This design comes from an exercise in tuning for small area, a short achievable clock period and few clock cycles per item on the open sky130 flow, not from production work.
Where RTL was checked, it was by simulation tests only, not by an equivalence proof against the original.
Some runs may be left out. An edit can pass the tests and still lose a function that they never use.
The RTL of runs 1 to 5, 9 and 10 was laid out without a check of its function.

File: flow/flow/run.sh
#!/bin/bash
# Standard ORFS layout (standard.sh), with two changes to how it is
# made: port buffers use the smallest buffer cell, and after global routing
# non-critical gates are downsized (ORFS's RECOVER_POWER step).
set -euo pipefail
export BUFFER_PORTS_ARGS="-buffer_cell sky130_fd_sc_hd__buf_1"
export RECOVER_POWER=100
bash standard.sh > standard_flow.log 2>&1
File: flow/constraint.sdc
create_clock -name core_clock -period 4.0 [get_ports {clk}]
set_input_delay 0.8000 -clock core_clock [delete_from_list [all_inputs] [get_ports {clk}]]
set_output_delay 0.8000 -clock core_clock [all_outputs]
set_load 0.01 [all_outputs]
File: flow/design.v
module mips_div64(
  input  logic         clk,
  input  logic         reset,
  input  logic [63:0]  srcA,
  input  logic [63:0]  srcB,
  input  logic [4:0]   rob_ptr_in,
  input  logic [1:0]   hilo_prf_ptr_in,
  input  logic         is_signed_div,
  input  logic         start_div,
  output logic [127:0] y,
  output logic [4:0]   rob_ptr_out,
  output logic [1:0]   hilo_prf_ptr_out,
  output logic         ready,
  output logic         complete
);
   localparam integer LG_G = 2;
   localparam integer G = 1 << LG_G;
   localparam integer DW = 66 + G - 1;
   localparam logic [1:0] IDLE = 2'd0, SETUP = 2'd1, ITER = 2'd2, DONE = 2'd3;
   logic [1:0]    r_state;
   logic [64:0]   r_R;        
   logic [DW-1:0] r_D;        
   logic [63:0]   r_Q;        
   logic [6:0]    r_lsA, r_lsB;
   logic [5:0]    r_cnt;
   logic          r_negA, r_qneg, r_inv, r_exit;
   logic          r_zf;       
   logic          r_zs;       
   logic [4:0]    r_rob;
   logic [1:0]    r_hilo;
   logic       sA, sB, qn, bz;
   logic [6:0] lsA, lsB, lsB63;
   assign sA    = is_signed_div & srcA[63];
   assign sB    = is_signed_div & srcB[63];
   assign qn    = sA ^ sB;
   assign bz    = ~|srcB;
   clz64 u_clzA (.x(sA ? {~srcA[62:0], 1'b1} : srcA), .n(lsA));
   clz64 u_clzB (.x(srcB ^ {64{sB}}), .n(lsB));
   assign lsB63 = {1'b0, lsB[5:0] | {6{lsB[6]}}};
   logic [7:0]    k;
   logic [DW-1:0] d_al;
   sk_add #(.W(8)) u_k (.a({1'b0, r_lsB}), .b(~{1'b0, r_lsA}), .cin(1'b1), .s(k));
   align_shl #(.W(DW), .LG_G(LG_G)) u_sh (.d(r_D), .k(k[5:0]), .fill(~r_qneg), .q(d_al));
   logic [DW-1:0] xs, sum;
   logic          cin, zero, acc;
   assign xs  = {{(DW-65){r_R[64]}}, r_R};
   assign cin = ~r_qneg;
   sk_add_z #(.W(DW)) u_add (.a(xs), .b(r_D), .cin(cin), .s(sum), .z(zero));
   logic fix;
   assign fix = r_zf | r_zs;
   assign acc = (sum[DW-1] ^ ~r_negA) & ~fix;
   logic start, inv_n, setup_sub;
   assign start     = (r_state == IDLE) & start_div;
   assign inv_n     = r_qneg & acc;
   assign setup_sub = (r_state == SETUP) & r_qneg & ~r_exit;
   always_ff @(posedge clk) begin
      if (reset) begin
         r_state <= IDLE;
      end else begin
         case (r_state)
           IDLE:  if (start_div) r_state <= SETUP;
           SETUP: r_state <= r_exit ? IDLE : ITER;
           ITER:  if (r_cnt == 6'd0) r_state <= DONE;
           DONE:  if (!r_zf) r_state <= IDLE;
         endcase
      end
   end
   always_ff @(posedge clk) begin
      if (start) begin
         r_lsA  <= lsA;
         r_lsB  <= lsB63;
         r_exit <= bz | (lsA > lsB63);
         r_negA <= sA;
         r_qneg <= qn;
         r_rob  <= rob_ptr_in;
         r_hilo <= hilo_prf_ptr_in;
      end
      if (start)
        r_R <= {sA, srcA};
      else if (fix)
        r_R <= '0;
      else if ((setup_sub | (r_state == ITER)) & acc)
        r_R <= sum[64:0];
      r_zs <= setup_sub & r_negA & zero;
      r_zf <= (r_state == ITER) & r_negA & zero;
      if (r_state == SETUP) begin
         r_inv <= inv_n;
         r_cnt <= k[5:0] | (G - 1);
      end else begin
         if (r_zs) r_inv <= 1'b1;
         r_cnt <= r_cnt - 6'd1;
      end
   end
   always_ff @(posedge clk) begin
      if (start)
        r_D <= {{(DW-64){sB}}, srcB} ^ {DW{~qn}};
      else if (r_state == SETUP)
        r_D <= d_al;
      else
        r_D <= {r_D[DW-1], r_D[DW-1:1]};
      if (start)
        r_Q <= bz ? (qn ? 64'd1 : '1) : '0;
      else if (r_state == SETUP)
        r_Q <= {64{inv_n}};
      else if (r_zs)
        r_Q <= '1;
      else if (r_zf & (r_state == DONE))
        r_Q <= {r_Q[63:1], ~r_inv};
      else if (r_zf)
        r_Q <= {r_Q[62:1], ~r_inv, r_inv};
      else
        r_Q <= {r_Q[62:0], acc ^ r_inv};
   end
   assign complete         = (r_state == DONE) & ~r_zf | ((r_state == SETUP) & r_exit);
   assign ready            = (r_state == IDLE) & ~start_div;
   assign y                = {r_R[63:0], r_Q};
   assign rob_ptr_out      = r_rob;
   assign hilo_prf_ptr_out = r_hilo;
endmodule
module clz64(input logic [63:0] x, output logic [6:0] n);
   logic [31:0] z1, c1;
   logic [15:0] z2; logic [31:0] c2;
   logic [7:0]  z3; logic [23:0] c3;
   logic [3:0]  z4; logic [15:0] c4;
   logic [1:0]  z5; logic [9:0]  c5;
   logic        z6; logic [5:0]  c6;
   always_comb begin
      for (int i = 0; i < 32; i++) begin
         z1[i] = ~(x[2*i+1] | x[2*i]);
         c1[i] = ~x[2*i+1];
      end
      for (int i = 0; i < 16; i++) begin
         z2[i] = z1[2*i+1] & z1[2*i];
         c2[2*i +: 2] = z1[2*i+1] ? {1'b1, c1[2*i]} : {1'b0, c1[2*i+1]};
      end
      for (int i = 0; i < 8; i++) begin
         z3[i] = z2[2*i+1] & z2[2*i];
         c3[3*i +: 3] = z2[2*i+1] ? {1'b1, c2[4*i +: 2]} : {1'b0, c2[4*i+2 +: 2]};
      end
      for (int i = 0; i < 4; i++) begin
         z4[i] = z3[2*i+1] & z3[2*i];
         c4[4*i +: 4] = z3[2*i+1] ? {1'b1, c3[6*i +: 3]} : {1'b0, c3[6*i+3 +: 3]};
      end
      for (int i = 0; i < 2; i++) begin
         z5[i] = z4[2*i+1] & z4[2*i];
         c5[5*i +: 5] = z4[2*i+1] ? {1'b1, c4[8*i +: 4]} : {1'b0, c4[8*i+4 +: 4]};
      end
      z6 = z5[1] & z5[0];
      c6 = z5[1] ? {1'b1, c5[4:0]} : {1'b0, c5[9:5]};
      n  = z6 ? 7'd64 : {1'b0, c6};
   end
endmodule
module align_shl #(parameter integer W = 8, parameter integer LG_G = 2)
  (input logic [W-1:0] d, input logic [5:0] k, input logic fill,
   output logic [W-1:0] q);
   localparam integer G = 1 << LG_G;
   logic [W-1:0] lv [LG_G:6];
   assign lv[LG_G] = {d[W-G:0], {(G-1){fill}}};
   for (genvar l = LG_G; l < 6; l++) begin : g_sh
      assign lv[l+1] = k[l] ? {lv[l][W-1-(1<<l):0], {(1<<l){fill}}} : lv[l];
   end
   assign q = lv[6];
endmodule
module sk_add #(parameter integer W = 8)
  (input logic [W-1:0] a, input logic [W-1:0] b, input logic cin,
   output logic [W-1:0] s);
   localparam integer N = W + 1;            
   localparam integer L = (N > 128) ? 8 : (N > 64) ? 7 : (N > 32) ? 6 : (N > 16) ? 5 :
                          (N > 8) ? 4 : (N > 4) ? 3 : (N > 2) ? 2 : 1;
   logic [N-1:0] g [0:L];
   logic [N-1:0] p [0:L];
   assign g[0] = {a & b, cin};
   assign p[0] = {a ^ b, 1'b0};
   for (genvar l = 0; l < L; l++) begin : g_lv
      for (genvar i = 0; i < N; i++) begin : g_b
         if ((i >> l) & 1) begin : g_n
            localparam integer J = ((i >> l) << l) - 1;
            assign g[l+1][i] = g[l][i] | (p[l][i] & g[l][J]);
            assign p[l+1][i] = p[l][i] & p[l][J];
         end else begin : g_c
            assign g[l+1][i] = g[l][i];
            assign p[l+1][i] = p[l][i];
         end
      end
   end
   assign s = (a ^ b) ^ g[L][W-1:0];
endmodule
module sk_add_z #(parameter integer W = 8)
  (input logic [W-1:0] a, input logic [W-1:0] b, input logic cin,
   output logic [W-1:0] s, output logic z);
   localparam integer N = W + 1;            
   localparam integer L = (N > 128) ? 8 : (N > 64) ? 7 : (N > 32) ? 6 : (N > 16) ? 5 :
                          (N > 8) ? 4 : (N > 4) ? 3 : (N > 2) ? 2 : 1;
   logic [N-1:0] g [0:L];
   logic [N-1:0] p [0:L];
   assign g[0] = {a & b, cin};
   assign p[0] = {a ^ b, 1'b0};
   for (genvar l = 0; l < L; l++) begin : g_lv
      for (genvar i = 0; i < N; i++) begin : g_b
         if ((i >> l) & 1) begin : g_n
            localparam integer J = ((i >> l) << l) - 1;
            assign g[l+1][i] = g[l][i] | (p[l][i] & g[l][J]);
            assign p[l+1][i] = p[l][i] & p[l][J];
         end else begin : g_c
            assign g[l+1][i] = g[l][i];
            assign p[l+1][i] = p[l][i];
         end
      end
   end
   assign s = (a ^ b) ^ g[L][W-1:0];
   assign z = ~|s;
endmodule
File: flow/config.mk
export PLATFORM = sky130hd
export DESIGN_NAME = mips_div64
export DESIGN_NICKNAME = mips_div64
export VERILOG_FILES = /design/flow/design.v
export SDC_FILE = /design/flow/constraint.sdc
export NUM_CORES = 4
export LEC_CHECK = 0
export CAP_MARGIN = 20
export CORE_MARGIN = 2
export CORE_UTILIZATION = 40
export SLEW_MARGIN = 20
File: flow/standard.sh
#!/bin/bash
# synth_recipe.tcl (not shown) runs the flow's synth.tcl, then flattens the netlist and writes it again
# the make line also repeats each setting of config.mk as NAME=value (left out here)
make -C /OpenROAD-flow-scripts/flow DESIGN_CONFIG=/design/flow/config.mk WORK_HOME=/design/flow/orfs CLKGATE_MAP_FILE= SYNTH_SCRIPT=/design/flow/synth_recipe.tcl "${@:-finish}"
==> run_1/metal_density.png <==
Scale bar: 50 um. The die is cut into 22 by 22 equal tiles; black is low, pale yellow is high, scaled to the fullest tile. Values are wire area over tile area, all layers added.
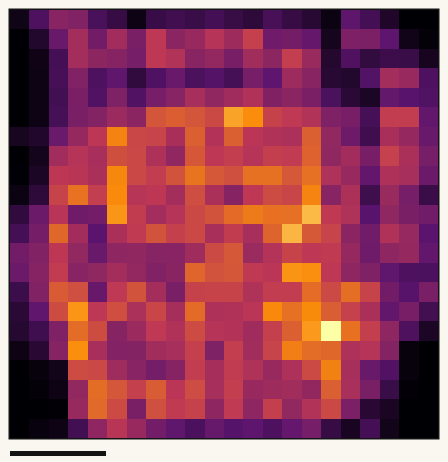
densest ninth of the die: center
tiles over half the peak: 29%
fullest tile: 0.74
mean over tiles: 0.28

==> run_1/layer_met4.png <==
Scale bar: 50 um. Supply wires on this layer in gray.
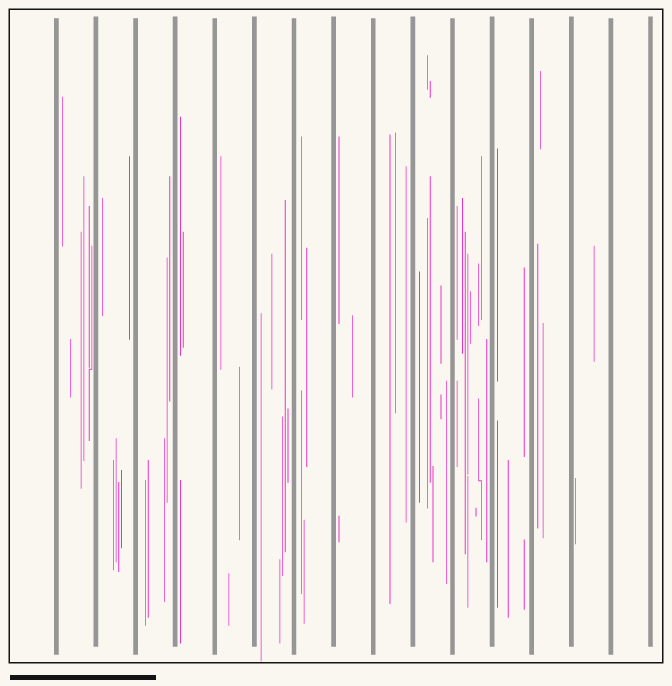
main direction: vertical
nets with wire on the layer: 60
longest straight run: 161 um
share of all routed wire: 4.7%

==> run_1/flops_by_reg.png <==
Scale bar: 50 um. Other sequential cells in the stronger gray, the rest of the logic in the fainter gray.
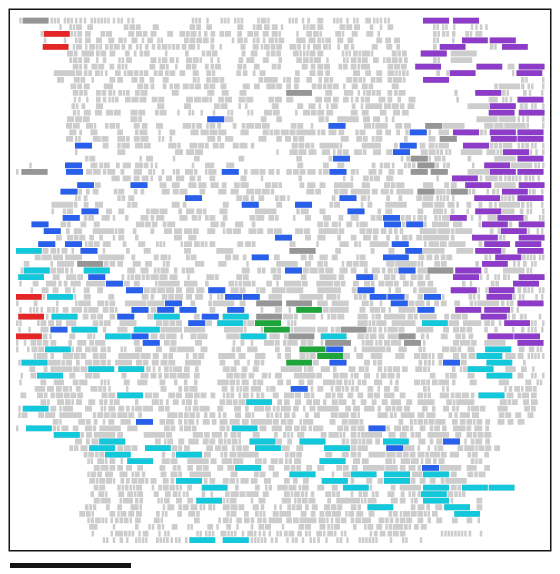
legend:
  green:
    name_in_the_netlist: r_lsA
    sequential_cells: 6
    where: center
  purple:
    name_in_the_netlist: r_Q
    sequential_cells: 64
  blue:
    name_in_the_netlist: r_D
    sequential_cells: 69
  red:
    name_in_the_netlist: r_rob
    sequential_cells: 5
  cyan:
    name_in_the_netlist: r_R
    sequential_cells: 65
not colored: 22

==> flow_metrics.env, run 1 <==
export IMPL_regMostFlops="r_D"
export IMPL_ctsResizeCount=27
export IMPL_yosys_warnings=10
export IMPL_met3_usage_pct=3.48
export IMPL_cts_tree="yes"
export IMPL_start_util_pct=40.4
export IMPL_seq_share_pct=22.9
export IMPL_buf_share_pct=23.9
export IMPL_critPathKind="flop to flop"
export IMPL_clockNetworkAreaShare_pct=3.50
export IMPL_met3_length_mm=5.85
export IMPL_largestRegisters="r_D x69, r_R x65, r_Q x64"
export IMPL_timing_final_ws_setup_ps=-1030
export IMPL_vias_per_cell=5.83
export IMPL_reg2reg_to="r_zf"
export IMPL_cts_sinks=231
export IMPL_syn_avg_cell_area_um2=8.38
export IMPL_synthXorXnorAreaFrac_pct=5.92
export IMPL_largestClassByArea="multi-input gates"
export IMPL_min_from="rob_ptr_in[1]"
export IMPL_cpPeakStageDelay_ps=530
export IMPL_whs_path_depth=1
export IMPL_setup_violations=158
export IMPL_syn_cell_area_um2=19200
export IMPL_grt_busiest_layer="met2"
export IMPL_nets=3267
export IMPL_antenna_found_initial=1
export IMPL_post_place_ws_ps=-1210
export IMPL_yosys_area_top_type="edfxtp_1"
export IMPL_port_buffer_count=275
export IMPL_diodes=0
export IMPL_dr_pass1_iters=5
export IMPL_final_util_pct=56.4
export IMPL_min_path_type="primary input to flop"
export IMPL_worst_pin_slew_ps=1880
export IMPL_synth_seq_cells=231
export IMPL_worst_path_buf_inv=2
export IMPL_yosysTopAreaCellShare_pct=23.7
export IMPL_crit_slowest_cell="or4_4"
export IMPL_n_tap_cell=615
export IMPL_ant_nets=0
export IMPL_yosys_area_share_simple_pct=17.0
export IMPL_numSequentialCells=231
export IMPL_place_area_um2=24700
export IMPL_violations="max-capacitance violations, max-slew violations, negative setup slack"
export IMPL_clockRootBuffer="clkbuf_16"
export IMPL_coreArea_um2=47600
export IMPL_multi_input_area_share_pct=45.9
export IMPL_postLayoutCellArea_um2=26900
export IMPL_layout_commonest_cell="buf_4"
export IMPL_buffers=917
export IMPL_synth_most_common_cell="nand2_1"
export IMPL_reg2reg_setup_slack_ps=-1030
export IMPL_htreeDepth=1
export IMPL_arrival_ps=5540
export IMPL_finClkSkew_ps=12.9
export IMPL_grt_pass1_vias=19854
export IMPL_status="finished with violations"
export IMPL_synth_compound_area_share_pct=25.2
export IMPL_post_cts_buffers=11
export IMPL_cp_start_kind="flop"
export IMPL_drtIter0Drc=2194
export IMPL_globalplace_congestion=0.987
export IMPL_holdWs_ps=386
export IMPL_cap_violations=3
export IMPL_io_pins=276
export IMPL_synth_seq_area_share_pct=31.9
export IMPL_cp_cell_sequence="ha_4 -> a21o_1 -> a311o_1 -> a211o_1 -> a21o_1 -> o211ai_1 -> nand2_1 -> inv_2 -> fa_2 -> nand4_1 -> a21oi_2 -> o2111ai_1 -> nor4_1 -> o2111ai_1 -> a211o_1 -> nand4bb_1 -> a2111oi_2 -> buf_4 -> nand4_1 -> or4_4 -> nor3_2"
export IMPL_drive_above_1_share_pct=25.9
export IMPL_hpwl_mm=63.6
export IMPL_synth_area_leaders="edfxtp_1 24%, dfxtp_1 8.2%, a21oi_1 6.2%, mux2i_1 5.8%, ha_1 5.5%"
export IMPL_cts_buffer_depth=3
export IMPL_synth_common_cells="254 x nand2_1, 238 x a21oi_1, 153 x o21ai_0"
export IMPL_required_ps=4520
export IMPL_synthMuxAreaShare_pct=6.88
export IMPL_synth_edf_count=152
export IMPL_stdcell_count=3673
export IMPL_async_flop_share_pct=0
export IMPL_placed_cells=3553
export IMPL_rows=80
export IMPL_drv_slew=156
export IMPL_vias=21431
export IMPL_die_area_um2=49900
export IMPL_fin_crit_sh_pct=126
export IMPL_netlist_instances=2297
export IMPL_wirelength_met1_mm=35.0
export IMPL_die_w_um=223
==> run_1/clocks.png <==
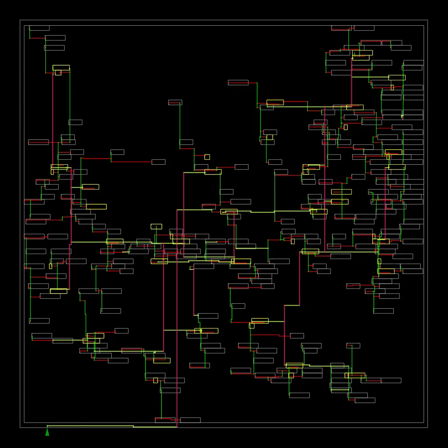

## Run 2: large edit since run 1, in outline
flow/design.v: 212 -> 1581 lines; modules unchanged: 3
  pp_nand2: new, 3 lines
  pp_nor2: new, 3 lines
  pp_inv: new, 3 lines
  pp_aoi21: new, 3 lines
  pp_oai21: new, 3 lines
  pp_xor2: new, 3 lines
  pp_xnor2: new, 3 lines
  pp_nand3: new, 3 lines
  pp_nor3: new, 3 lines
  pp_add69: new, 1365 lines
  mips_div64: edited, 119 -> 121 lines
  removed: sk_add_z
==> module pp_xnor2 as of run 2 <==
module pp_xnor2(input logic a, input logic b, output logic y);
   assign y = ~(a ^ b);
endmodule
==> module mips_div64 as of run 2 <==
module mips_div64(
  input  logic         clk,
  input  logic         reset,
  input  logic [63:0]  srcA,
  input  logic [63:0]  srcB,
  input  logic [4:0]   rob_ptr_in,
  input  logic [1:0]   hilo_prf_ptr_in,
  input  logic         is_signed_div,
  input  logic         start_div,
  output logic [127:0] y,
  output logic [4:0]   rob_ptr_out,
  output logic [1:0]   hilo_prf_ptr_out,
  output logic         ready,
  output logic         complete
);
   localparam integer LG_G = 2;
   localparam integer G = 1 << LG_G;
   localparam integer DW = 66 + G - 1;
   localparam logic [1:0] IDLE = 2'd0, SETUP = 2'd1, ITER = 2'd2, DONE = 2'd3;
   logic [1:0]    r_state;
   logic [64:0]   r_R;        
   logic [DW-1:0] r_D;        
   logic [63:0]   r_Q;        
   logic [6:0]    r_lsA, r_lsB;
   logic [5:0]    r_cnt;
   logic          r_negA, r_qneg, r_inv, r_exit;
   logic          r_zf;       
   logic          r_zs;       
   logic [4:0]    r_rob;
   logic [1:0]    r_hilo;
   logic       sA, sB, qn, bz;
   logic [6:0] lsA, lsB, lsB63;
   assign sA    = is_signed_div & srcA[63];
   assign sB    = is_signed_div & srcB[63];
   assign qn    = sA ^ sB;
   assign bz    = ~|srcB;
   clz64 u_clzA (.x(sA ? {~srcA[62:0], 1'b1} : srcA), .n(lsA));
   clz64 u_clzB (.x(srcB ^ {64{sB}}), .n(lsB));
   assign lsB63 = {1'b0, lsB[5:0] | {6{lsB[6]}}};
   logic [7:0]    k;
   logic [DW-1:0] d_al;
   sk_add #(.W(8)) u_k (.a({1'b0, r_lsB}), .b(~{1'b0, r_lsA}), .cin(1'b1), .s(k));
   align_shl #(.W(DW), .LG_G(LG_G)) u_sh (.d(r_D), .k(k[5:0]), .fill(~r_qneg), .q(d_al));
   logic [DW-1:0] xs, sum;
   logic          cin, zero, acc;
   assign xs  = {{(DW-65){r_R[64]}}, r_R};
   assign cin = ~r_qneg;
   logic zero_n;
   pp_add69 u_add (.a(xs), .b(r_D), .cin(cin), .s(sum), .zn(zero_n));
   assign zero = ~zero_n;
   logic fix;
   assign fix = r_zf | r_zs;
   assign acc = (sum[DW-1] ^ ~r_negA) & ~fix;
   logic start, inv_n, setup_sub;
   assign start     = (r_state == IDLE) & start_div;
   assign inv_n     = r_qneg & acc;
   assign setup_sub = (r_state == SETUP) & r_qneg & ~r_exit;
   always_ff @(posedge clk) begin
      if (reset) begin
         r_state <= IDLE;
      end else begin
         case (r_state)
           IDLE:  if (start_div) r_state <= SETUP;
           SETUP: r_state <= r_exit ? IDLE : ITER;
           ITER:  if (r_cnt == 6'd0) r_state <= DONE;
           DONE:  if (!r_zf) r_state <= IDLE;
         endcase
      end
   end
   always_ff @(posedge clk) begin
      if (start) begin
         r_lsA  <= lsA;
         r_lsB  <= lsB63;
         r_exit <= bz | (lsA > lsB63);
         r_negA <= sA;
         r_qneg <= qn;
         r_rob  <= rob_ptr_in;
         r_hilo <= hilo_prf_ptr_in;
      end
      if (start)
        r_R <= {sA, srcA};
      else if (fix)
        r_R <= '0;
      else if ((setup_sub | (r_state == ITER)) & acc)
        r_R <= sum[64:0];
      r_zs <= setup_sub & r_negA & zero;
      r_zf <= (r_state == ITER) & r_negA & zero;
      if (r_state == SETUP) begin
         r_inv <= inv_n;
         r_cnt <= k[5:0] | (G - 1);
      end else begin
         if (r_zs) r_inv <= 1'b1;
         r_cnt <= r_cnt - 6'd1;
      end
   end
   always_ff @(posedge clk) begin
      if (start)
        r_D <= {{(DW-64){sB}}, srcB} ^ {DW{~qn}};
      else if (r_state == SETUP)
        r_D <= d_al;
      else
        r_D <= {r_D[DW-1], r_D[DW-1:1]};
      if (start)
        r_Q <= bz ? (qn ? 64'd1 : '1) : '0;
      else if (r_state == SETUP)
        r_Q <= {64{inv_n}};
      else if (r_zs)
        r_Q <= '1;
      else if (r_zf & (r_state == DONE))
        r_Q <= {r_Q[63:1], ~r_inv};
      else if (r_zf)
        r_Q <= {r_Q[62:1], ~r_inv, r_inv};
      else
        r_Q <= {r_Q[62:0], acc ^ r_inv};
   end
   assign complete         = (r_state == DONE) & ~r_zf | ((r_state == SETUP) & r_exit);
   assign ready            = (r_state == IDLE) & ~start_div;
   assign y                = {r_R[63:0], r_Q};
   assign rob_ptr_out      = r_rob;
   assign hilo_prf_ptr_out = r_hilo;
endmodule
==> module pp_aoi21 as of run 2 <==
module pp_aoi21(input logic a1, input logic a2, input logic b1, output logic y);
   assign y = ~((a1 & a2) | b1);
endmodule
==> module pp_nand3 as of run 2 <==
module pp_nand3(input logic a, input logic b, input logic c, output logic y);
   assign y = ~(a & b & c);
endmodule
==> module pp_inv as of run 2 <==
module pp_inv(input logic a, output logic y);
   assign y = ~a;
endmodule
==> module pp_nand2 as of run 2 <==
module pp_nand2(input logic a, input logic b, output logic y);
   assign y = ~(a & b);
endmodule
==> module pp_oai21 as of run 2 <==
module pp_oai21(input logic a1, input logic a2, input logic b1, output logic y);
   assign y = ~((a1 | a2) & b1);
endmodule
==> module pp_xor2 as of run 2 <==
module pp_xor2(input logic a, input logic b, output logic y);
   assign y = a ^ b;
endmodule
==> module pp_nor2 as of run 2 <==
module pp_nor2(input logic a, input logic b, output logic y);
   assign y = ~(a | b);
endmodule
==> module pp_nor3 as of run 2 <==
module pp_nor3(input logic a, input logic b, input logic c, output logic y);
   assign y = ~(a | b | c);
endmodule
==> flow/run.sh (new file) <==
#!/bin/bash
# synth_recipe.tcl (not shown) runs the flow's synth.tcl, then flattens the netlist and writes it again
# the make line also repeats each setting of config.mk as NAME=value (left out here)
make -C /OpenROAD-flow-scripts/flow DESIGN_CONFIG=/design/flow/config.mk WORK_HOME=/design/flow/orfs CLKGATE_MAP_FILE= SYNTH_SCRIPT=/design/flow/synth_recipe.tcl finish
--- a/flow/config.mk
+++ b/flow/config.mk
@@ -10,2 +10,3 @@
 export CORE_UTILIZATION = 40
 export SLEW_MARGIN = 20
+export SYNTH_HIERARCHICAL = 1
removed: flow/flow/run.sh
removed: flow/standard.sh
==> run_2/clocks.png <==
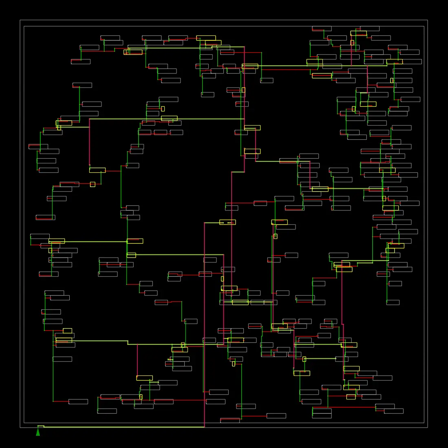
Clock Sinks: 231
total CTS buffers: 30
skew final: 11.2 ps

==> run_2/flops_by_reg.png <==
Scale bar: 50 um. Other sequential cells in the stronger gray, the rest of the logic in the fainter gray.
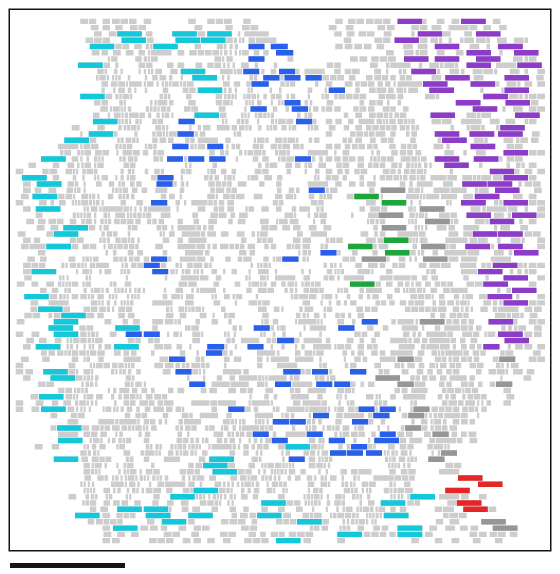
legend:
  blue:
    name_in_the_netlist: r_D
    sequential_cells: 69
  purple:
    name_in_the_netlist: r_Q
    sequential_cells: 64
  cyan:
    name_in_the_netlist: r_R
    sequential_cells: 65
  red:
    name_in_the_netlist: r_rob
    sequential_cells: 5
    where: lower right
  green:
    name_in_the_netlist: r_lsA
    sequential_cells: 6
not colored: 22

==> flow_metrics.env, run 2 <==
export IMPL_stdcell_count=3752
export IMPL_cts_buffer_depth=3
export IMPL_crit_slowest_cell="fa_4"
export IMPL_vias_per_cell=5.76
export IMPL_seq_share_pct=21.9
export IMPL_critPathKind="flop to flop"
export IMPL_final_util_pct=53.4
export IMPL_drtIter0Drc=1862
export IMPL_grt_busiest_layer="met2"
export IMPL_holdWs_ps=407
export IMPL_die_w_um=235
export IMPL_worst_pin_slew_ps=850
export IMPL_ant_nets=0
export IMPL_status="no timing/DRC/antenna violations"
export IMPL_n_tap_cell=688
export IMPL_wirelength_met1_mm=35.5
export IMPL_largestClassByArea="multi-input gates"
export IMPL_setup_violations=0
export IMPL_nets=3194
export IMPL_htreeDepth=1
export IMPL_syn_cell_area_um2=21300
export IMPL_met3_usage_pct=4.14
export IMPL_start_util_pct=40.5
export IMPL_rows=84
export IMPL_coreArea_um2=52700
export IMPL_buf_share_pct=20.8
export IMPL_layout_commonest_cell="nand2_1"
export IMPL_placed_cells=3685
export IMPL_yosys_warnings=13
export IMPL_port_buffer_count=275
export IMPL_post_cts_buffers=2
export IMPL_drive_above_1_share_pct=24.1
export IMPL_clockNetworkAreaShare_pct=3.62
export IMPL_fin_crit_sh_pct=97.1
export IMPL_cp_start_kind="flop"
export IMPL_die_area_um2=55100
export IMPL_post_place_ws_ps=-575
export IMPL_buffers=643
export IMPL_cts_tree="yes"
export IMPL_cp_cell_sequence="inv_1 -> fa_1 -> nand2b_4 -> nand2b_1 -> a21o_2 -> fa_4 -> buf_12 -> buf_12 -> mux4_2 -> mux2_2 -> a221o_1 -> mux2i_1 -> o21ai_0"
==> run_2/clk_routes.png <==
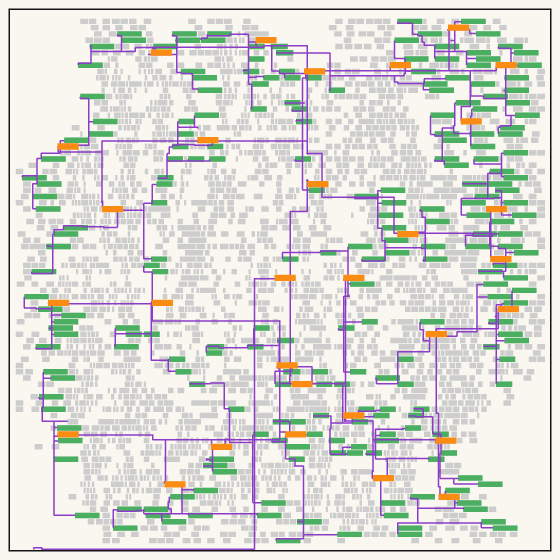
legend:
  orange:
    item: clock drivers
    count: 30
  green:
    item: flip-flops
    count: 231
  purple:
    item: clock wires
    length: 3970 um
routed clock nets: 31
flops lie: widely spread

==> run_2/metal_density.png <==
Scale bar: 50 um. The die is cut into 23 by 23 equal tiles; black is low, pale yellow is high, scaled to the fullest tile. Values are wire area over tile area, all layers added.
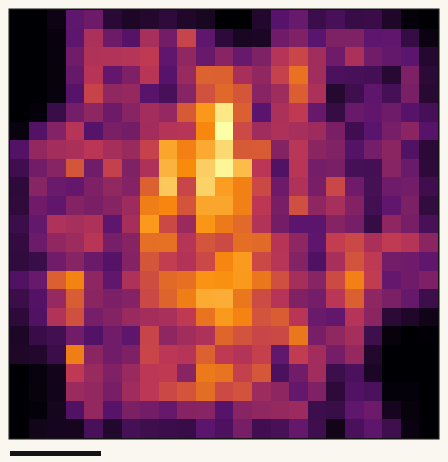

==> run 3, diff against run 2 <==
==> flow/flow/run.sh (new file) <==
#!/bin/bash
# Standard ORFS layout (standard.sh) with one change to how it is
# made: the port buffers use the smallest buffer cell instead of the delay
# buffer buffer_ports picks by default.  All of make's output goes to
# standard_flow.log here.
set -euo pipefail
export BUFFER_PORTS_ARGS="-buffer_cell sky130_fd_sc_hd__buf_1"
bash standard.sh > standard_flow.log 2>&1
==> flow/standard.sh (new file) <==
#!/bin/bash
# synth_recipe.tcl (not shown) runs the flow's synth.tcl, then flattens the netlist and writes it again
# the make line also repeats each setting of config.mk as NAME=value (left out here)
make -C /OpenROAD-flow-scripts/flow DESIGN_CONFIG=/design/flow/config.mk WORK_HOME=/design/flow/orfs CLKGATE_MAP_FILE= SYNTH_SCRIPT=/design/flow/synth_recipe.tcl "${@:-finish}"
--- a/flow/config.mk
+++ b/flow/config.mk
@@ -9,4 +9,5 @@
 export CORE_MARGIN = 2
 export CORE_UTILIZATION = 40
+export SETUP_SLACK_MARGIN = 0.6
 export SLEW_MARGIN = 20
 export SYNTH_HIERARCHICAL = 1
removed: flow/run.sh
==> run_3/metal_density.png <==
Scale bar: 50 um. The die is cut into 23 by 23 equal tiles; black is low, pale yellow is high, scaled to the fullest tile. Values are wire area over tile area, all layers added.
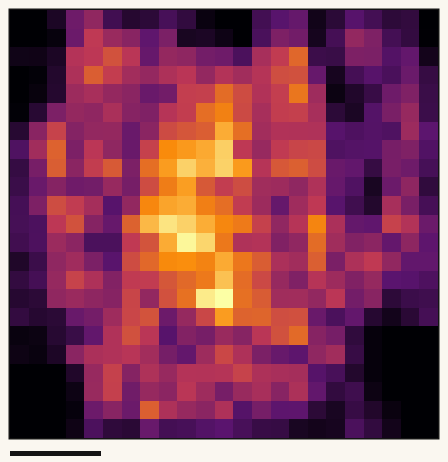
tiles over half the peak: 23%
emptiest ninth of the die: lower right
fullest tile: 0.77
densest ninth of the die: center

==> run_3/flops_by_reg.png <==
Scale bar: 50 um. Other sequential cells in the stronger gray, the rest of the logic in the fainter gray.
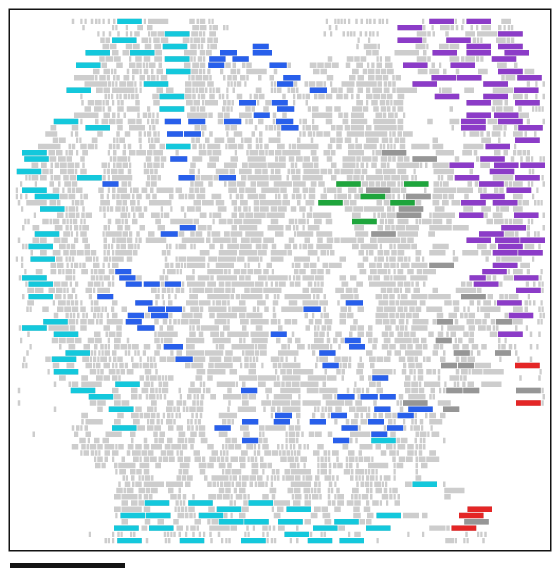
legend:
  blue:
    name_in_the_netlist: r_D
    sequential_cells: 69
  cyan:
    name_in_the_netlist: r_R
    sequential_cells: 65
  green:
    name_in_the_netlist: r_lsA
    sequential_cells: 6
  red:
    name_in_the_netlist: r_rob
    sequential_cells: 5
    where: lower right
  purple:
    name_in_the_netlist: r_Q
    sequential_cells: 64

==> flow_metrics.env, run 3 <==
export IMPL_status="no timing/DRC/antenna violations"
export IMPL_fin_crit_sh_pct=92.5
export IMPL_buf_share_pct=17.2
export IMPL_n_tap_cell=688
export IMPL_cp_start_kind="flop"
export IMPL_num_nonclk_inverters=114
export IMPL_reg2reg_setup_slack_ps=300
export IMPL_regMostFlops="r_D"
export IMPL_worst_pin_slew_ps=815
export IMPL_ant_nets=0
export IMPL_cts_buffers=30
export IMPL_timing_final_ws_setup_ps=299
export IMPL_rows=84
export IMPL_final_util_pct=54.5
export IMPL_critPathKind="flop to flop"
export IMPL_setup_violations=0
export IMPL_whs_path_depth=1
export IMPL_clockNetworkAreaShare_pct=3.48
export IMPL_dr_pass1_iters=6
export IMPL_syn_cell_area_um2=21300
export IMPL_cpPeakStageDelay_ps=640
export IMPL_layout_commonest_cell="nand2_1"
export IMPL_largestClassByArea="multi-input gates"
export IMPL_htreeDepth=1
export IMPL_min_path_type="primary input to flop"
export IMPL_post_place_ws_ps=-161
export IMPL_grt_busiest_layer="met2"
export IMPL_seq_share_pct=21.5
export IMPL_multi_input_area_share_pct=53.3
export IMPL_stdcell_count=3793
export IMPL_largestRegisters="r_D x69, r_R x65, r_Q x64"
export IMPL_start_util_pct=40.5
export IMPL_drv_slew=0
export IMPL_numSequentialCells=231
export IMPL_placed_cells=3605
export IMPL_globalplace_congestion=1.02
export IMPL_drtIter0Drc=2125
export IMPL_drive_above_1_share_pct=33.0
export IMPL_slew_headroom_pct=45.7
export IMPL_arrival_ps=4170
export IMPL_die_w_um=235
export IMPL_critPathLaunch="r_lsA[0]"
export IMPL_vias=22605
export IMPL_diodes=0
export IMPL_cts_sinks=231
export IMPL_met3_usage_pct=3.79
export IMPL_holdWs_ps=385
export IMPL_min_from="rob_ptr_in[1]"
export IMPL_required_ps=4470
export IMPL_place_area_um2=24700
export IMPL_cts_tree="yes"
export IMPL_regArea_um2=6180
export IMPL_multi_input_gates=2021
export IMPL_die_area_um2=55100
export IMPL_hpwl_mm=62.6
export IMPL_nets=3237
export IMPL_coreArea_um2=52700
export IMPL_wirelength_met1_mm=35.9
export IMPL_critPathMaxFanout=8
export IMPL_vias_per_cell=5.96
export IMPL_reg2reg_to="r_D[54]"
export IMPL_syn_avg_cell_area_um2=8.25
export IMPL_clockRootBuffer="clkbuf_16"
export IMPL_worst_path_buf_inv=5
export IMPL_yosys_warnings=13
export IMPL_antenna_found_initial=0
export IMPL_cts_buffer_depth=3
export IMPL_met3_length_mm=7.01
export IMPL_cap_violations=0
export IMPL_post_cts_buffers=77
export IMPL_buffers=686
export IMPL_cp_cell_sequence="inv_2 -> inv_2 -> fa_2 -> nand2b_4 -> nand2b_1 -> a21o_2 -> fa_4 -> buf_12 -> buf_12 -> mux2_4 -> mux2i_4 -> mux2i_2 -> buf_4 -> a221o_1 -> nand2_1 -> and3_1 -> a21oi_1"
export IMPL_grt_pass1_vias=21449
export IMPL_netlist_instances=2583
export IMPL_io_pins=276
==> run_3/clk_routes.png <==
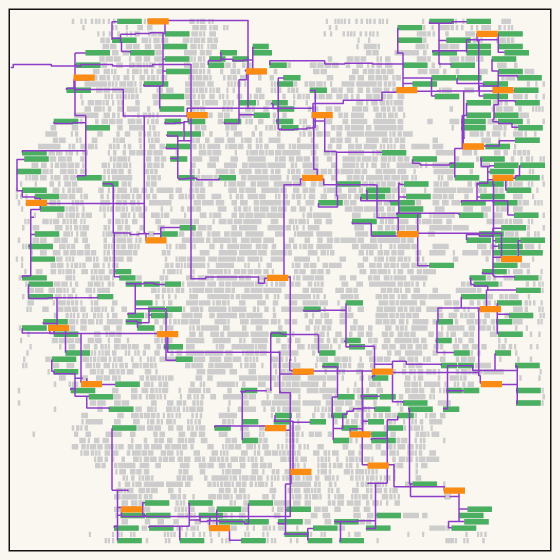
legend:
  green:
    item: flip-flops
    count: 231
  orange:
    item: clock drivers
    count: 30
  purple:
    item: clock wires
    length: 4080 um
routed clock nets: 31
flops lie: widely spread

==> run_3/layer_met4.png <==
Scale bar: 50 um. Supply wires on this layer in gray.
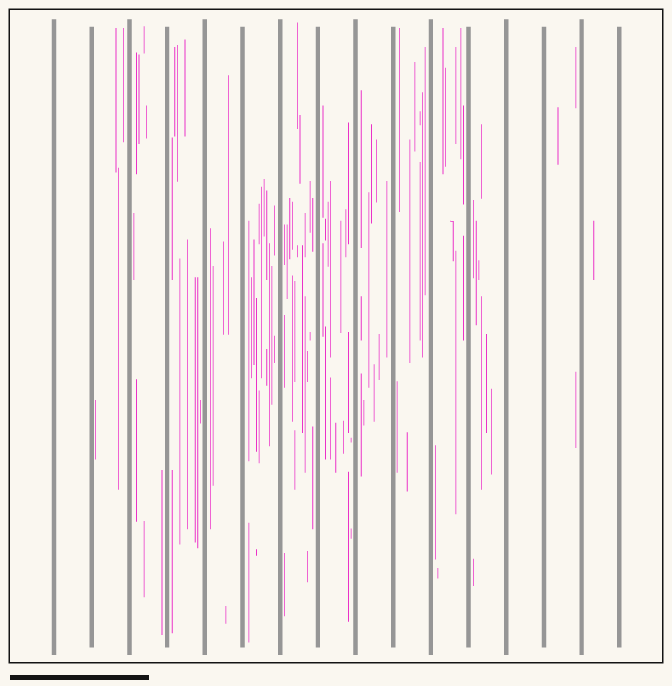

==> run 4, diff against run 3 <==
--- a/flow/config.mk
+++ b/flow/config.mk
@@ -9,5 +9,5 @@
 export CORE_MARGIN = 2
 export CORE_UTILIZATION = 40
-export SETUP_SLACK_MARGIN = 0.6
+export SETUP_SLACK_MARGIN = 1.2
 export SLEW_MARGIN = 20
 export SYNTH_HIERARCHICAL = 1
==> run_4/layer_met4.png <==
Scale bar: 50 um. Supply wires on this layer in gray.
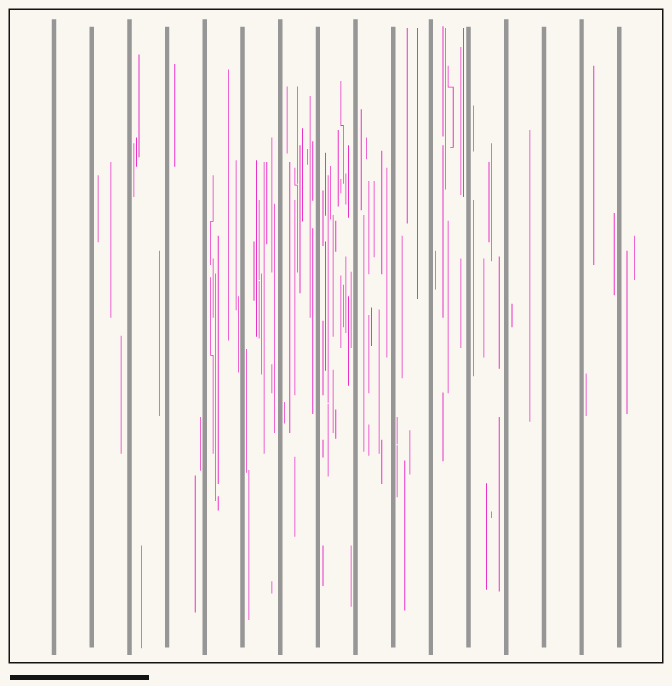
longest straight run: 105 um
main direction: vertical
share of all routed wire: 4.8%

==> run_4/clk_routes.png <==
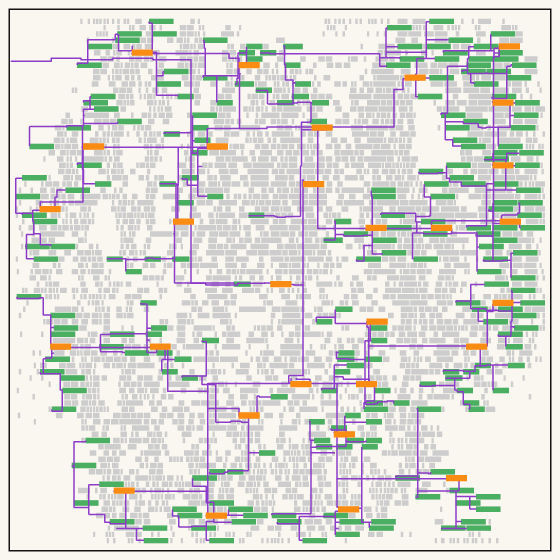
legend:
  orange:
    item: clock drivers
    count: 29
  purple:
    item: clock wires
    length: 4070 um
  green:
    item: flip-flops
    count: 231
flops lie: widely spread

==> run_4/clocks.png <==
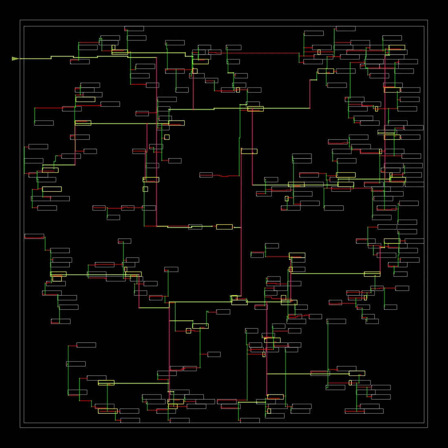
num sequential: 231
clock latency (worst-skew pair): 590 ps
layout clock buffer count: 37
skew final: 21.2 ps

==> flow_metrics.env, run 4 <==
export IMPL_cts_buffer_depth=3
export IMPL_nets=3289
export IMPL_met3_usage_pct=4.37
export IMPL_grt_pass1_wl_mm=133
export IMPL_cpPeakStageDelay_ps=890
export IMPL_buffers=739
export IMPL_post_cts_buffers=90
export IMPL_fp_dieH_um=235
export IMPL_cp_cell_sequence="inv_2 -> fa_2 -> nand2b_4 -> nand2b_1 -> a21o_2 -> fa_4 -> buf_6 -> mux4_2 -> mux2_4 -> a221o_1 -> mux2i_1 -> o21ai_1"
export IMPL_reg2reg_to="r_D[63]"
export IMPL_globalplace_congestion=1.02
export IMPL_die_w_um=235
export IMPL_whs_path_depth=1
export IMPL_buf_share_pct=18.7
export IMPL_finalWirelength_mm=91.0
export IMPL_drive_above_1_share_pct=36.8
export IMPL_crit_slowest_cell="fa_4"
export IMPL_timing_final_ws_setup_ps=299
export IMPL_wirelength_met1_mm=36.8
export IMPL_ant_nets=0
export IMPL_min_from="rob_ptr_in[2]"
export IMPL_n_fill_cell=4613
export IMPL_htreeDepth=1
export IMPL_num_nonclk_inverters=114
export IMPL_required_ps=4450
export IMPL_die_area_um2=55100
export IMPL_cts_tree="yes"
export IMPL_antenna_found_initial=0
export IMPL_syn_avg_cell_area_um2=8.25
export IMPL_largestRegisters="r_D x69, r_R x65, r_Q x64"
export IMPL_yosys_warnings=13
export IMPL_min_path_type="primary input to flop"
export IMPL_vias=22889
export IMPL_largestClassByArea="multi-input gates"
export IMPL_grt_busiest_layer="met2"
export IMPL_holdWs_ps=393
export IMPL_worst_path_buf_inv=2
export IMPL_cap_violations=0
export IMPL_critPathKind="flop to flop"
export IMPL_coreArea_um2=52700
export IMPL_final_util_pct=57.1
export IMPL_seq_share_pct=20.6
export IMPL_critPathMaxFanout=7
export IMPL_regArea_um2=6180
export IMPL_netlist_instances=2583
export IMPL_met3_length_mm=7.44
export IMPL_multi_input_gates=2021
export IMPL_status="no timing/DRC/antenna violations"
export IMPL_clockRootBuffer="clkbuf_16"
export IMPL_diodes=0
export IMPL_dr_pass1_iters=6
export IMPL_slew_headroom_pct=26.7
export IMPL_drtIter0Drc=2027
export IMPL_layout_commonest_cell="nand2_1"
export IMPL_crit_family="adder cells"
export IMPL_worst_pin_slew_ps=1100
export IMPL_start_util_pct=40.5
export IMPL_stdcell_count=3847
export IMPL_port_buffer_count=275
export IMPL_largest_register_ffs=69
export IMPL_io_pins=276
export IMPL_ctsResizeCount=328
export IMPL_post_place_ws_ps=-165
export IMPL_arrival_ps=4150
export IMPL_clockNetworkAreaShare_pct=3.24
export IMPL_drv_slew=0
export IMPL_grt_pass1_vias=22151
export IMPL_setup_violations=0
export IMPL_hpwl_mm=63.9
export IMPL_rsz0062_at_grt="yes"
export IMPL_placed_cells=3623
export IMPL_multi_input_area_um2=16000
export IMPL_met2_usage_pct=50.7
export IMPL_syn_cell_area_um2=21300
export IMPL_cp_endpoint="r_D[63]"
export IMPL_cp_start_kind="flop"
export IMPL_regMostFlops="r_D"
export IMPL_n_tap_cell=688
export IMPL_fin_crit_sh_pct=92.5
export IMPL_critPathLaunch="r_lsB[0]"
export IMPL_grtUsageTotal_pct=30.6
export IMPL_cts_sinks=231
export IMPL_place_area_um2=24900
export IMPL_postLayoutCellArea_um2=30100
export IMPL_multi_input_area_share_pct=53.2
export IMPL_reg2reg_setup_slack_ps=300
export IMPL_rows=84
export IMPL_vias_per_cell=5.95
export IMPL_cts_buffers=29
==> run_4/flops_by_reg.png <==
Scale bar: 50 um. Other sequential cells in the stronger gray, the rest of the logic in the fainter gray.
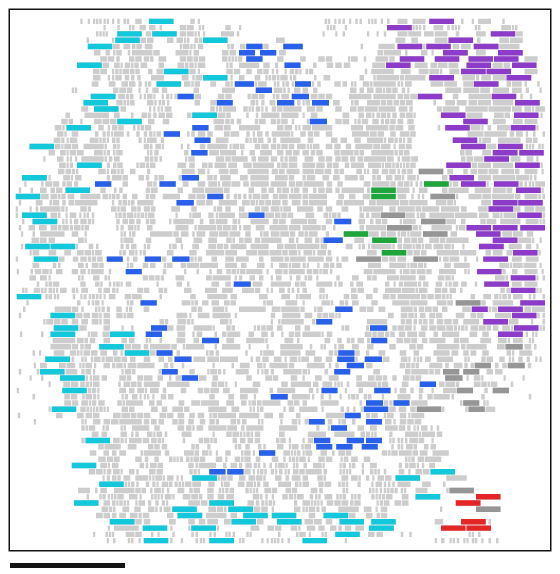

==> run 5, diff against run 4 <==
--- a/flow/design.v
+++ b/flow/design.v
@@ -1391,4 +1391,111 @@
    assign zn = zt_35;
 endmodule
+module pp_add8(input logic [7:0] a, input logic [7:0] b, input logic cin,
+   output logic [7:0] s);
+   logic gn0_1;
+   logic tn0_1;
+   logic gn0_2;
+   logic tn0_2;
+   logic gn0_3;
+   logic tn0_3;
+   logic gn0_4;
+   logic tn0_4;
+   logic gn0_5;
+   logic tn0_5;
+   logic gn0_6;
+   logic tn0_6;
+   logic gn0_7;
+   logic tn0_7;
+   logic gn0_8;
+   logic tn0_8;
+   logic gi_16;
+   logic g1_1;
+   logic g1_3;
+   logic t1_3;
+   logic g1_5;
+   logic t1_5;
+   logic g1_7;
+   logic t1_7;
+   logic gi_24;
+   logic g2_2;
+   logic g2_3;
+   logic gi_27;
+   logic ti_28;
+   logic g2_6;
+   logic t2_6;
+   logic g2_7;
+   logic t2_7;
+   logic g3_4;
+   logic gi_34;
+   logic g3_5;
+   logic g3_6;
+   logic g3_7;
+   logic gi_38;
+   logic g4_8;
+   logic p_0;
+   logic p_1;
+   logic p_2;
+   logic p_3;
+   logic p_4;
+   logic p_5;
+   logic p_6;
+   logic p_7;
+   pp_nand2 u_pp_nand2_1 (.a(a[0]), .b(b[0]), .y(gn0_1));
+   pp_nor2 u_pp_nor2_1 (.a(a[0]), .b(b[0]), .y(tn0_1));
+   pp_nand2 u_pp_nand2_2 (.a(a[1]), .b(b[1]), .y(gn0_2));
+   pp_nor2 u_pp_nor2_2 (.a(a[1]), .b(b[1]), .y(tn0_2));
+   pp_nand2 u_pp_nand2_3 (.a(a[2]), .b(b[2]), .y(gn0_3));
+   pp_nor2 u_pp_nor2_3 (.a(a[2]), .b(b[2]), .y(tn0_3));
+   pp_nand2 u_pp_nand2_4 (.a(a[3]), .b(b[3]), .y(gn0_4));
+   pp_nor2 u_pp_nor2_4 (.a(a[3]), .b(b[3]), .y(tn0_4));
+   pp_nand2 u_pp_nand2_5 (.a(a[4]), .b(b[4]), .y(gn0_5));
+   pp_nor2 u_pp_nor2_5 (.a(a[4]), .b(b[4]), .y(tn0_5));
+   pp_nand2 u_pp_nand2_6 (.a(a[5]), .b(b[5]), .y(gn0_6));
+   pp_nor2 u_pp_nor2_6 (.a(a[5]), .b(b[5]), .y(tn0_6));
+   pp_nand2 u_pp_nand2_7 (.a(a[6]), .b(b[6]), .y(gn0_7));
+   pp_nor2 u_pp_nor2_7 (.a(a[6]), .b(b[6]), .y(tn0_7));
+   pp_nand2 u_pp_nand2_8 (.a(a[7]), .b(b[7]), .y(gn0_8));
+   pp_nor2 u_pp_nor2_8 (.a(a[7]), .b(b[7]), .y(tn0_8));
+   pp_inv u_pp_inv_1 (.a(cin), .y(gi_16));
+   pp_oai21 u_pp_oai21_1 (.a1(tn0_1), .a2(gi_16), .b1(gn0_1), .y(g1_1));
+   pp_oai21 u_pp_oai21_2 (.a1(tn0_3), .a2(gn0_2), .b1(gn0_3), .y(g1_3));
+   pp_nor2 u_pp_nor2_9 (.a(tn0_3), .b(tn0_2), .y(t1_3));
+   pp_oai21 u_pp_oai21_3 (.a1(tn0_5), .a2(gn0_4), .b1(gn0_5), .y(g1_5));
+   pp_nor2 u_pp_nor2_10 (.a(tn0_5), .b(tn0_4), .y(t1_5));
+   pp_oai21 u_pp_oai21_4 (.a1(tn0_7), .a2(gn0_6), .b1(gn0_7), .y(g1_7));
+   pp_nor2 u_pp_nor2_11 (.a(tn0_7), .b(tn0_6), .y(t1_7));
+   pp_inv u_pp_inv_2 (.a(g1_1), .y(gi_24));
+   pp_oai21 u_pp_oai21_5 (.a1(tn0_2), .a2(gi_24), .b1(gn0_2), .y(g2_2));
+   pp_aoi21 u_pp_aoi21_1 (.a1(t1_3), .a2(g1_1), .b1(g1_3), .y(g2_3));
+   pp_inv u_pp_inv_3 (.a(g1_5), .y(gi_27));
+   pp_inv u_pp_inv_4 (.a(t1_5), .y(ti_28));
+   pp_oai21 u_pp_oai21_6 (.a1(tn0_6), .a2(gi_27), .b1(gn0_6), .y(g2_6));
+   pp_nor2 u_pp_nor2_12 (.a(tn0_6), .b(ti_28), .y(t2_6));
+   pp_aoi21 u_pp_aoi21_2 (.a1(t1_7), .a2(g1_5), .b1(g1_7), .y(g2_7));
+   pp_nand2 u_pp_nand2_9 (.a(t1_7), .b(t1_5), .y(t2_7));
+   pp_oai21 u_pp_oai21_7 (.a1(tn0_4), .a2(g2_3), .b1(gn0_4), .y(g3_4));
+   pp_inv u_pp_inv_5 (.a(g2_3), .y(gi_34));
+   pp_aoi21 u_pp_aoi21_3 (.a1(t1_5), .a2(gi_34), .b1(g1_5), .y(g3_5));
+   pp_aoi21 u_pp_aoi21_4 (.a1(t2_6), .a2(gi_34), .b1(g2_6), .y(g3_6));
+   pp_oai21 u_pp_oai21_8 (.a1(t2_7), .a2(g2_3), .b1(g2_7), .y(g3_7));
+   pp_inv u_pp_inv_6 (.a(g3_7), .y(gi_38));
+   pp_oai21 u_pp_oai21_9 (.a1(tn0_8), .a2(gi_38), .b1(gn0_8), .y(g4_8));
+   pp_xor2 u_pp_xor2_1 (.a(a[0]), .b(b[0]), .y(p_0));
+   pp_xor2 u_pp_xor2_2 (.a(p_0), .b(cin), .y(s[0]));
+   pp_xor2 u_pp_xor2_3 (.a(a[1]), .b(b[1]), .y(p_1));
+   pp_xor2 u_pp_xor2_4 (.a(p_1), .b(g1_1), .y(s[1]));
+   pp_xor2 u_pp_xor2_5 (.a(a[2]), .b(b[2]), .y(p_2));
+   pp_xor2 u_pp_xor2_6 (.a(p_2), .b(g2_2), .y(s[2]));
+   pp_xor2 u_pp_xor2_7 (.a(a[3]), .b(b[3]), .y(p_3));
+   pp_xnor2 u_pp_xnor2_1 (.a(p_3), .b(g2_3), .y(s[3]));
+   pp_xor2 u_pp_xor2_8 (.a(a[4]), .b(b[4]), .y(p_4));
+   pp_xor2 u_pp_xor2_9 (.a(p_4), .b(g3_4), .y(s[4]));
+   pp_xor2 u_pp_xor2_10 (.a(a[5]), .b(b[5]), .y(p_5));
+   pp_xnor2 u_pp_xnor2_2 (.a(p_5), .b(g3_5), .y(s[5]));
+   pp_xor2 u_pp_xor2_11 (.a(a[6]), .b(b[6]), .y(p_6));
+   pp_xnor2 u_pp_xnor2_3 (.a(p_6), .b(g3_6), .y(s[6]));
+   pp_xor2 u_pp_xor2_12 (.a(a[7]), .b(b[7]), .y(p_7));
+   pp_xor2 u_pp_xor2_13 (.a(p_7), .b(g3_7), .y(s[7]));
+endmodule
 module mips_div64(
   input  logic         clk,
@@ -1414,7 +1521,8 @@
    logic [DW-1:0] r_D;        
    logic [63:0]   r_Q;        
-   logic [6:0]    r_lsA, r_lsB;
+   logic [7:0]    r_k;        
    logic [5:0]    r_cnt;
-   logic          r_negA, r_qneg, r_inv, r_exit;
+   logic          r_negA, r_qneg, r_exit;
+   logic          r_z0;       
    logic          r_zf;       
    logic          r_zs;       
@@ -1423,4 +1531,5 @@
    logic       sA, sB, qn, bz;
    logic [6:0] lsA, lsB, lsB63;
+   logic [7:0] k_in;
    assign sA    = is_signed_div & srcA[63];
    assign sB    = is_signed_div & srcB[63];
@@ -1430,8 +1539,7 @@
    clz64 u_clzB (.x(srcB ^ {64{sB}}), .n(lsB));
    assign lsB63 = {1'b0, lsB[5:0] | {6{lsB[6]}}};
-   logic [7:0]    k;
+   pp_add8 u_k (.a({1'b0, lsB63}), .b(~{1'b0, lsA}), .cin(1'b1), .s(k_in));
    logic [DW-1:0] d_al;
-   sk_add #(.W(8)) u_k (.a({1'b0, r_lsB}), .b(~{1'b0, r_lsA}), .cin(1'b1), .s(k));
-   align_shl #(.W(DW), .LG_G(LG_G)) u_sh (.d(r_D), .k(k[5:0]), .fill(~r_qneg), .q(d_al));
+   align_shl #(.W(DW), .LG_G(LG_G)) u_sh (.d(r_D), .k(r_k[5:0]), .fill(~r_qneg), .q(d_al));
    logic [DW-1:0] xs, sum;
    logic          cin, zero, acc;
@@ -1443,8 +1551,7 @@
    logic fix;
    assign fix = r_zf | r_zs;
-   assign acc = (sum[DW-1] ^ ~r_negA) & ~fix;
-   logic start, inv_n, setup_sub;
+   assign acc = (sum[DW-1] ^ ~r_negA) & ~fix & ~r_z0;
+   logic start, setup_sub;
    assign start     = (r_state == IDLE) & start_div;
-   assign inv_n     = r_qneg & acc;
    assign setup_sub = (r_state == SETUP) & r_qneg & ~r_exit;
    always_ff @(posedge clk) begin
@@ -1455,5 +1562,5 @@
            IDLE:  if (start_div) r_state <= SETUP;
            SETUP: r_state <= r_exit ? IDLE : ITER;
-           ITER:  if (r_cnt == 6'd0) r_state <= DONE;
+           ITER:  if (r_z0 | (r_cnt == 6'd0)) r_state <= DONE;
            DONE:  if (!r_zf) r_state <= IDLE;
          endcase
@@ -1462,7 +1569,6 @@
    always_ff @(posedge clk) begin
       if (start) begin
-         r_lsA  <= lsA;
-         r_lsB  <= lsB63;
-         r_exit <= bz | (lsA > lsB63);
+         r_k    <= k_in;
+         r_exit <= bz | k_in[7];
          r_negA <= sA;
          r_qneg <= qn;
@@ -1477,12 +1583,10 @@
         r_R <= sum[64:0];
       r_zs <= setup_sub & r_negA & zero;
+      r_z0 <= setup_sub & ~acc & ~(r_negA & zero);
       r_zf <= (r_state == ITER) & r_negA & zero;
-      if (r_state == SETUP) begin
-         r_inv <= inv_n;
-         r_cnt <= k[5:0] | (G - 1);
-      end else begin
-         if (r_zs) r_inv <= 1'b1;
-         r_cnt <= r_cnt - 6'd1;
-      end
+      if (r_state == SETUP)
+        r_cnt <= r_k[5:0] | (G - 1);
+      else
+        r_cnt <= r_cnt - 6'd1;
    end
    always_ff @(posedge clk) begin
@@ -1496,13 +1600,13 @@
         r_Q <= bz ? (qn ? 64'd1 : '1) : '0;
       else if (r_state == SETUP)
-        r_Q <= {64{inv_n}};
-      else if (r_zs)
-        r_Q <= '1;
+        r_Q <= {64{r_qneg}};
+      else if (r_z0)
+        r_Q <= '0;
       else if (r_zf & (r_state == DONE))
-        r_Q <= {r_Q[63:1], ~r_inv};
+        r_Q <= {r_Q[63:1], ~r_qneg};
       else if (r_zf)
-        r_Q <= {r_Q[62:1], ~r_inv, r_inv};
+        r_Q <= {r_Q[62:1], ~r_qneg, r_qneg};
       else
-        r_Q <= {r_Q[62:0], acc ^ r_inv};
+        r_Q <= {r_Q[62:0], acc ^ r_qneg};
    end
    assign complete         = (r_state == DONE) & ~r_zf | ((r_state == SETUP) & r_exit);
@@ -1556,26 +1660,2 @@
    assign q = lv[6];
 endmodule
-module sk_add #(parameter integer W = 8)
-  (input logic [W-1:0] a, input logic [W-1:0] b, input logic cin,
-   output logic [W-1:0] s);
-   localparam integer N = W + 1;            
-   localparam integer L = (N > 128) ? 8 : (N > 64) ? 7 : (N > 32) ? 6 : (N > 16) ? 5 :
-                          (N > 8) ? 4 : (N > 4) ? 3 : (N > 2) ? 2 : 1;
-   logic [N-1:0] g [0:L];
-   logic [N-1:0] p [0:L];
-   assign g[0] = {a & b, cin};
-   assign p[0] = {a ^ b, 1'b0};
-   for (genvar l = 0; l < L; l++) begin : g_lv
-      for (genvar i = 0; i < N; i++) begin : g_b
-         if ((i >> l) & 1) begin : g_n
-            localparam integer J = ((i >> l) << l) - 1;
-            assign g[l+1][i] = g[l][i] | (p[l][i] & g[l][J]);
-            assign p[l+1][i] = p[l][i] & p[l][J];
-         end else begin : g_c
-            assign g[l+1][i] = g[l][i];
-            assign p[l+1][i] = p[l][i];
-         end
-      end
-   end
-   assign s = (a ^ b) ^ g[L][W-1:0];
-endmodule
==> run_5/flops_by_reg.png <==
Scale bar: 50 um. Other sequential cells in the stronger gray, the rest of the logic in the fainter gray.
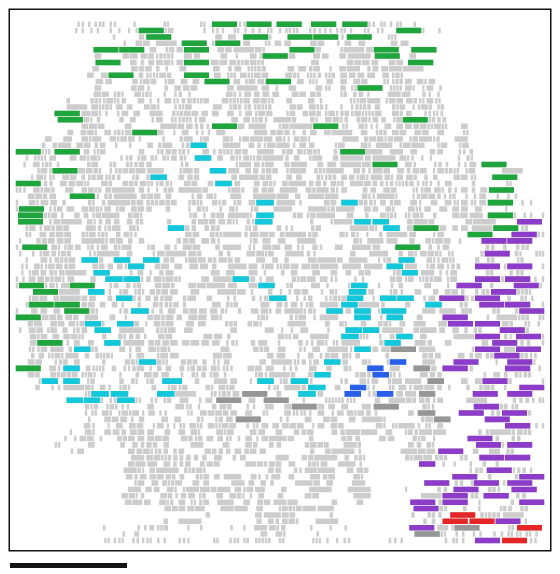
legend:
  purple:
    name_in_the_netlist: r_Q
    sequential_cells: 64
  cyan:
    name_in_the_netlist: r_D
    sequential_cells: 69
  blue:
    name_in_the_netlist: r_cnt
    sequential_cells: 6
  green:
    name_in_the_netlist: r_R
    sequential_cells: 65
  red:
    name_in_the_netlist: r_rob
    sequential_cells: 5
    where: lower right

==> run_5/clk_routes.png <==
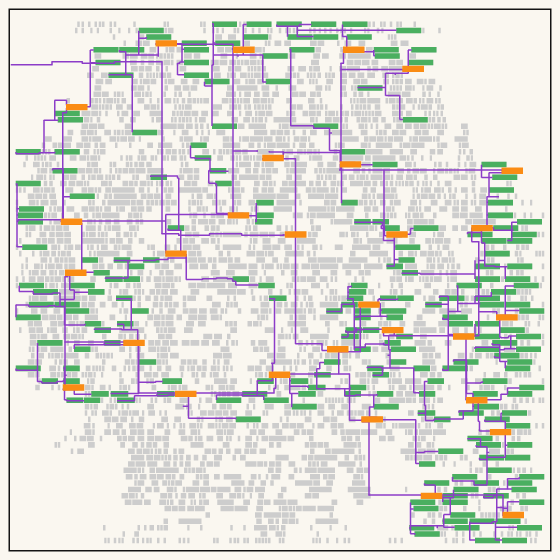
legend:
  green:
    item: flip-flops
    count: 223
  orange:
    item: clock drivers
    count: 29
  purple:
    item: clock wires
    length: 3750 um
routed clock nets: 30

==> run_5/clocks.png <==
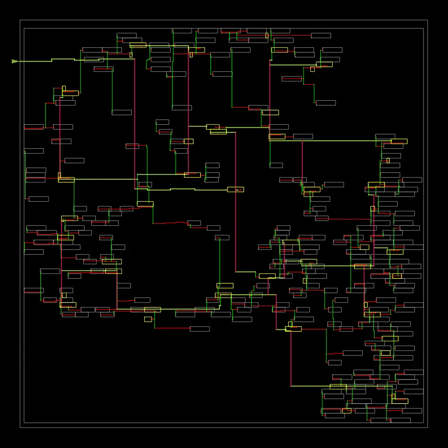
skew final: 21.7 ps
layout clock buffer count: 43
num sequential: 223
Clock Sinks: 223

==> flow_metrics.env, run 5 <==
export IMPL_status="no timing/DRC/antenna violations"
export IMPL_largestRegisters="r_D x69, r_R x65, r_Q x64"
export IMPL_num_nonclk_inverters=108
export IMPL_stdcell_count=3683
export IMPL_reg2reg_setup_slack_ps=620
export IMPL_fp_dieH_um=230
export IMPL_holdWs_ps=375
export IMPL_postLayoutCellArea_um2=26300
export IMPL_largest_register_ffs=69
export IMPL_met3_usage_pct=3.78
export IMPL_placed_cells=3508
export IMPL_grt_busiest_layer="met2"
export IMPL_syn_cell_area_um2=20500
export IMPL_critPathMaxFanout=11
export IMPL_seq_share_pct=22.5
export IMPL_drv_slew=0
export IMPL_critPathLaunch="is_signed_div"
export IMPL_clockRootBuffer="clkbuf_16"
export IMPL_place_area_um2=23300
export IMPL_crit_slowest_cell="a21oi_1"
export IMPL_clockNetworkAreaShare_pct=3.84
export IMPL_die_area_um2=53100
export IMPL_grtUsageTotal_pct=29.0
export IMPL_die_w_um=230
export IMPL_whs_path_depth=2
export IMPL_n_tap_cell=672
export IMPL_io_pins=276
export IMPL_clock_latency_ps=590
export IMPL_rows=82
export IMPL_vias_per_cell=5.80
export IMPL_fin_crit_sh_pct=85.3
export IMPL_rsz0062_at_grt="yes"
export IMPL_slew_headroom_pct=32.1
export IMPL_cts_buffers=29
export IMPL_diodes=0
export IMPL_min_path_type="primary input to flop"
export IMPL_regMostFlops="r_D"
export IMPL_regArea_um2=5920
export IMPL_n_fill_cell=4754
export IMPL_netlist_instances=2573
export IMPL_multi_input_gates=2038
export IMPL_buf_share_pct=15.1
export IMPL_cp_start_kind="primary input"
export IMPL_cts_tree="yes"
export IMPL_grt_pass1_vias=20443
export IMPL_min_from="reset"
export IMPL_arrival_ps=3760
export IMPL_timing_final_ws_setup_ps=589
export IMPL_cts_buffer_depth=3
export IMPL_crit_family="buffers and inverters"
export IMPL_htreeDepth=1
export IMPL_post_cts_buffers=73
export IMPL_buffers=588
export IMPL_yosys_warnings=10
export IMPL_multi_input_area_um2=14100
export IMPL_port_buffer_count=275
export IMPL_globalplace_congestion=0.977
export IMPL_critPathKind="primary input to flop"
export IMPL_setup_violations=0
export IMPL_coreArea_um2=50400
export IMPL_reg2reg_to="r_zs"
export IMPL_required_ps=4350
export IMPL_ctsResizeCount=146
export IMPL_layout_commonest_cell="nand2_1"
export IMPL_hpwl_mm=59.5
export IMPL_final_util_pct=52.2
export IMPL_post_place_ws_ps=-69.6
export IMPL_nets=3129
export IMPL_ant_nets=0
export IMPL_cap_violations=0
export IMPL_grt_pass1_wl_mm=120
export IMPL_met3_length_mm=5.45
export IMPL_worst_path_buf_inv=10
export IMPL_start_util_pct=40.7
export IMPL_cpPeakStageDelay_ps=280
export IMPL_drive_above_1_share_pct=26.5
export IMPL_dr_pass1_iters=5
==> run_5/metal_density.png <==
Scale bar: 50 um. The die is cut into 23 by 23 equal tiles; black is low, pale yellow is high, scaled to the fullest tile. Values are wire area over tile area, all layers added.
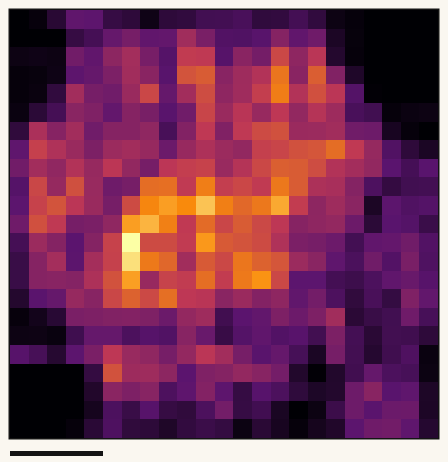

==> run 6, diff against run 5 <==
--- a/flow/design.v
+++ b/flow/design.v
@@ -26,4 +26,7 @@
    assign y = ~(a | b | c);
 endmodule
+module pp_mux2(input logic s, input logic a, input logic b, output logic y);
+   assign y = s ? a : b;
+endmodule
 module pp_add69(input logic [68:0] a, input logic [68:0] b, input logic cin,
    output logic [68:0] s, output logic zn);
@@ -1567,8 +1570,15 @@
       end
    end
+   logic upd, en_neg, en_pos, en_R;
+   assign upd    = (setup_sub | (r_state == ITER)) & ~fix & ~r_z0;
+   assign en_neg = start | fix | (upd & r_negA);
+   assign en_pos = start | fix | (upd & ~r_negA);
+   pp_mux2 u_en (.s(sum[DW-1]), .a(en_neg), .b(en_pos), .y(en_R));
+   always_ff @(posedge clk) begin
+      r_k    <= k_in;
+      r_exit <= bz | k_in[7];
+   end
    always_ff @(posedge clk) begin
       if (start) begin
-         r_k    <= k_in;
-         r_exit <= bz | k_in[7];
          r_negA <= sA;
          r_qneg <= qn;
@@ -1576,13 +1586,9 @@
          r_hilo <= hilo_prf_ptr_in;
       end
-      if (start)
-        r_R <= {sA, srcA};
-      else if (fix)
-        r_R <= '0;
-      else if ((setup_sub | (r_state == ITER)) & acc)
-        r_R <= sum[64:0];
+      if (en_R)
+        r_R <= start ? {sA, srcA} : fix ? '0 : sum[64:0];
       r_zs <= setup_sub & r_negA & zero;
-      r_z0 <= setup_sub & ~acc & ~(r_negA & zero);
       r_zf <= (r_state == ITER) & r_negA & zero;
+      r_z0 <= setup_sub & ~acc & ~(r_negA & zero);
       if (r_state == SETUP)
         r_cnt <= r_k[5:0] | (G - 1);
--- a/flow/config.mk
+++ b/flow/config.mk
@@ -9,5 +9,5 @@
 export CORE_MARGIN = 2
 export CORE_UTILIZATION = 40
-export SETUP_SLACK_MARGIN = 1.2
+export SETUP_SLACK_MARGIN = 1.8
 export SLEW_MARGIN = 20
 export SYNTH_HIERARCHICAL = 1
==> run_6/metal_density.png <==
Scale bar: 50 um. The die is cut into 23 by 23 equal tiles; black is low, pale yellow is high, scaled to the fullest tile. Values are wire area over tile area, all layers added.
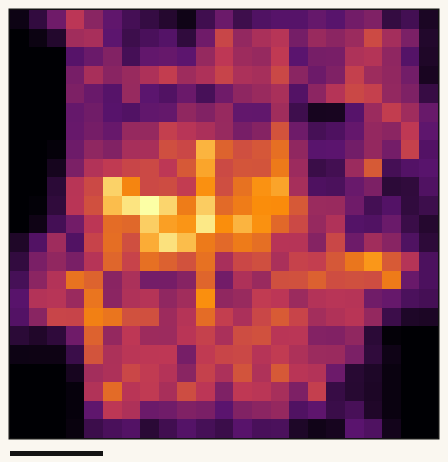
tiles over half the peak: 25%
nearly empty tiles: 10%
densest ninth of the die: center
fullest tile: 0.77
mean over tiles: 0.28

==> run_6/clocks.png <==
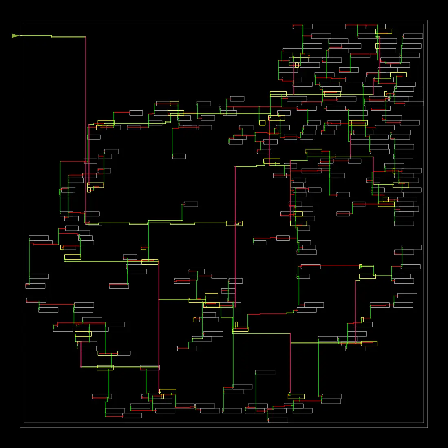
clock latency (worst-skew pair): 580 ps
total CTS buffers: 27
layout clock buffer count: 37
skew final: 19.3 ps

==> flow_metrics.env, run 6 <==
export IMPL_crit_family="simple AND/OR/NAND/NOR gates"
export IMPL_drive_above_1_share_pct=32.3
export IMPL_cts_buffer_depth=3
export IMPL_arrival_ps=3800
export IMPL_io_pins=276
export IMPL_post_cts_buffers=103
export IMPL_post_place_ws_ps=-93.8
export IMPL_antenna_found_initial=1
export IMPL_multi_input_gates=1989
export IMPL_dr_pass1_iters=7
export IMPL_cp_endpoint="r_z0"
export IMPL_rows=83
export IMPL_layout_commonest_cell="buf_1"
export IMPL_status="no timing/DRC/antenna violations"
export IMPL_grtUsageTotal_pct=31.0
export IMPL_buffers=572
export IMPL_yosys_warnings=10
export IMPL_regArea_um2=5910
export IMPL_multi_input_area_share_pct=56.1
export IMPL_n_fill_cell=4643
export IMPL_whs_path_depth=1
export IMPL_critPathKind="flop to flop"
export IMPL_hpwl_mm=60.9
export IMPL_largestClassByArea="multi-input gates"
export IMPL_num_nonclk_inverters=107
export IMPL_netlist_instances=2519
export IMPL_vias_per_cell=6.03
export IMPL_multi_input_area_um2=15500
export IMPL_clockNetworkAreaShare_pct=3.13
export IMPL_final_util_pct=54.2
export IMPL_slew_headroom_pct=45.0
export IMPL_vias=21818
export IMPL_numSequentialCells=223
export IMPL_drv_slew=0
export IMPL_cp_start_kind="flop"
export IMPL_cts_sinks=223
export IMPL_fin_crit_sh_pct=83.7
export IMPL_die_w_um=231
export IMPL_reg2reg_to="r_z0"
export IMPL_postLayoutCellArea_um2=27700
export IMPL_nets=3061
export IMPL_globalplace_congestion=0.964
export IMPL_start_util_pct=40.3
export IMPL_cap_violations=0
export IMPL_coreArea_um2=51100
export IMPL_timing_final_ws_setup_ps=650
export IMPL_diodes=0
export IMPL_cpPeakStageDelay_ps=410
Testbench counts for the RTL of run 6, summed over its fixed seeds: cycles 34,487, items 2,400.
==> run_6/flops_by_reg.png <==
Scale bar: 50 um. Other sequential cells in the stronger gray, the rest of the logic in the fainter gray.
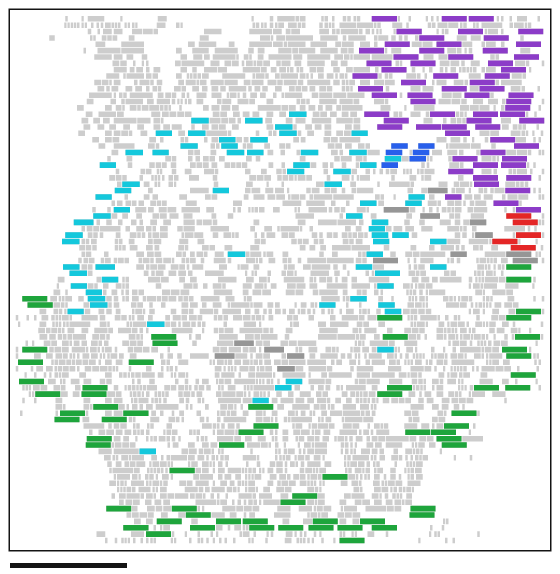
legend:
  blue:
    name_in_the_netlist: r_cnt
    sequential_cells: 6
    where: upper right
  cyan:
    name_in_the_netlist: r_D
    sequential_cells: 69
  purple:
    name_in_the_netlist: r_Q
    sequential_cells: 64
    where: upper right
  green:
    name_in_the_netlist: r_R
    sequential_cells: 65
  red:
    name_in_the_netlist: r_rob
    sequential_cells: 5
    where: middle right
not colored: 14

==> run_6/clk_routes.png <==
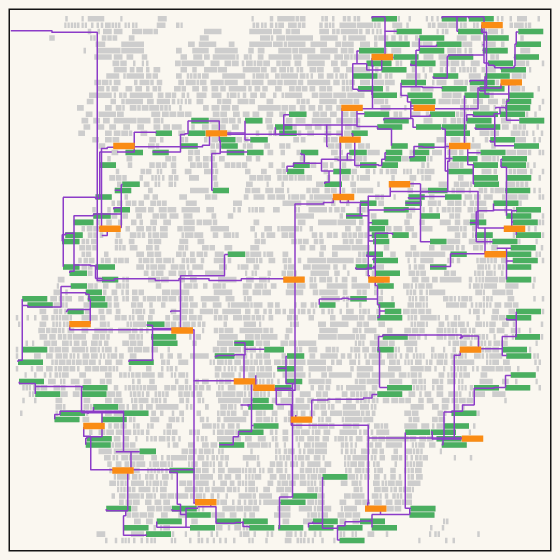

==> run 7, diff against run 6 <==
--- a/flow/config.mk
+++ b/flow/config.mk
@@ -9,5 +9,5 @@
 export CORE_MARGIN = 2
 export CORE_UTILIZATION = 40
-export SETUP_SLACK_MARGIN = 1.8
+export SETUP_SLACK_MARGIN = 1.4
 export SLEW_MARGIN = 20
 export SYNTH_HIERARCHICAL = 1
==> run_7/clk_routes.png <==
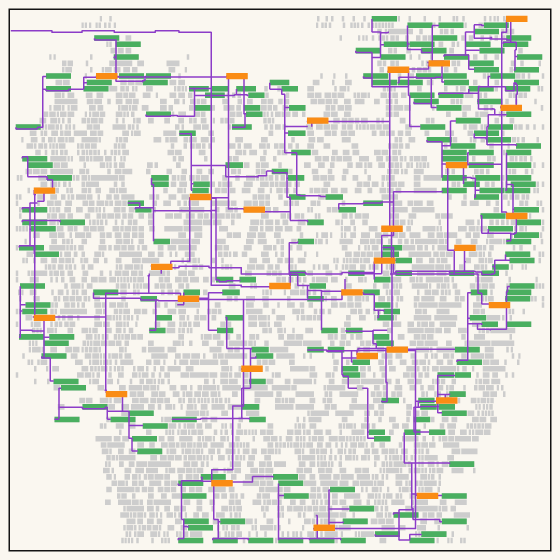
legend:
  orange:
    item: clock drivers
    count: 29
  purple:
    item: clock wires
    length: 3960 um
  green:
    item: flip-flops
    count: 223
flops lie: widely spread
routed clock nets: 30

==> run_7/metal_density.png <==
Scale bar: 50 um. The die is cut into 23 by 23 equal tiles; black is low, pale yellow is high, scaled to the fullest tile. Values are wire area over tile area, all layers added.
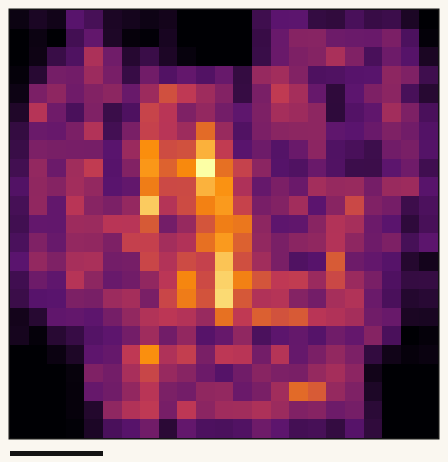
fullest tile: 0.86
mean over tiles: 0.27
nearly empty tiles: 10%

==> run_7/flops_by_reg.png <==
Scale bar: 50 um. Other sequential cells in the stronger gray, the rest of the logic in the fainter gray.
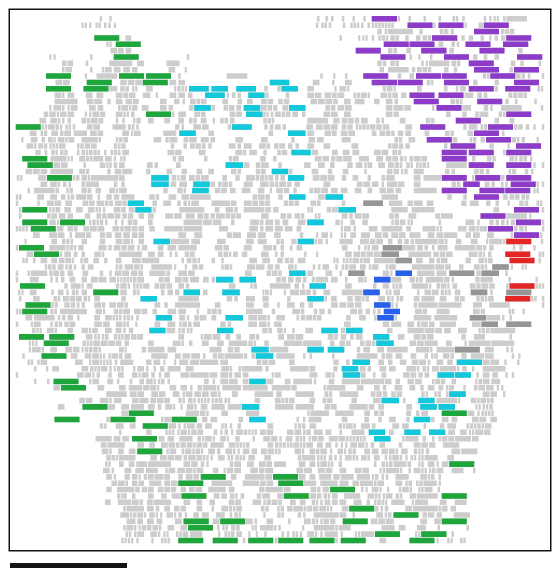
legend:
  purple:
    name_in_the_netlist: r_Q
    sequential_cells: 64
    where: upper right
  green:
    name_in_the_netlist: r_R
    sequential_cells: 65
    where: widely spread
  cyan:
    name_in_the_netlist: r_D
    sequential_cells: 69
  red:
    name_in_the_netlist: r_rob
    sequential_cells: 5
    where: middle right
  blue:
    name_in_the_netlist: r_cnt
    sequential_cells: 6

==> flow_metrics.env, run 7 <==
export IMPL_netlist_instances=2519
export IMPL_diodes=0
export IMPL_dr_pass1_iters=6
export IMPL_finalWirelength_mm=84.4
export IMPL_port_buffer_count=275
export IMPL_postLayoutCellArea_um2=26800
export IMPL_drv_slew=0
export IMPL_crit_slowest_cell="dfxtp_1"
export IMPL_fin_crit_sh_pct=82.9
export IMPL_n_fill_cell=4804
export IMPL_num_nonclk_inverters=107
export IMPL_reg2reg_setup_slack_ps=680
export IMPL_largestRegisters="r_D x69, r_R x65, r_Q x64"
export IMPL_wirelength_met1_mm=35.2
export IMPL_syn_cell_area_um2=20600
export IMPL_rsz0062_at_grt="yes"
export IMPL_arrival_ps=3790
export IMPL_post_place_ws_ps=-395
export IMPL_cts_tree="yes"
export IMPL_post_cts_buffers=62
export IMPL_regMostFlops="r_D"
export IMPL_holdWs_ps=369
export IMPL_start_util_pct=40.3
export IMPL_rows=83
export IMPL_nets=3100
export IMPL_grt_pass1_wl_mm=123
export IMPL_cp_cell_sequence="nor2_1 -> nor2_2 -> nand2_1 -> nor2_1 -> a21oi_4 -> buf_12 -> o21ai_4 -> buf_12 -> buf_6 -> a21oi_2 -> xnor2_2 -> nor3_2 -> nand3_2 -> nor3_4 -> nand3_2 -> nand2b_4 -> nor4b_1"
export IMPL_io_pins=276
export IMPL_min_from="rob_ptr_in[3]"
export IMPL_antenna_found_initial=1
export IMPL_worst_pin_slew_ps=1130
export IMPL_seq_share_pct=22.0
export IMPL_ctsResizeCount=166
export IMPL_critPathKind="flop to flop"
export IMPL_met3_length_mm=7.35
export IMPL_grt_pass1_vias=20105
export IMPL_slew_headroom_pct=24.6
export IMPL_htreeDepth=1
export IMPL_globalplace_congestion=0.994
export IMPL_worst_path_buf_inv=3
export IMPL_met2_usage_pct=47.6
export IMPL_yosys_warnings=10
export IMPL_cp_start_kind="flop"
export IMPL_grt_busiest_layer="met2"
export IMPL_critPathMaxFanout=6
export IMPL_grtUsageTotal_pct=29.8
export IMPL_largest_register_ffs=69
export IMPL_required_ps=4480
export IMPL_cts_sinks=223
export IMPL_clockNetworkAreaShare_pct=3.91
export IMPL_die_area_um2=53300
export IMPL_placed_cells=3474
export IMPL_place_area_um2=23400
export IMPL_cts_buffer_depth=3
export IMPL_buf_share_pct=15.2
export IMPL_status="no timing/DRC/antenna violations"
export IMPL_ant_nets=0
export IMPL_stdcell_count=3662
export IMPL_cp_endpoint="r_z0"
export IMPL_coreArea_um2=51100
export IMPL_n_tap_cell=680
export IMPL_critPathLaunch="r_D[11]"
export IMPL_clockRootBuffer="clkbuf_16"
export IMPL_drive_above_1_share_pct=27.7
==> run_7/clocks.png <==
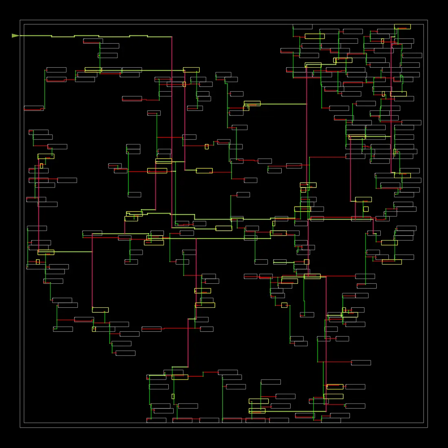

==> run 8, diff against run 7 <==
--- a/flow/config.mk
+++ b/flow/config.mk
@@ -8,5 +8,5 @@
 export CAP_MARGIN = 20
 export CORE_MARGIN = 2
-export CORE_UTILIZATION = 40
+export CORE_UTILIZATION = 60
 export SETUP_SLACK_MARGIN = 1.4
 export SLEW_MARGIN = 20
==> run_8/clocks.png <==
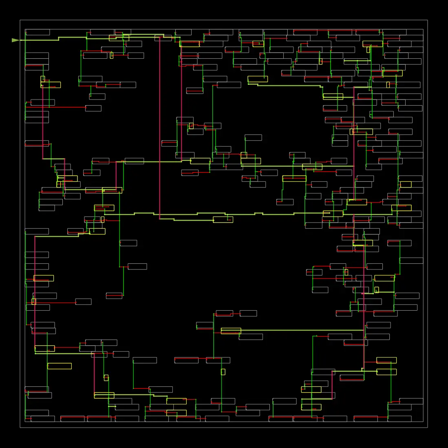
skew final: 11.6 ps
layout clock buffer count: 39

==> run_8/metal_density.png <==
Scale bar: 50 um. The die is cut into 38 by 38 equal tiles; black is low, pale yellow is high, scaled to the fullest tile. Values are wire area over tile area, all layers added.
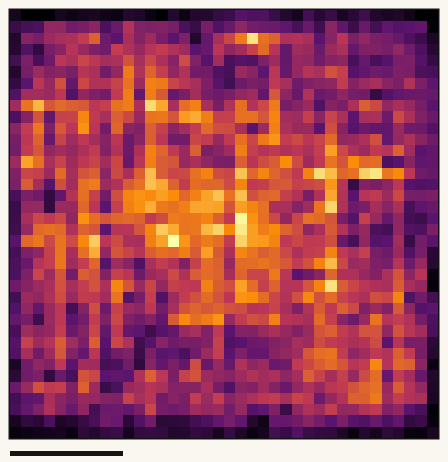
mean over tiles: 0.39
tiles over half the peak: 35%
nearly empty tiles: 0.60%
densest ninth of the die: center
fullest tile: 0.91

==> run_8/clk_routes.png <==
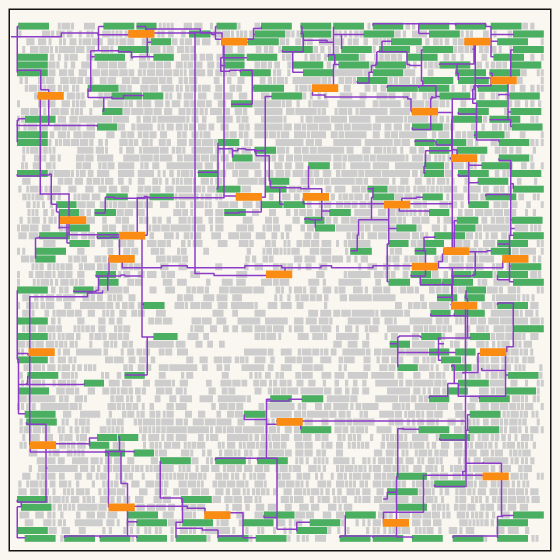
legend:
  green:
    item: flip-flops
    count: 223
  orange:
    item: clock drivers
    count: 27
  purple:
    item: clock wires
    length: 3440 um
routed clock nets: 28
flops lie: widely spread

==> flow_metrics.env, run 8 <==
export IMPL_cp_cell_sequence="nor2_2 -> nor2_2 -> a21oi_4 -> o21ai_4 -> a21oi_4 -> o21ai_4 -> buf_12 -> a21oi_4 -> inv_2 -> a21oi_4 -> xnor2_4 -> buf_4 -> nor3_2 -> nand2_1 -> nor2_1 -> nand3_1 -> nand2b_4 -> nor4b_2"
export IMPL_layout_commonest_cell="buf_1"
export IMPL_cp_endpoint="r_z0"
export IMPL_multi_input_area_um2=14600
export IMPL_vias_per_cell=6.55
export IMPL_start_util_pct=61.1
export IMPL_grt_pass1_wl_mm=115
export IMPL_regMostFlops="r_D"
export IMPL_fp_dieH_um=189
export IMPL_holdWs_ps=391
export IMPL_placed_cells=3158
export IMPL_cts_sinks=223
export IMPL_regArea_um2=5890
export IMPL_n_tap_cell=448
export IMPL_drive_above_1_share_pct=25.3
export IMPL_setup_violations=0
export IMPL_crit_family="compound AO/OA/AOI/OAI gates"
export IMPL_largestClassByArea="multi-input gates"
export IMPL_status="no timing/DRC/antenna violations"
export IMPL_rsz0062_at_grt="yes"
export IMPL_dr_pass1_iters=6
export IMPL_reg2reg_to="r_z0"
export IMPL_cts_buffers=27
export IMPL_finalWirelength_mm=79.6
export IMPL_multi_input_gates=1984
export IMPL_grt_pass1_vias=20122
export IMPL_ctsResizeCount=176
export IMPL_port_buffer_count=275
export IMPL_required_ps=4440
export IMPL_slew_headroom_pct=31.5
export IMPL_met3_length_mm=8.47
export IMPL_nets=3006
export IMPL_worst_path_buf_inv=3
export IMPL_die_w_um=189
export IMPL_clock_latency_ps=580
export IMPL_die_area_um2=35800
export IMPL_critPathLaunch="r_R[1]"
export IMPL_multi_input_area_share_pct=56.5
export IMPL_cp_start_kind="flop"
export IMPL_numSequentialCells=223
export IMPL_buf_share_pct=13.2
export IMPL_critPathKind="flop to flop"
export IMPL_wirelength_met1_mm=30.2
export IMPL_met3_usage_pct=7.30
export IMPL_final_util_pct=76.5
export IMPL_seq_share_pct=22.8
export IMPL_cap_violations=0
export IMPL_whs_path_depth=1
export IMPL_grtUsageTotal_pct=41.1
export IMPL_n_fill_cell=2451
export IMPL_clockRootBuffer="clkbuf_16"
export IMPL_min_path_type="primary input to flop"
export IMPL_crit_slowest_cell="edfxtp_1"
export IMPL_syn_avg_cell_area_um2=8.17
export IMPL_met2_usage_pct=65.5
export IMPL_arrival_ps=3840
export IMPL_cpPeakStageDelay_ps=470
export IMPL_syn_cell_area_um2=20600
export IMPL_drtIter0Drc=2552
export IMPL_fin_crit_sh_pct=84.9
export IMPL_stdcell_count=3336
export IMPL_grt_busiest_layer="met2"
export IMPL_rows=67
export IMPL_postLayoutCellArea_um2=25800
export IMPL_cts_buffer_depth=3
export IMPL_buffers=522
export IMPL_netlist_instances=2519
export IMPL_hpwl_mm=54.2
export IMPL_antenna_found_initial=2
export IMPL_worst_pin_slew_ps=1030
export IMPL_post_place_ws_ps=-106
export IMPL_globalplace_congestion=0.986
export IMPL_coreArea_um2=33700
export IMPL_io_pins=276
export IMPL_critPathMaxFanout=9
export IMPL_post_cts_buffers=85
export IMPL_largestRegisters="r_D x69, r_R x65, r_Q x64"
export IMPL_yosys_warnings=10
==> run_8/flops_by_reg.png <==
Scale bar: 50 um. Other sequential cells in the stronger gray, the rest of the logic in the fainter gray.
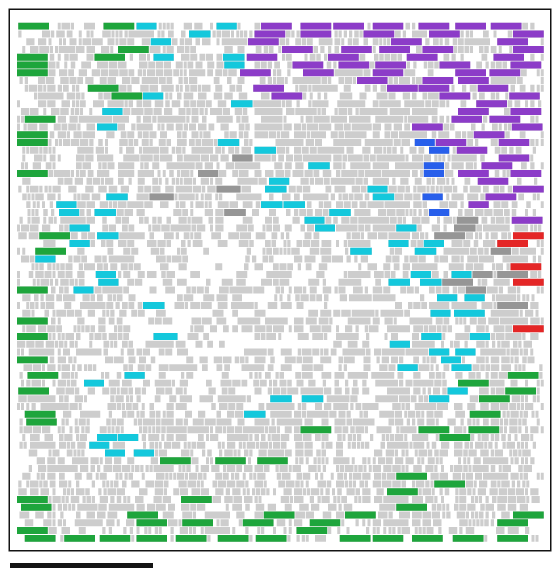

==> run 9, diff against run 8 <==
--- a/flow/design.v
+++ b/flow/design.v
@@ -1532,4 +1532,27 @@
    logic [4:0]    r_rob;
    logic [1:0]    r_hilo;
+   function automatic logic [6:0] clz64(input logic [63:0] x);
+      logic [15:0] v1; logic [31:0] c1;    
+      logic [3:0]  v2; logic [15:0] c2;    
+      logic        v3; logic [5:0]  c3;
+      for (int i = 0; i < 16; i++) begin
+         v1[i] = |x[4*i +: 4];
+         c1[2*i+1] = ~x[4*i+3] & ~x[4*i+2];
+         c1[2*i]   = ~x[4*i+3] & (x[4*i+2] | ~x[4*i+1]);
+      end
+      for (int i = 0; i < 4; i++) begin
+         v2[i] = |v1[4*i +: 4];
+         c2[4*i+3] = ~v1[4*i+3] & ~v1[4*i+2];
+         c2[4*i+2] = ~v1[4*i+3] & (v1[4*i+2] | ~v1[4*i+1]);
+         c2[4*i +: 2] = v1[4*i+3] ? c1[2*(4*i+3) +: 2] :
+                        v1[4*i+2] ? c1[2*(4*i+2) +: 2] :
+                        v1[4*i+1] ? c1[2*(4*i+1) +: 2] : c1[2*(4*i) +: 2];
+      end
+      v3 = |v2;
+      c3[5] = ~v2[3] & ~v2[2];
+      c3[4] = ~v2[3] & (v2[2] | ~v2[1]);
+      c3[3:0] = v2[3] ? c2[12 +: 4] : v2[2] ? c2[8 +: 4] : v2[1] ? c2[4 +: 4] : c2[0 +: 4];
+      clz64 = v3 ? {1'b0, c3} : 7'd64;
+   endfunction
    logic       sA, sB, qn, bz;
    logic [6:0] lsA, lsB, lsB63;
@@ -1539,10 +1562,15 @@
    assign qn    = sA ^ sB;
    assign bz    = ~|srcB;
-   clz64 u_clzA (.x(sA ? {~srcA[62:0], 1'b1} : srcA), .n(lsA));
-   clz64 u_clzB (.x(srcB ^ {64{sB}}), .n(lsB));
+   assign lsA   = clz64(sA ? {~srcA[62:0], 1'b1} : srcA);
+   assign lsB   = clz64(srcB ^ {64{sB}});
    assign lsB63 = {1'b0, lsB[5:0] | {6{lsB[6]}}};
    pp_add8 u_k (.a({1'b0, lsB63}), .b(~{1'b0, lsA}), .cin(1'b1), .s(k_in));
-   logic [DW-1:0] d_al;
-   align_shl #(.W(DW), .LG_G(LG_G)) u_sh (.d(r_D), .k(r_k[5:0]), .fill(~r_qneg), .q(d_al));
+   logic [DW-1:0] d_lv [LG_G:6];
+   logic          fill;
+   assign fill       = ~r_qneg;
+   assign d_lv[LG_G] = {r_D[DW-G:0], {(G-1){fill}}};
+   for (genvar l = LG_G; l < 6; l++) begin : g_sh
+      assign d_lv[l+1] = r_k[l] ? {d_lv[l][DW-1-(1<<l):0], {(1<<l){fill}}} : d_lv[l];
+   end
    logic [DW-1:0] xs, sum;
    logic          cin, zero, acc;
@@ -1600,5 +1628,5 @@
         r_D <= {{(DW-64){sB}}, srcB} ^ {DW{~qn}};
       else if (r_state == SETUP)
-        r_D <= d_al;
+        r_D <= d_lv[6];
       else
         r_D <= {r_D[DW-1], r_D[DW-1:1]};
@@ -1622,46 +1650,2 @@
    assign hilo_prf_ptr_out = r_hilo;
 endmodule
-module clz64(input logic [63:0] x, output logic [6:0] n);
-   logic [31:0] z1, c1;
-   logic [15:0] z2; logic [31:0] c2;
-   logic [7:0]  z3; logic [23:0] c3;
-   logic [3:0]  z4; logic [15:0] c4;
-   logic [1:0]  z5; logic [9:0]  c5;
-   logic        z6; logic [5:0]  c6;
-   always_comb begin
-      for (int i = 0; i < 32; i++) begin
-         z1[i] = ~(x[2*i+1] | x[2*i]);
-         c1[i] = ~x[2*i+1];
-      end
-      for (int i = 0; i < 16; i++) begin
-         z2[i] = z1[2*i+1] & z1[2*i];
-         c2[2*i +: 2] = z1[2*i+1] ? {1'b1, c1[2*i]} : {1'b0, c1[2*i+1]};
-      end
-      for (int i = 0; i < 8; i++) begin
-         z3[i] = z2[2*i+1] & z2[2*i];
-         c3[3*i +: 3] = z2[2*i+1] ? {1'b1, c2[4*i +: 2]} : {1'b0, c2[4*i+2 +: 2]};
-      end
-      for (int i = 0; i < 4; i++) begin
-         z4[i] = z3[2*i+1] & z3[2*i];
-         c4[4*i +: 4] = z3[2*i+1] ? {1'b1, c3[6*i +: 3]} : {1'b0, c3[6*i+3 +: 3]};
-      end
-      for (int i = 0; i < 2; i++) begin
-         z5[i] = z4[2*i+1] & z4[2*i];
-         c5[5*i +: 5] = z4[2*i+1] ? {1'b1, c4[8*i +: 4]} : {1'b0, c4[8*i+4 +: 4]};
-      end
-      z6 = z5[1] & z5[0];
-      c6 = z5[1] ? {1'b1, c5[4:0]} : {1'b0, c5[9:5]};
-      n  = z6 ? 7'd64 : {1'b0, c6};
-   end
-endmodule
-module align_shl #(parameter integer W = 8, parameter integer LG_G = 2)
-  (input logic [W-1:0] d, input logic [5:0] k, input logic fill,
-   output logic [W-1:0] q);
-   localparam integer G = 1 << LG_G;
-   logic [W-1:0] lv [LG_G:6];
-   assign lv[LG_G] = {d[W-G:0], {(G-1){fill}}};
-   for (genvar l = LG_G; l < 6; l++) begin : g_sh
-      assign lv[l+1] = k[l] ? {lv[l][W-1-(1<<l):0], {(1<<l){fill}}} : lv[l];
-   end
-   assign q = lv[6];
-endmodule
--- a/flow/config.mk
+++ b/flow/config.mk
@@ -8,5 +8,5 @@
 export CAP_MARGIN = 20
 export CORE_MARGIN = 2
-export CORE_UTILIZATION = 60
+export CORE_UTILIZATION = 40
 export SETUP_SLACK_MARGIN = 1.4
 export SLEW_MARGIN = 20
==> run_9/flops_by_reg.png <==
Scale bar: 50 um. Other sequential cells in the stronger gray, the rest of the logic in the fainter gray.
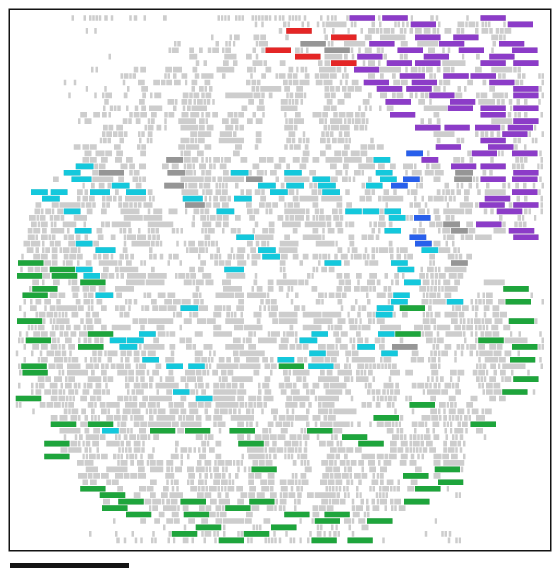
legend:
  purple:
    name_in_the_netlist: r_Q
    sequential_cells: 64
    where: upper right
  blue:
    name_in_the_netlist: r_cnt
    sequential_cells: 6
  green:
    name_in_the_netlist: r_R
    sequential_cells: 65
  cyan:
    name_in_the_netlist: r_D
    sequential_cells: 69
  red:
    name_in_the_netlist: r_rob
    sequential_cells: 5
    where: top center
not colored: 14

==> run_9/metal_density.png <==
Scale bar: 50 um. The die is cut into 23 by 23 equal tiles; black is low, pale yellow is high, scaled to the fullest tile. Values are wire area over tile area, all layers added.
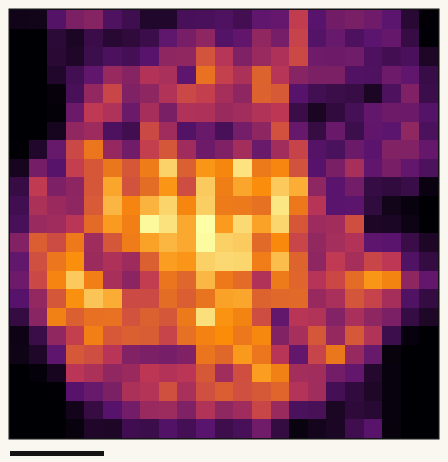
nearly empty tiles: 7.9%
densest ninth of the die: center
mean over tiles: 0.27

==> flow_metrics.env, run 9 <==
export IMPL_status="no timing/DRC/antenna violations"
export IMPL_diodes=0
export IMPL_grtUsageTotal_pct=30.2
export IMPL_post_place_ws_ps=115
export IMPL_grt_busiest_layer="met2"
export IMPL_cpPeakStageDelay_ps=470
export IMPL_met3_usage_pct=3.69
export IMPL_largest_register_ffs=69
export IMPL_drv_slew=0
export IMPL_cts_buffer_depth=3
export IMPL_die_area_um2=51900
export IMPL_rows=82
export IMPL_die_w_um=228
export IMPL_drtIter0Drc=2154
export IMPL_stdcell_count=3545
export IMPL_grt_pass1_vias=20319
export IMPL_place_area_um2=22100
export IMPL_worst_pin_slew_ps=1020
export IMPL_numSequentialCells=223
export IMPL_met2_usage_pct=49.3
export IMPL_ctsResizeCount=169
export IMPL_placed_cells=3375
export IMPL_fin_crit_sh_pct=83.3
export IMPL_multi_input_gates=1964
export IMPL_cp_start_kind="flop"
export IMPL_reg2reg_setup_slack_ps=670
export IMPL_min_path_type="primary input to flop"
export IMPL_finClkSkew_ps=19.6
export IMPL_port_buffer_count=275
export IMPL_worst_path_buf_inv=3
export IMPL_dr_pass1_iters=6
export IMPL_cts_sinks=223
export IMPL_io_pins=276
export IMPL_regArea_um2=5910
export IMPL_min_from="rob_ptr_in[2]"
export IMPL_multi_input_area_share_pct=53.7
export IMPL_wirelength_met1_mm=33.1
export IMPL_drive_above_1_share_pct=25.5
export IMPL_cts_buffers=28
export IMPL_vias_per_cell=6.02
export IMPL_clock_latency_ps=590
export IMPL_arrival_ps=3810
export IMPL_crit_slowest_cell="edfxtp_1"
export IMPL_largestClassByArea="multi-input gates"
export IMPL_clockNetworkAreaShare_pct=4.13
export IMPL_globalplace_congestion=0.983
export IMPL_required_ps=4470
export IMPL_critPathMaxFanout=5
export IMPL_clockRootBuffer="clkbuf_16"
export IMPL_cap_violations=0
export IMPL_cp_endpoint="r_z0"
export IMPL_regMostFlops="r_D"
export IMPL_fp_dieH_um=228
export IMPL_post_cts_buffers=60
export IMPL_rsz0062_at_grt="yes"
export IMPL_reg2reg_to="r_z0"
export IMPL_slew_headroom_pct=32.2
export IMPL_cp_cell_sequence="nor2_2 -> nor2_2 -> a21oi_2 -> o21ai_4 -> a21oi_4 -> buf_6 -> clkinvlp_4 -> buf_6 -> a21oi_4 -> xnor2_2 -> nor3_2 -> nand3_2 -> nor3_4 -> nand3_2 -> nand2b_4 -> and4b_1"
export IMPL_htreeDepth=1
export IMPL_n_fill_cell=4725
export IMPL_antenna_found_initial=0
export IMPL_whs_path_depth=1
export IMPL_crit_family="simple AND/OR/NAND/NOR gates"
==> run_9/layer_met4.png <==
Scale bar: 50 um. Supply wires on this layer in gray.
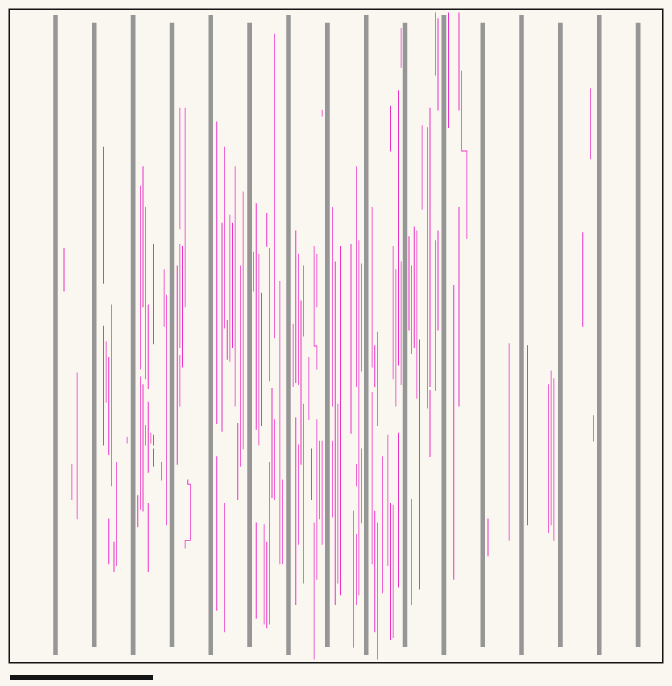
main direction: vertical
share of all routed wire: 7.4%
longest straight run: 124 um
nets with wire on the layer: 121

==> run_9/clk_routes.png <==
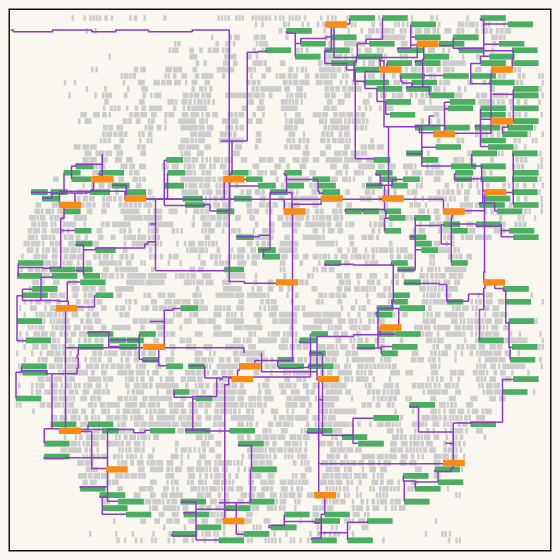

==> run 10, diff against run 9 <==
--- a/flow/design.v
+++ b/flow/design.v
@@ -26,6 +26,6 @@
    assign y = ~(a | b | c);
 endmodule
-module pp_mux2(input logic s, input logic a, input logic b, output logic y);
-   assign y = s ? a : b;
+module pp_mux2i(input logic s, input logic a, input logic b, output logic y);
+   assign y = ~(s ? a : b);
 endmodule
 module pp_add69(input logic [68:0] a, input logic [68:0] b, input logic cin,
@@ -1602,5 +1602,5 @@
    assign en_neg = start | fix | (upd & r_negA);
    assign en_pos = start | fix | (upd & ~r_negA);
-   pp_mux2 u_en (.s(sum[DW-1]), .a(en_neg), .b(en_pos), .y(en_R));
+   pp_mux2i u_en (.s(sum[DW-1]), .a(~en_neg), .b(~en_pos), .y(en_R));
    always_ff @(posedge clk) begin
       r_k    <= k_in;
==> run_10/clk_routes.png <==
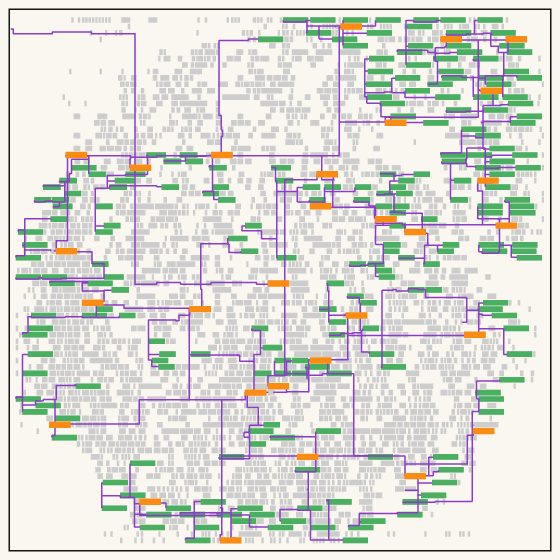
legend:
  orange:
    item: clock drivers
    count: 29
  purple:
    item: clock wires
    length: 3930 um
  green:
    item: flip-flops
    count: 223
routed clock nets: 30
flops lie: widely spread

==> run_10/layer_met4.png <==
Scale bar: 50 um. Supply wires on this layer in gray.
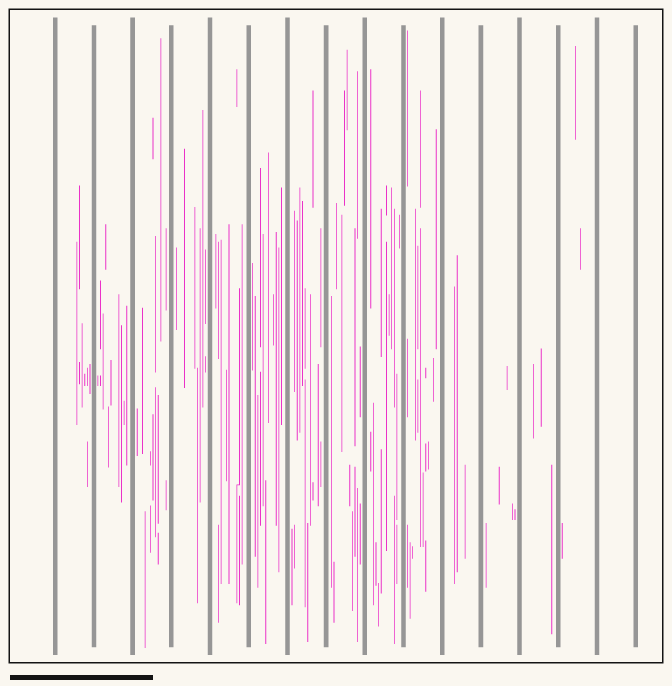
nets with wire on the layer: 126
share of all routed wire: 7.1%

==> run_10/flops_by_reg.png <==
Scale bar: 50 um. Other sequential cells in the stronger gray, the rest of the logic in the fainter gray.
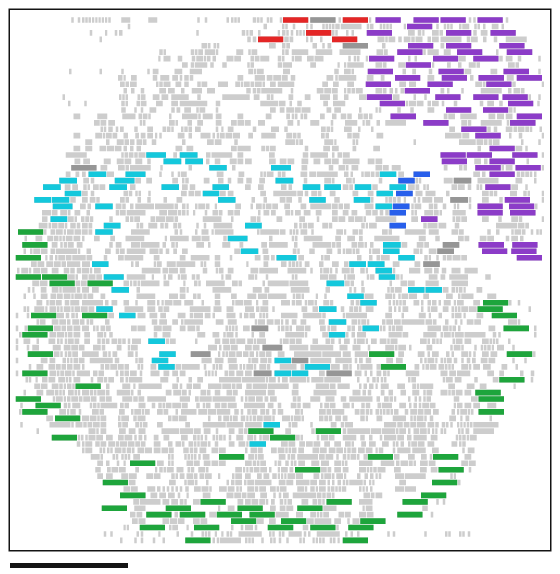
legend:
  green:
    name_in_the_netlist: r_R
    sequential_cells: 65
  cyan:
    name_in_the_netlist: r_D
    sequential_cells: 69
  purple:
    name_in_the_netlist: r_Q
    sequential_cells: 64
    where: upper right
  blue:
    name_in_the_netlist: r_cnt
    sequential_cells: 6
  red:
    name_in_the_netlist: r_rob
    sequential_cells: 5
    where: top center
not colored: 14

==> flow_metrics.env, run 10 <==
export IMPL_met3_length_mm=6.40
export IMPL_cp_cell_sequence="nor2_2 -> nor2_1 -> nand2_1 -> o21ai_4 -> a21oi_4 -> buf_12 -> o21ai_4 -> clkinvlp_4 -> buf_6 -> o21ai_2 -> xor2_1 -> nor3_2 -> nand3_1 -> nor2_1 -> nand3_2 -> nand2b_4 -> and4b_1"
export IMPL_coreArea_um2=50000
export IMPL_dr_pass1_iters=6
export IMPL_finalWirelength_mm=84.9
export IMPL_diodes=2
export IMPL_stdcell_count=3592
export IMPL_n_fill_cell=4696
export IMPL_die_w_um=229
export IMPL_grtUsageTotal_pct=30.4
export IMPL_final_util_pct=52.0
export IMPL_drtIter0Drc=2466
export IMPL_post_place_ws_ps=-108
export IMPL_clock_latency_ps=600
export IMPL_multi_input_area_um2=13800
export IMPL_buffers=577
export IMPL_reg2reg_to="r_z0"
export IMPL_post_cts_buffers=103
export IMPL_min_path_type="primary input to flop"
export IMPL_cp_start_kind="flop"
export IMPL_placed_cells=3360
export IMPL_reg2reg_setup_slack_ps=690
export IMPL_place_area_um2=22200
export IMPL_grt_pass1_vias=20554
export IMPL_num_nonclk_inverters=101
export IMPL_timing_final_ws_setup_ps=686
export IMPL_arrival_ps=3790
export IMPL_ant_nets=0
export IMPL_setup_violations=0
export IMPL_status="no timing/DRC/antenna violations"
export IMPL_largestClassByArea="multi-input gates"
export IMPL_die_area_um2=52300
export IMPL_cp_endpoint="r_z0"
export IMPL_holdWs_ps=389
export IMPL_nets=3036
export IMPL_yosys_warnings=8
export IMPL_cts_sinks=223
export IMPL_drv_slew=0
export IMPL_nClkBuffers=40
export IMPL_syn_cell_area_um2=20200
export IMPL_finClkSkew_ps=24.5
export IMPL_required_ps=4470
export IMPL_met2_usage_pct=50.0
export IMPL_met3_usage_pct=4.13
export IMPL_regMostFlops="r_D"
export IMPL_netlist_instances=2495
export IMPL_vias_per_cell=6.07
export IMPL_antenna_found_initial=1
export IMPL_syn_avg_cell_area_um2=8.09
export IMPL_grt_pass1_wl_mm=124
export IMPL_cts_buffer_depth=3
export IMPL_critPathMaxFanout=6
export IMPL_critPathKind="flop to flop"
export IMPL_wirelength_met1_mm=33.2
export IMPL_largestRegisters="r_D x69, r_R x65, r_Q x64"
export IMPL_htreeDepth=1
export IMPL_critPathLaunch="r_R[5]"
export IMPL_vias=21793
export IMPL_slew_headroom_pct=31.0
export IMPL_n_tap_cell=672
export IMPL_start_util_pct=40.4
export IMPL_port_buffer_count=275
export IMPL_multi_input_area_share_pct=53.3
export IMPL_cts_buffers=29
export IMPL_clockNetworkAreaShare_pct=3.66
export IMPL_cpPeakStageDelay_ps=390
export IMPL_io_pins=276
export IMPL_min_from="rob_ptr_in[2]"
export IMPL_rsz0062_at_grt="yes"
export IMPL_grt_busiest_layer="met2"
export IMPL_hpwl_mm=59.7
export IMPL_layout_commonest_cell="nand2_1"
export IMPL_fp_dieH_um=229
export IMPL_ctsResizeCount=188
export IMPL_seq_share_pct=22.8
==> run_10/metal_density.png <==
Scale bar: 50 um. The die is cut into 23 by 23 equal tiles; black is low, pale yellow is high, scaled to the fullest tile. Values are wire area over tile area, all layers added.
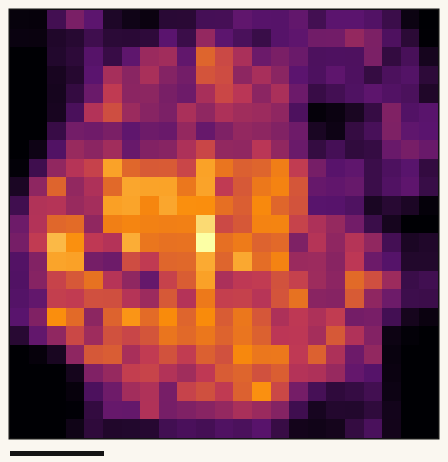

## Run 11: large edit since run 10, in outline
flow/design.v: 1651 -> 1779 lines; modules unchanged: 11
  pp_add69: edited, 1365 -> 1503 lines
  mips_div64: edited, 149 -> 139 lines
--- a/flow/config.mk
+++ b/flow/config.mk
@@ -9,5 +9,5 @@
 export CORE_MARGIN = 2
 export CORE_UTILIZATION = 40
-export SETUP_SLACK_MARGIN = 1.4
+export SETUP_SLACK_MARGIN = 1.0
 export SLEW_MARGIN = 20
 export SYNTH_HIERARCHICAL = 1
==> run_11/metal_density.png <==
Scale bar: 50 um. The die is cut into 23 by 23 equal tiles; black is low, pale yellow is high, scaled to the fullest tile. Values are wire area over tile area, all layers added.
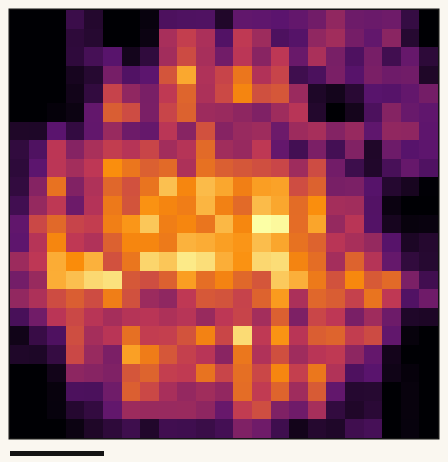
nearly empty tiles: 9.3%
mean over tiles: 0.26
fullest tile: 0.66
emptiest ninth of the die: upper left
tiles over half the peak: 35%
densest ninth of the die: center

==> run_11/flops_by_reg.png <==
Scale bar: 50 um. Other sequential cells in the stronger gray, the rest of the logic in the fainter gray.
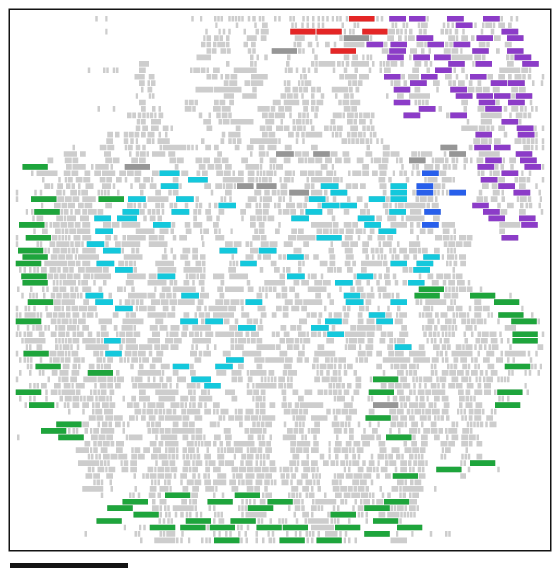
legend:
  cyan:
    name_in_the_netlist: r_D
    sequential_cells: 69
  purple:
    name_in_the_netlist: r_Q
    sequential_cells: 64
    where: upper right
  green:
    name_in_the_netlist: r_R
    sequential_cells: 65
  red:
    name_in_the_netlist: r_rob
    sequential_cells: 5
  blue:
    name_in_the_netlist: r_cnt
    sequential_cells: 6
not colored: 12

==> flow_metrics.env, run 11 <==
export IMPL_placed_cells=3514
export IMPL_ctsResizeCount=186
export IMPL_diodes=0
export IMPL_multi_input_area_share_pct=57.5
export IMPL_cp_start_kind="flop"
export IMPL_rows=82
export IMPL_regMostFlops="r_D"
export IMPL_htreeDepth=1
export IMPL_seq_share_pct=20.7
export IMPL_hpwl_mm=59.3
export IMPL_die_area_um2=52000
export IMPL_largest_register_ffs=69
export IMPL_yosys_warnings=8
export IMPL_vias_per_cell=5.87
export IMPL_syn_cell_area_um2=20100
export IMPL_die_w_um=228
export IMPL_cpPeakStageDelay_ps=400
export IMPL_n_tap_cell=672
export IMPL_cp_endpoint="r_R[10]"
export IMPL_postLayoutCellArea_um2=25300
export IMPL_port_buffer_count=275
export IMPL_clock_latency_ps=600
export IMPL_numSequentialCells=221
export IMPL_required_ps=4310
export IMPL_worst_pin_slew_ps=798
export IMPL_vias=21602
export IMPL_largestClassByArea="multi-input gates"
export IMPL_met3_usage_pct=3.81
export IMPL_cts_sinks=221
export IMPL_timing_final_ws_setup_ps=826
export IMPL_grt_busiest_layer="met2"
export IMPL_status="no timing/DRC/antenna violations"
export IMPL_met3_length_mm=5.54
export IMPL_syn_avg_cell_area_um2=7.58
export IMPL_n_fill_cell=4874
export IMPL_slew_headroom_pct=46.6
export IMPL_wirelength_met1_mm=32.7
export IMPL_whs_path_depth=1
export IMPL_place_area_um2=22100
export IMPL_nClkBuffers=44
export IMPL_regArea_um2=5240
export IMPL_post_place_ws_ps=38.3
export IMPL_drive_above_1_share_pct=25.0
export IMPL_critPathKind="flop to flop"
export IMPL_start_util_pct=40.3
export IMPL_fin_crit_sh_pct=79.3
export IMPL_arrival_ps=3480
export IMPL_cp_cell_sequence="buf_4 -> xor2_1 -> xnor2_1 -> nor3_2 -> nand3_1 -> nor3_4 -> nand3_2 -> nand2_1 -> a21oi_1 -> mux2i_4 -> buf_12 -> buf_12 -> buf_16"
export IMPL_layout_commonest_cell="nand2_1"
export IMPL_drv_slew=0
export IMPL_buf_share_pct=13.1
export IMPL_cts_buffers=29
export IMPL_cts_tree="yes"
export IMPL_reg2reg_setup_slack_ps=830
export IMPL_stdcell_count=3682
export IMPL_globalplace_congestion=0.951
export IMPL_multi_input_area_um2=14500
export IMPL_num_nonclk_inverters=88
export IMPL_clockNetworkAreaShare_pct=3.92
export IMPL_critPathMaxFanout=9
export IMPL_setup_violations=0
export IMPL_final_util_pct=50.7
export IMPL_finalWirelength_mm=81.1
export IMPL_crit_family="simple AND/OR/NAND/NOR gates"
export IMPL_clockRootBuffer="clkbuf_16"
export IMPL_worst_path_buf_inv=4
export IMPL_cap_violations=0
export IMPL_holdWs_ps=374
export IMPL_largestRegisters="r_D x69, r_R x65, r_Q x64"
export IMPL_coreArea_um2=49900
export IMPL_min_path_type="primary input to flop"
export IMPL_io_pins=276
Testbench counts for the RTL of run 11, summed over its fixed seeds: cycles 34,475, items 2,400.
==> run_11/clk_routes.png <==
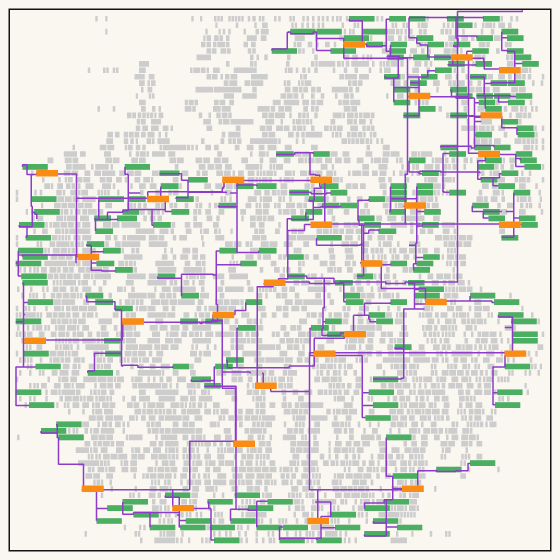
legend:
  purple:
    item: clock wires
    length: 3800 um
  green:
    item: flip-flops
    count: 221
  orange:
    item: clock drivers
    count: 29
flops lie: widely spread


==> layout pictures side by side <==
Clock routing.
Plate I
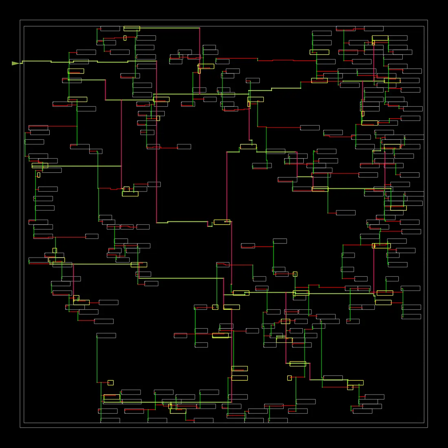
Plate II
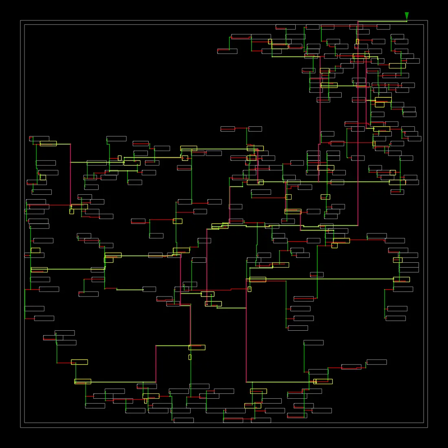
- Plate II = run 11
- Plate I = run 3


## Gallery

M4 wires.
Scale bar: 50 um. Supply wires on this layer in gray.
image #1
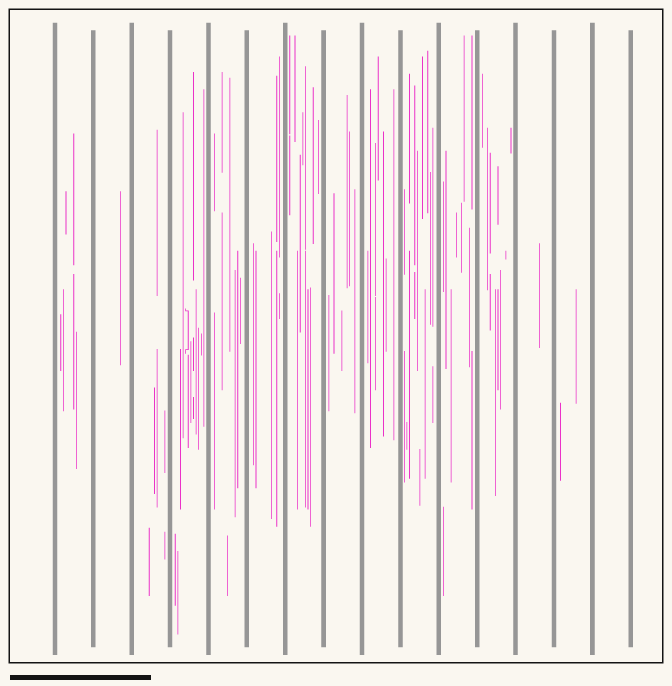
image #2
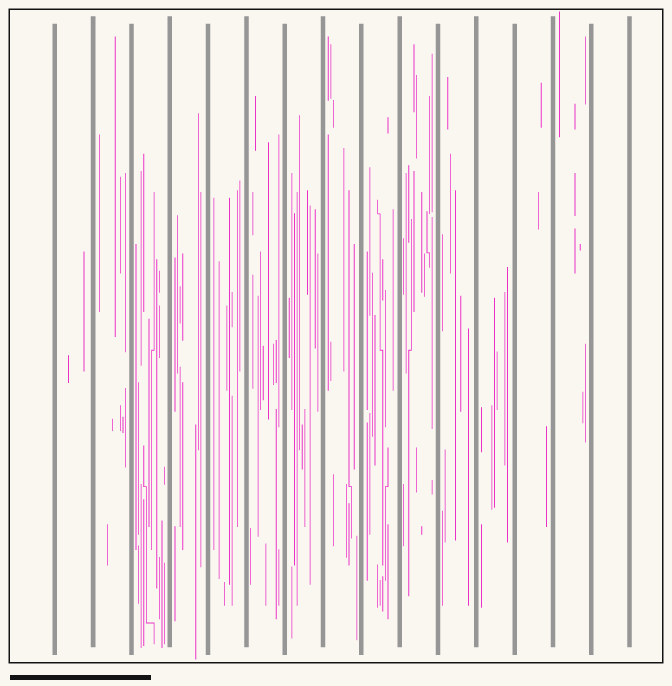
image #3
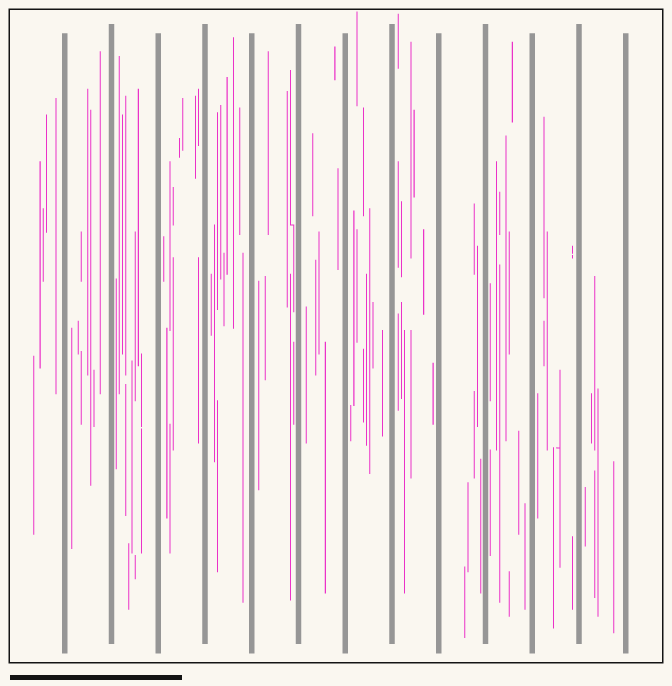
The one with the smallest die is image #3.
run 6 -> image #2
run 5 -> image #1
run 8 -> image #3

Key to image #3:
main direction: vertical
share of all routed wire: 5.9%

-- separate check: timing with driven ports --
In the flow no input, the clock included, has a driving cell. The finished layouts below were timed again as built, in two steps. Step 1 assumes that a clkbuf_16 drives the clock port and a buf_2 every other input. Step 2 moves the port delays by t, midway between the first and last clock arrival at a register: inputs arrive t later, outputs are due t later. That takes back most of the time a late clock gives input paths. Slacks: no drivers / after step 1 / after step 2; pairs: no drivers / after step 1.
run | t, ns | slack for setup (ns) | clock arrival spread, ns | slew at the worst register clock pin (ns) | worst data-port slew with drivers (ns)
run 1 | 0.639 | -1.029 / -1.029 / -1.029 | 0.013 / 0.013 | 0.07 / 0.07 | 0.06
run 2 | 0.639 | 0.118 / 0.118 / -0.293 | 0.012 / 0.011 | 0.06 / 0.06 | 0.07
run 3 | 0.651 | 0.299 / 0.299 / -0.058 | 0.018 / 0.018 | 0.07 / 0.07 | 0.10
run 4 | 0.643 | 0.299 / 0.299 / -0.114 | 0.021 / 0.021 | 0.07 / 0.07 | 0.09
run 5 | 0.640 | 0.589 / 0.565 / -0.075 | 0.022 / 0.022 | 0.07 / 0.07 | 0.08
run 6 | 0.639 | 0.650 / 0.650 / 0.152 | 0.022 / 0.022 | 0.07 / 0.07 | 0.07
run 7 | 0.657 | 0.683 / 0.683 / 0.031 | 0.012 / 0.013 | 0.07 / 0.07 | 0.08
run 8 | 0.635 | 0.604 / 0.604 / 0.125 | 0.012 / 0.012 | 0.07 / 0.07 | 0.08
run 9 | 0.637 | 0.669 / 0.669 / 0.323 | 0.020 / 0.019 | 0.07 / 0.07 | 0.09
run 10 | 0.647 | 0.686 / 0.686 / 0.332 | 0.026 / 0.026 | 0.07 / 0.07 | 0.07
run 11 | 0.651 | 0.826 / 0.826 / 0.303 | 0.020 / 0.020 | 0.07 / 0.07 | 0.06
With both steps, setup timing fails in run 2, run 3, run 4 and run 5, where it was met with ideal ports. For run 5, which loses most, drivers alone change the setup slack by -0.024 ns; drivers and shift together by -0.664 ns.
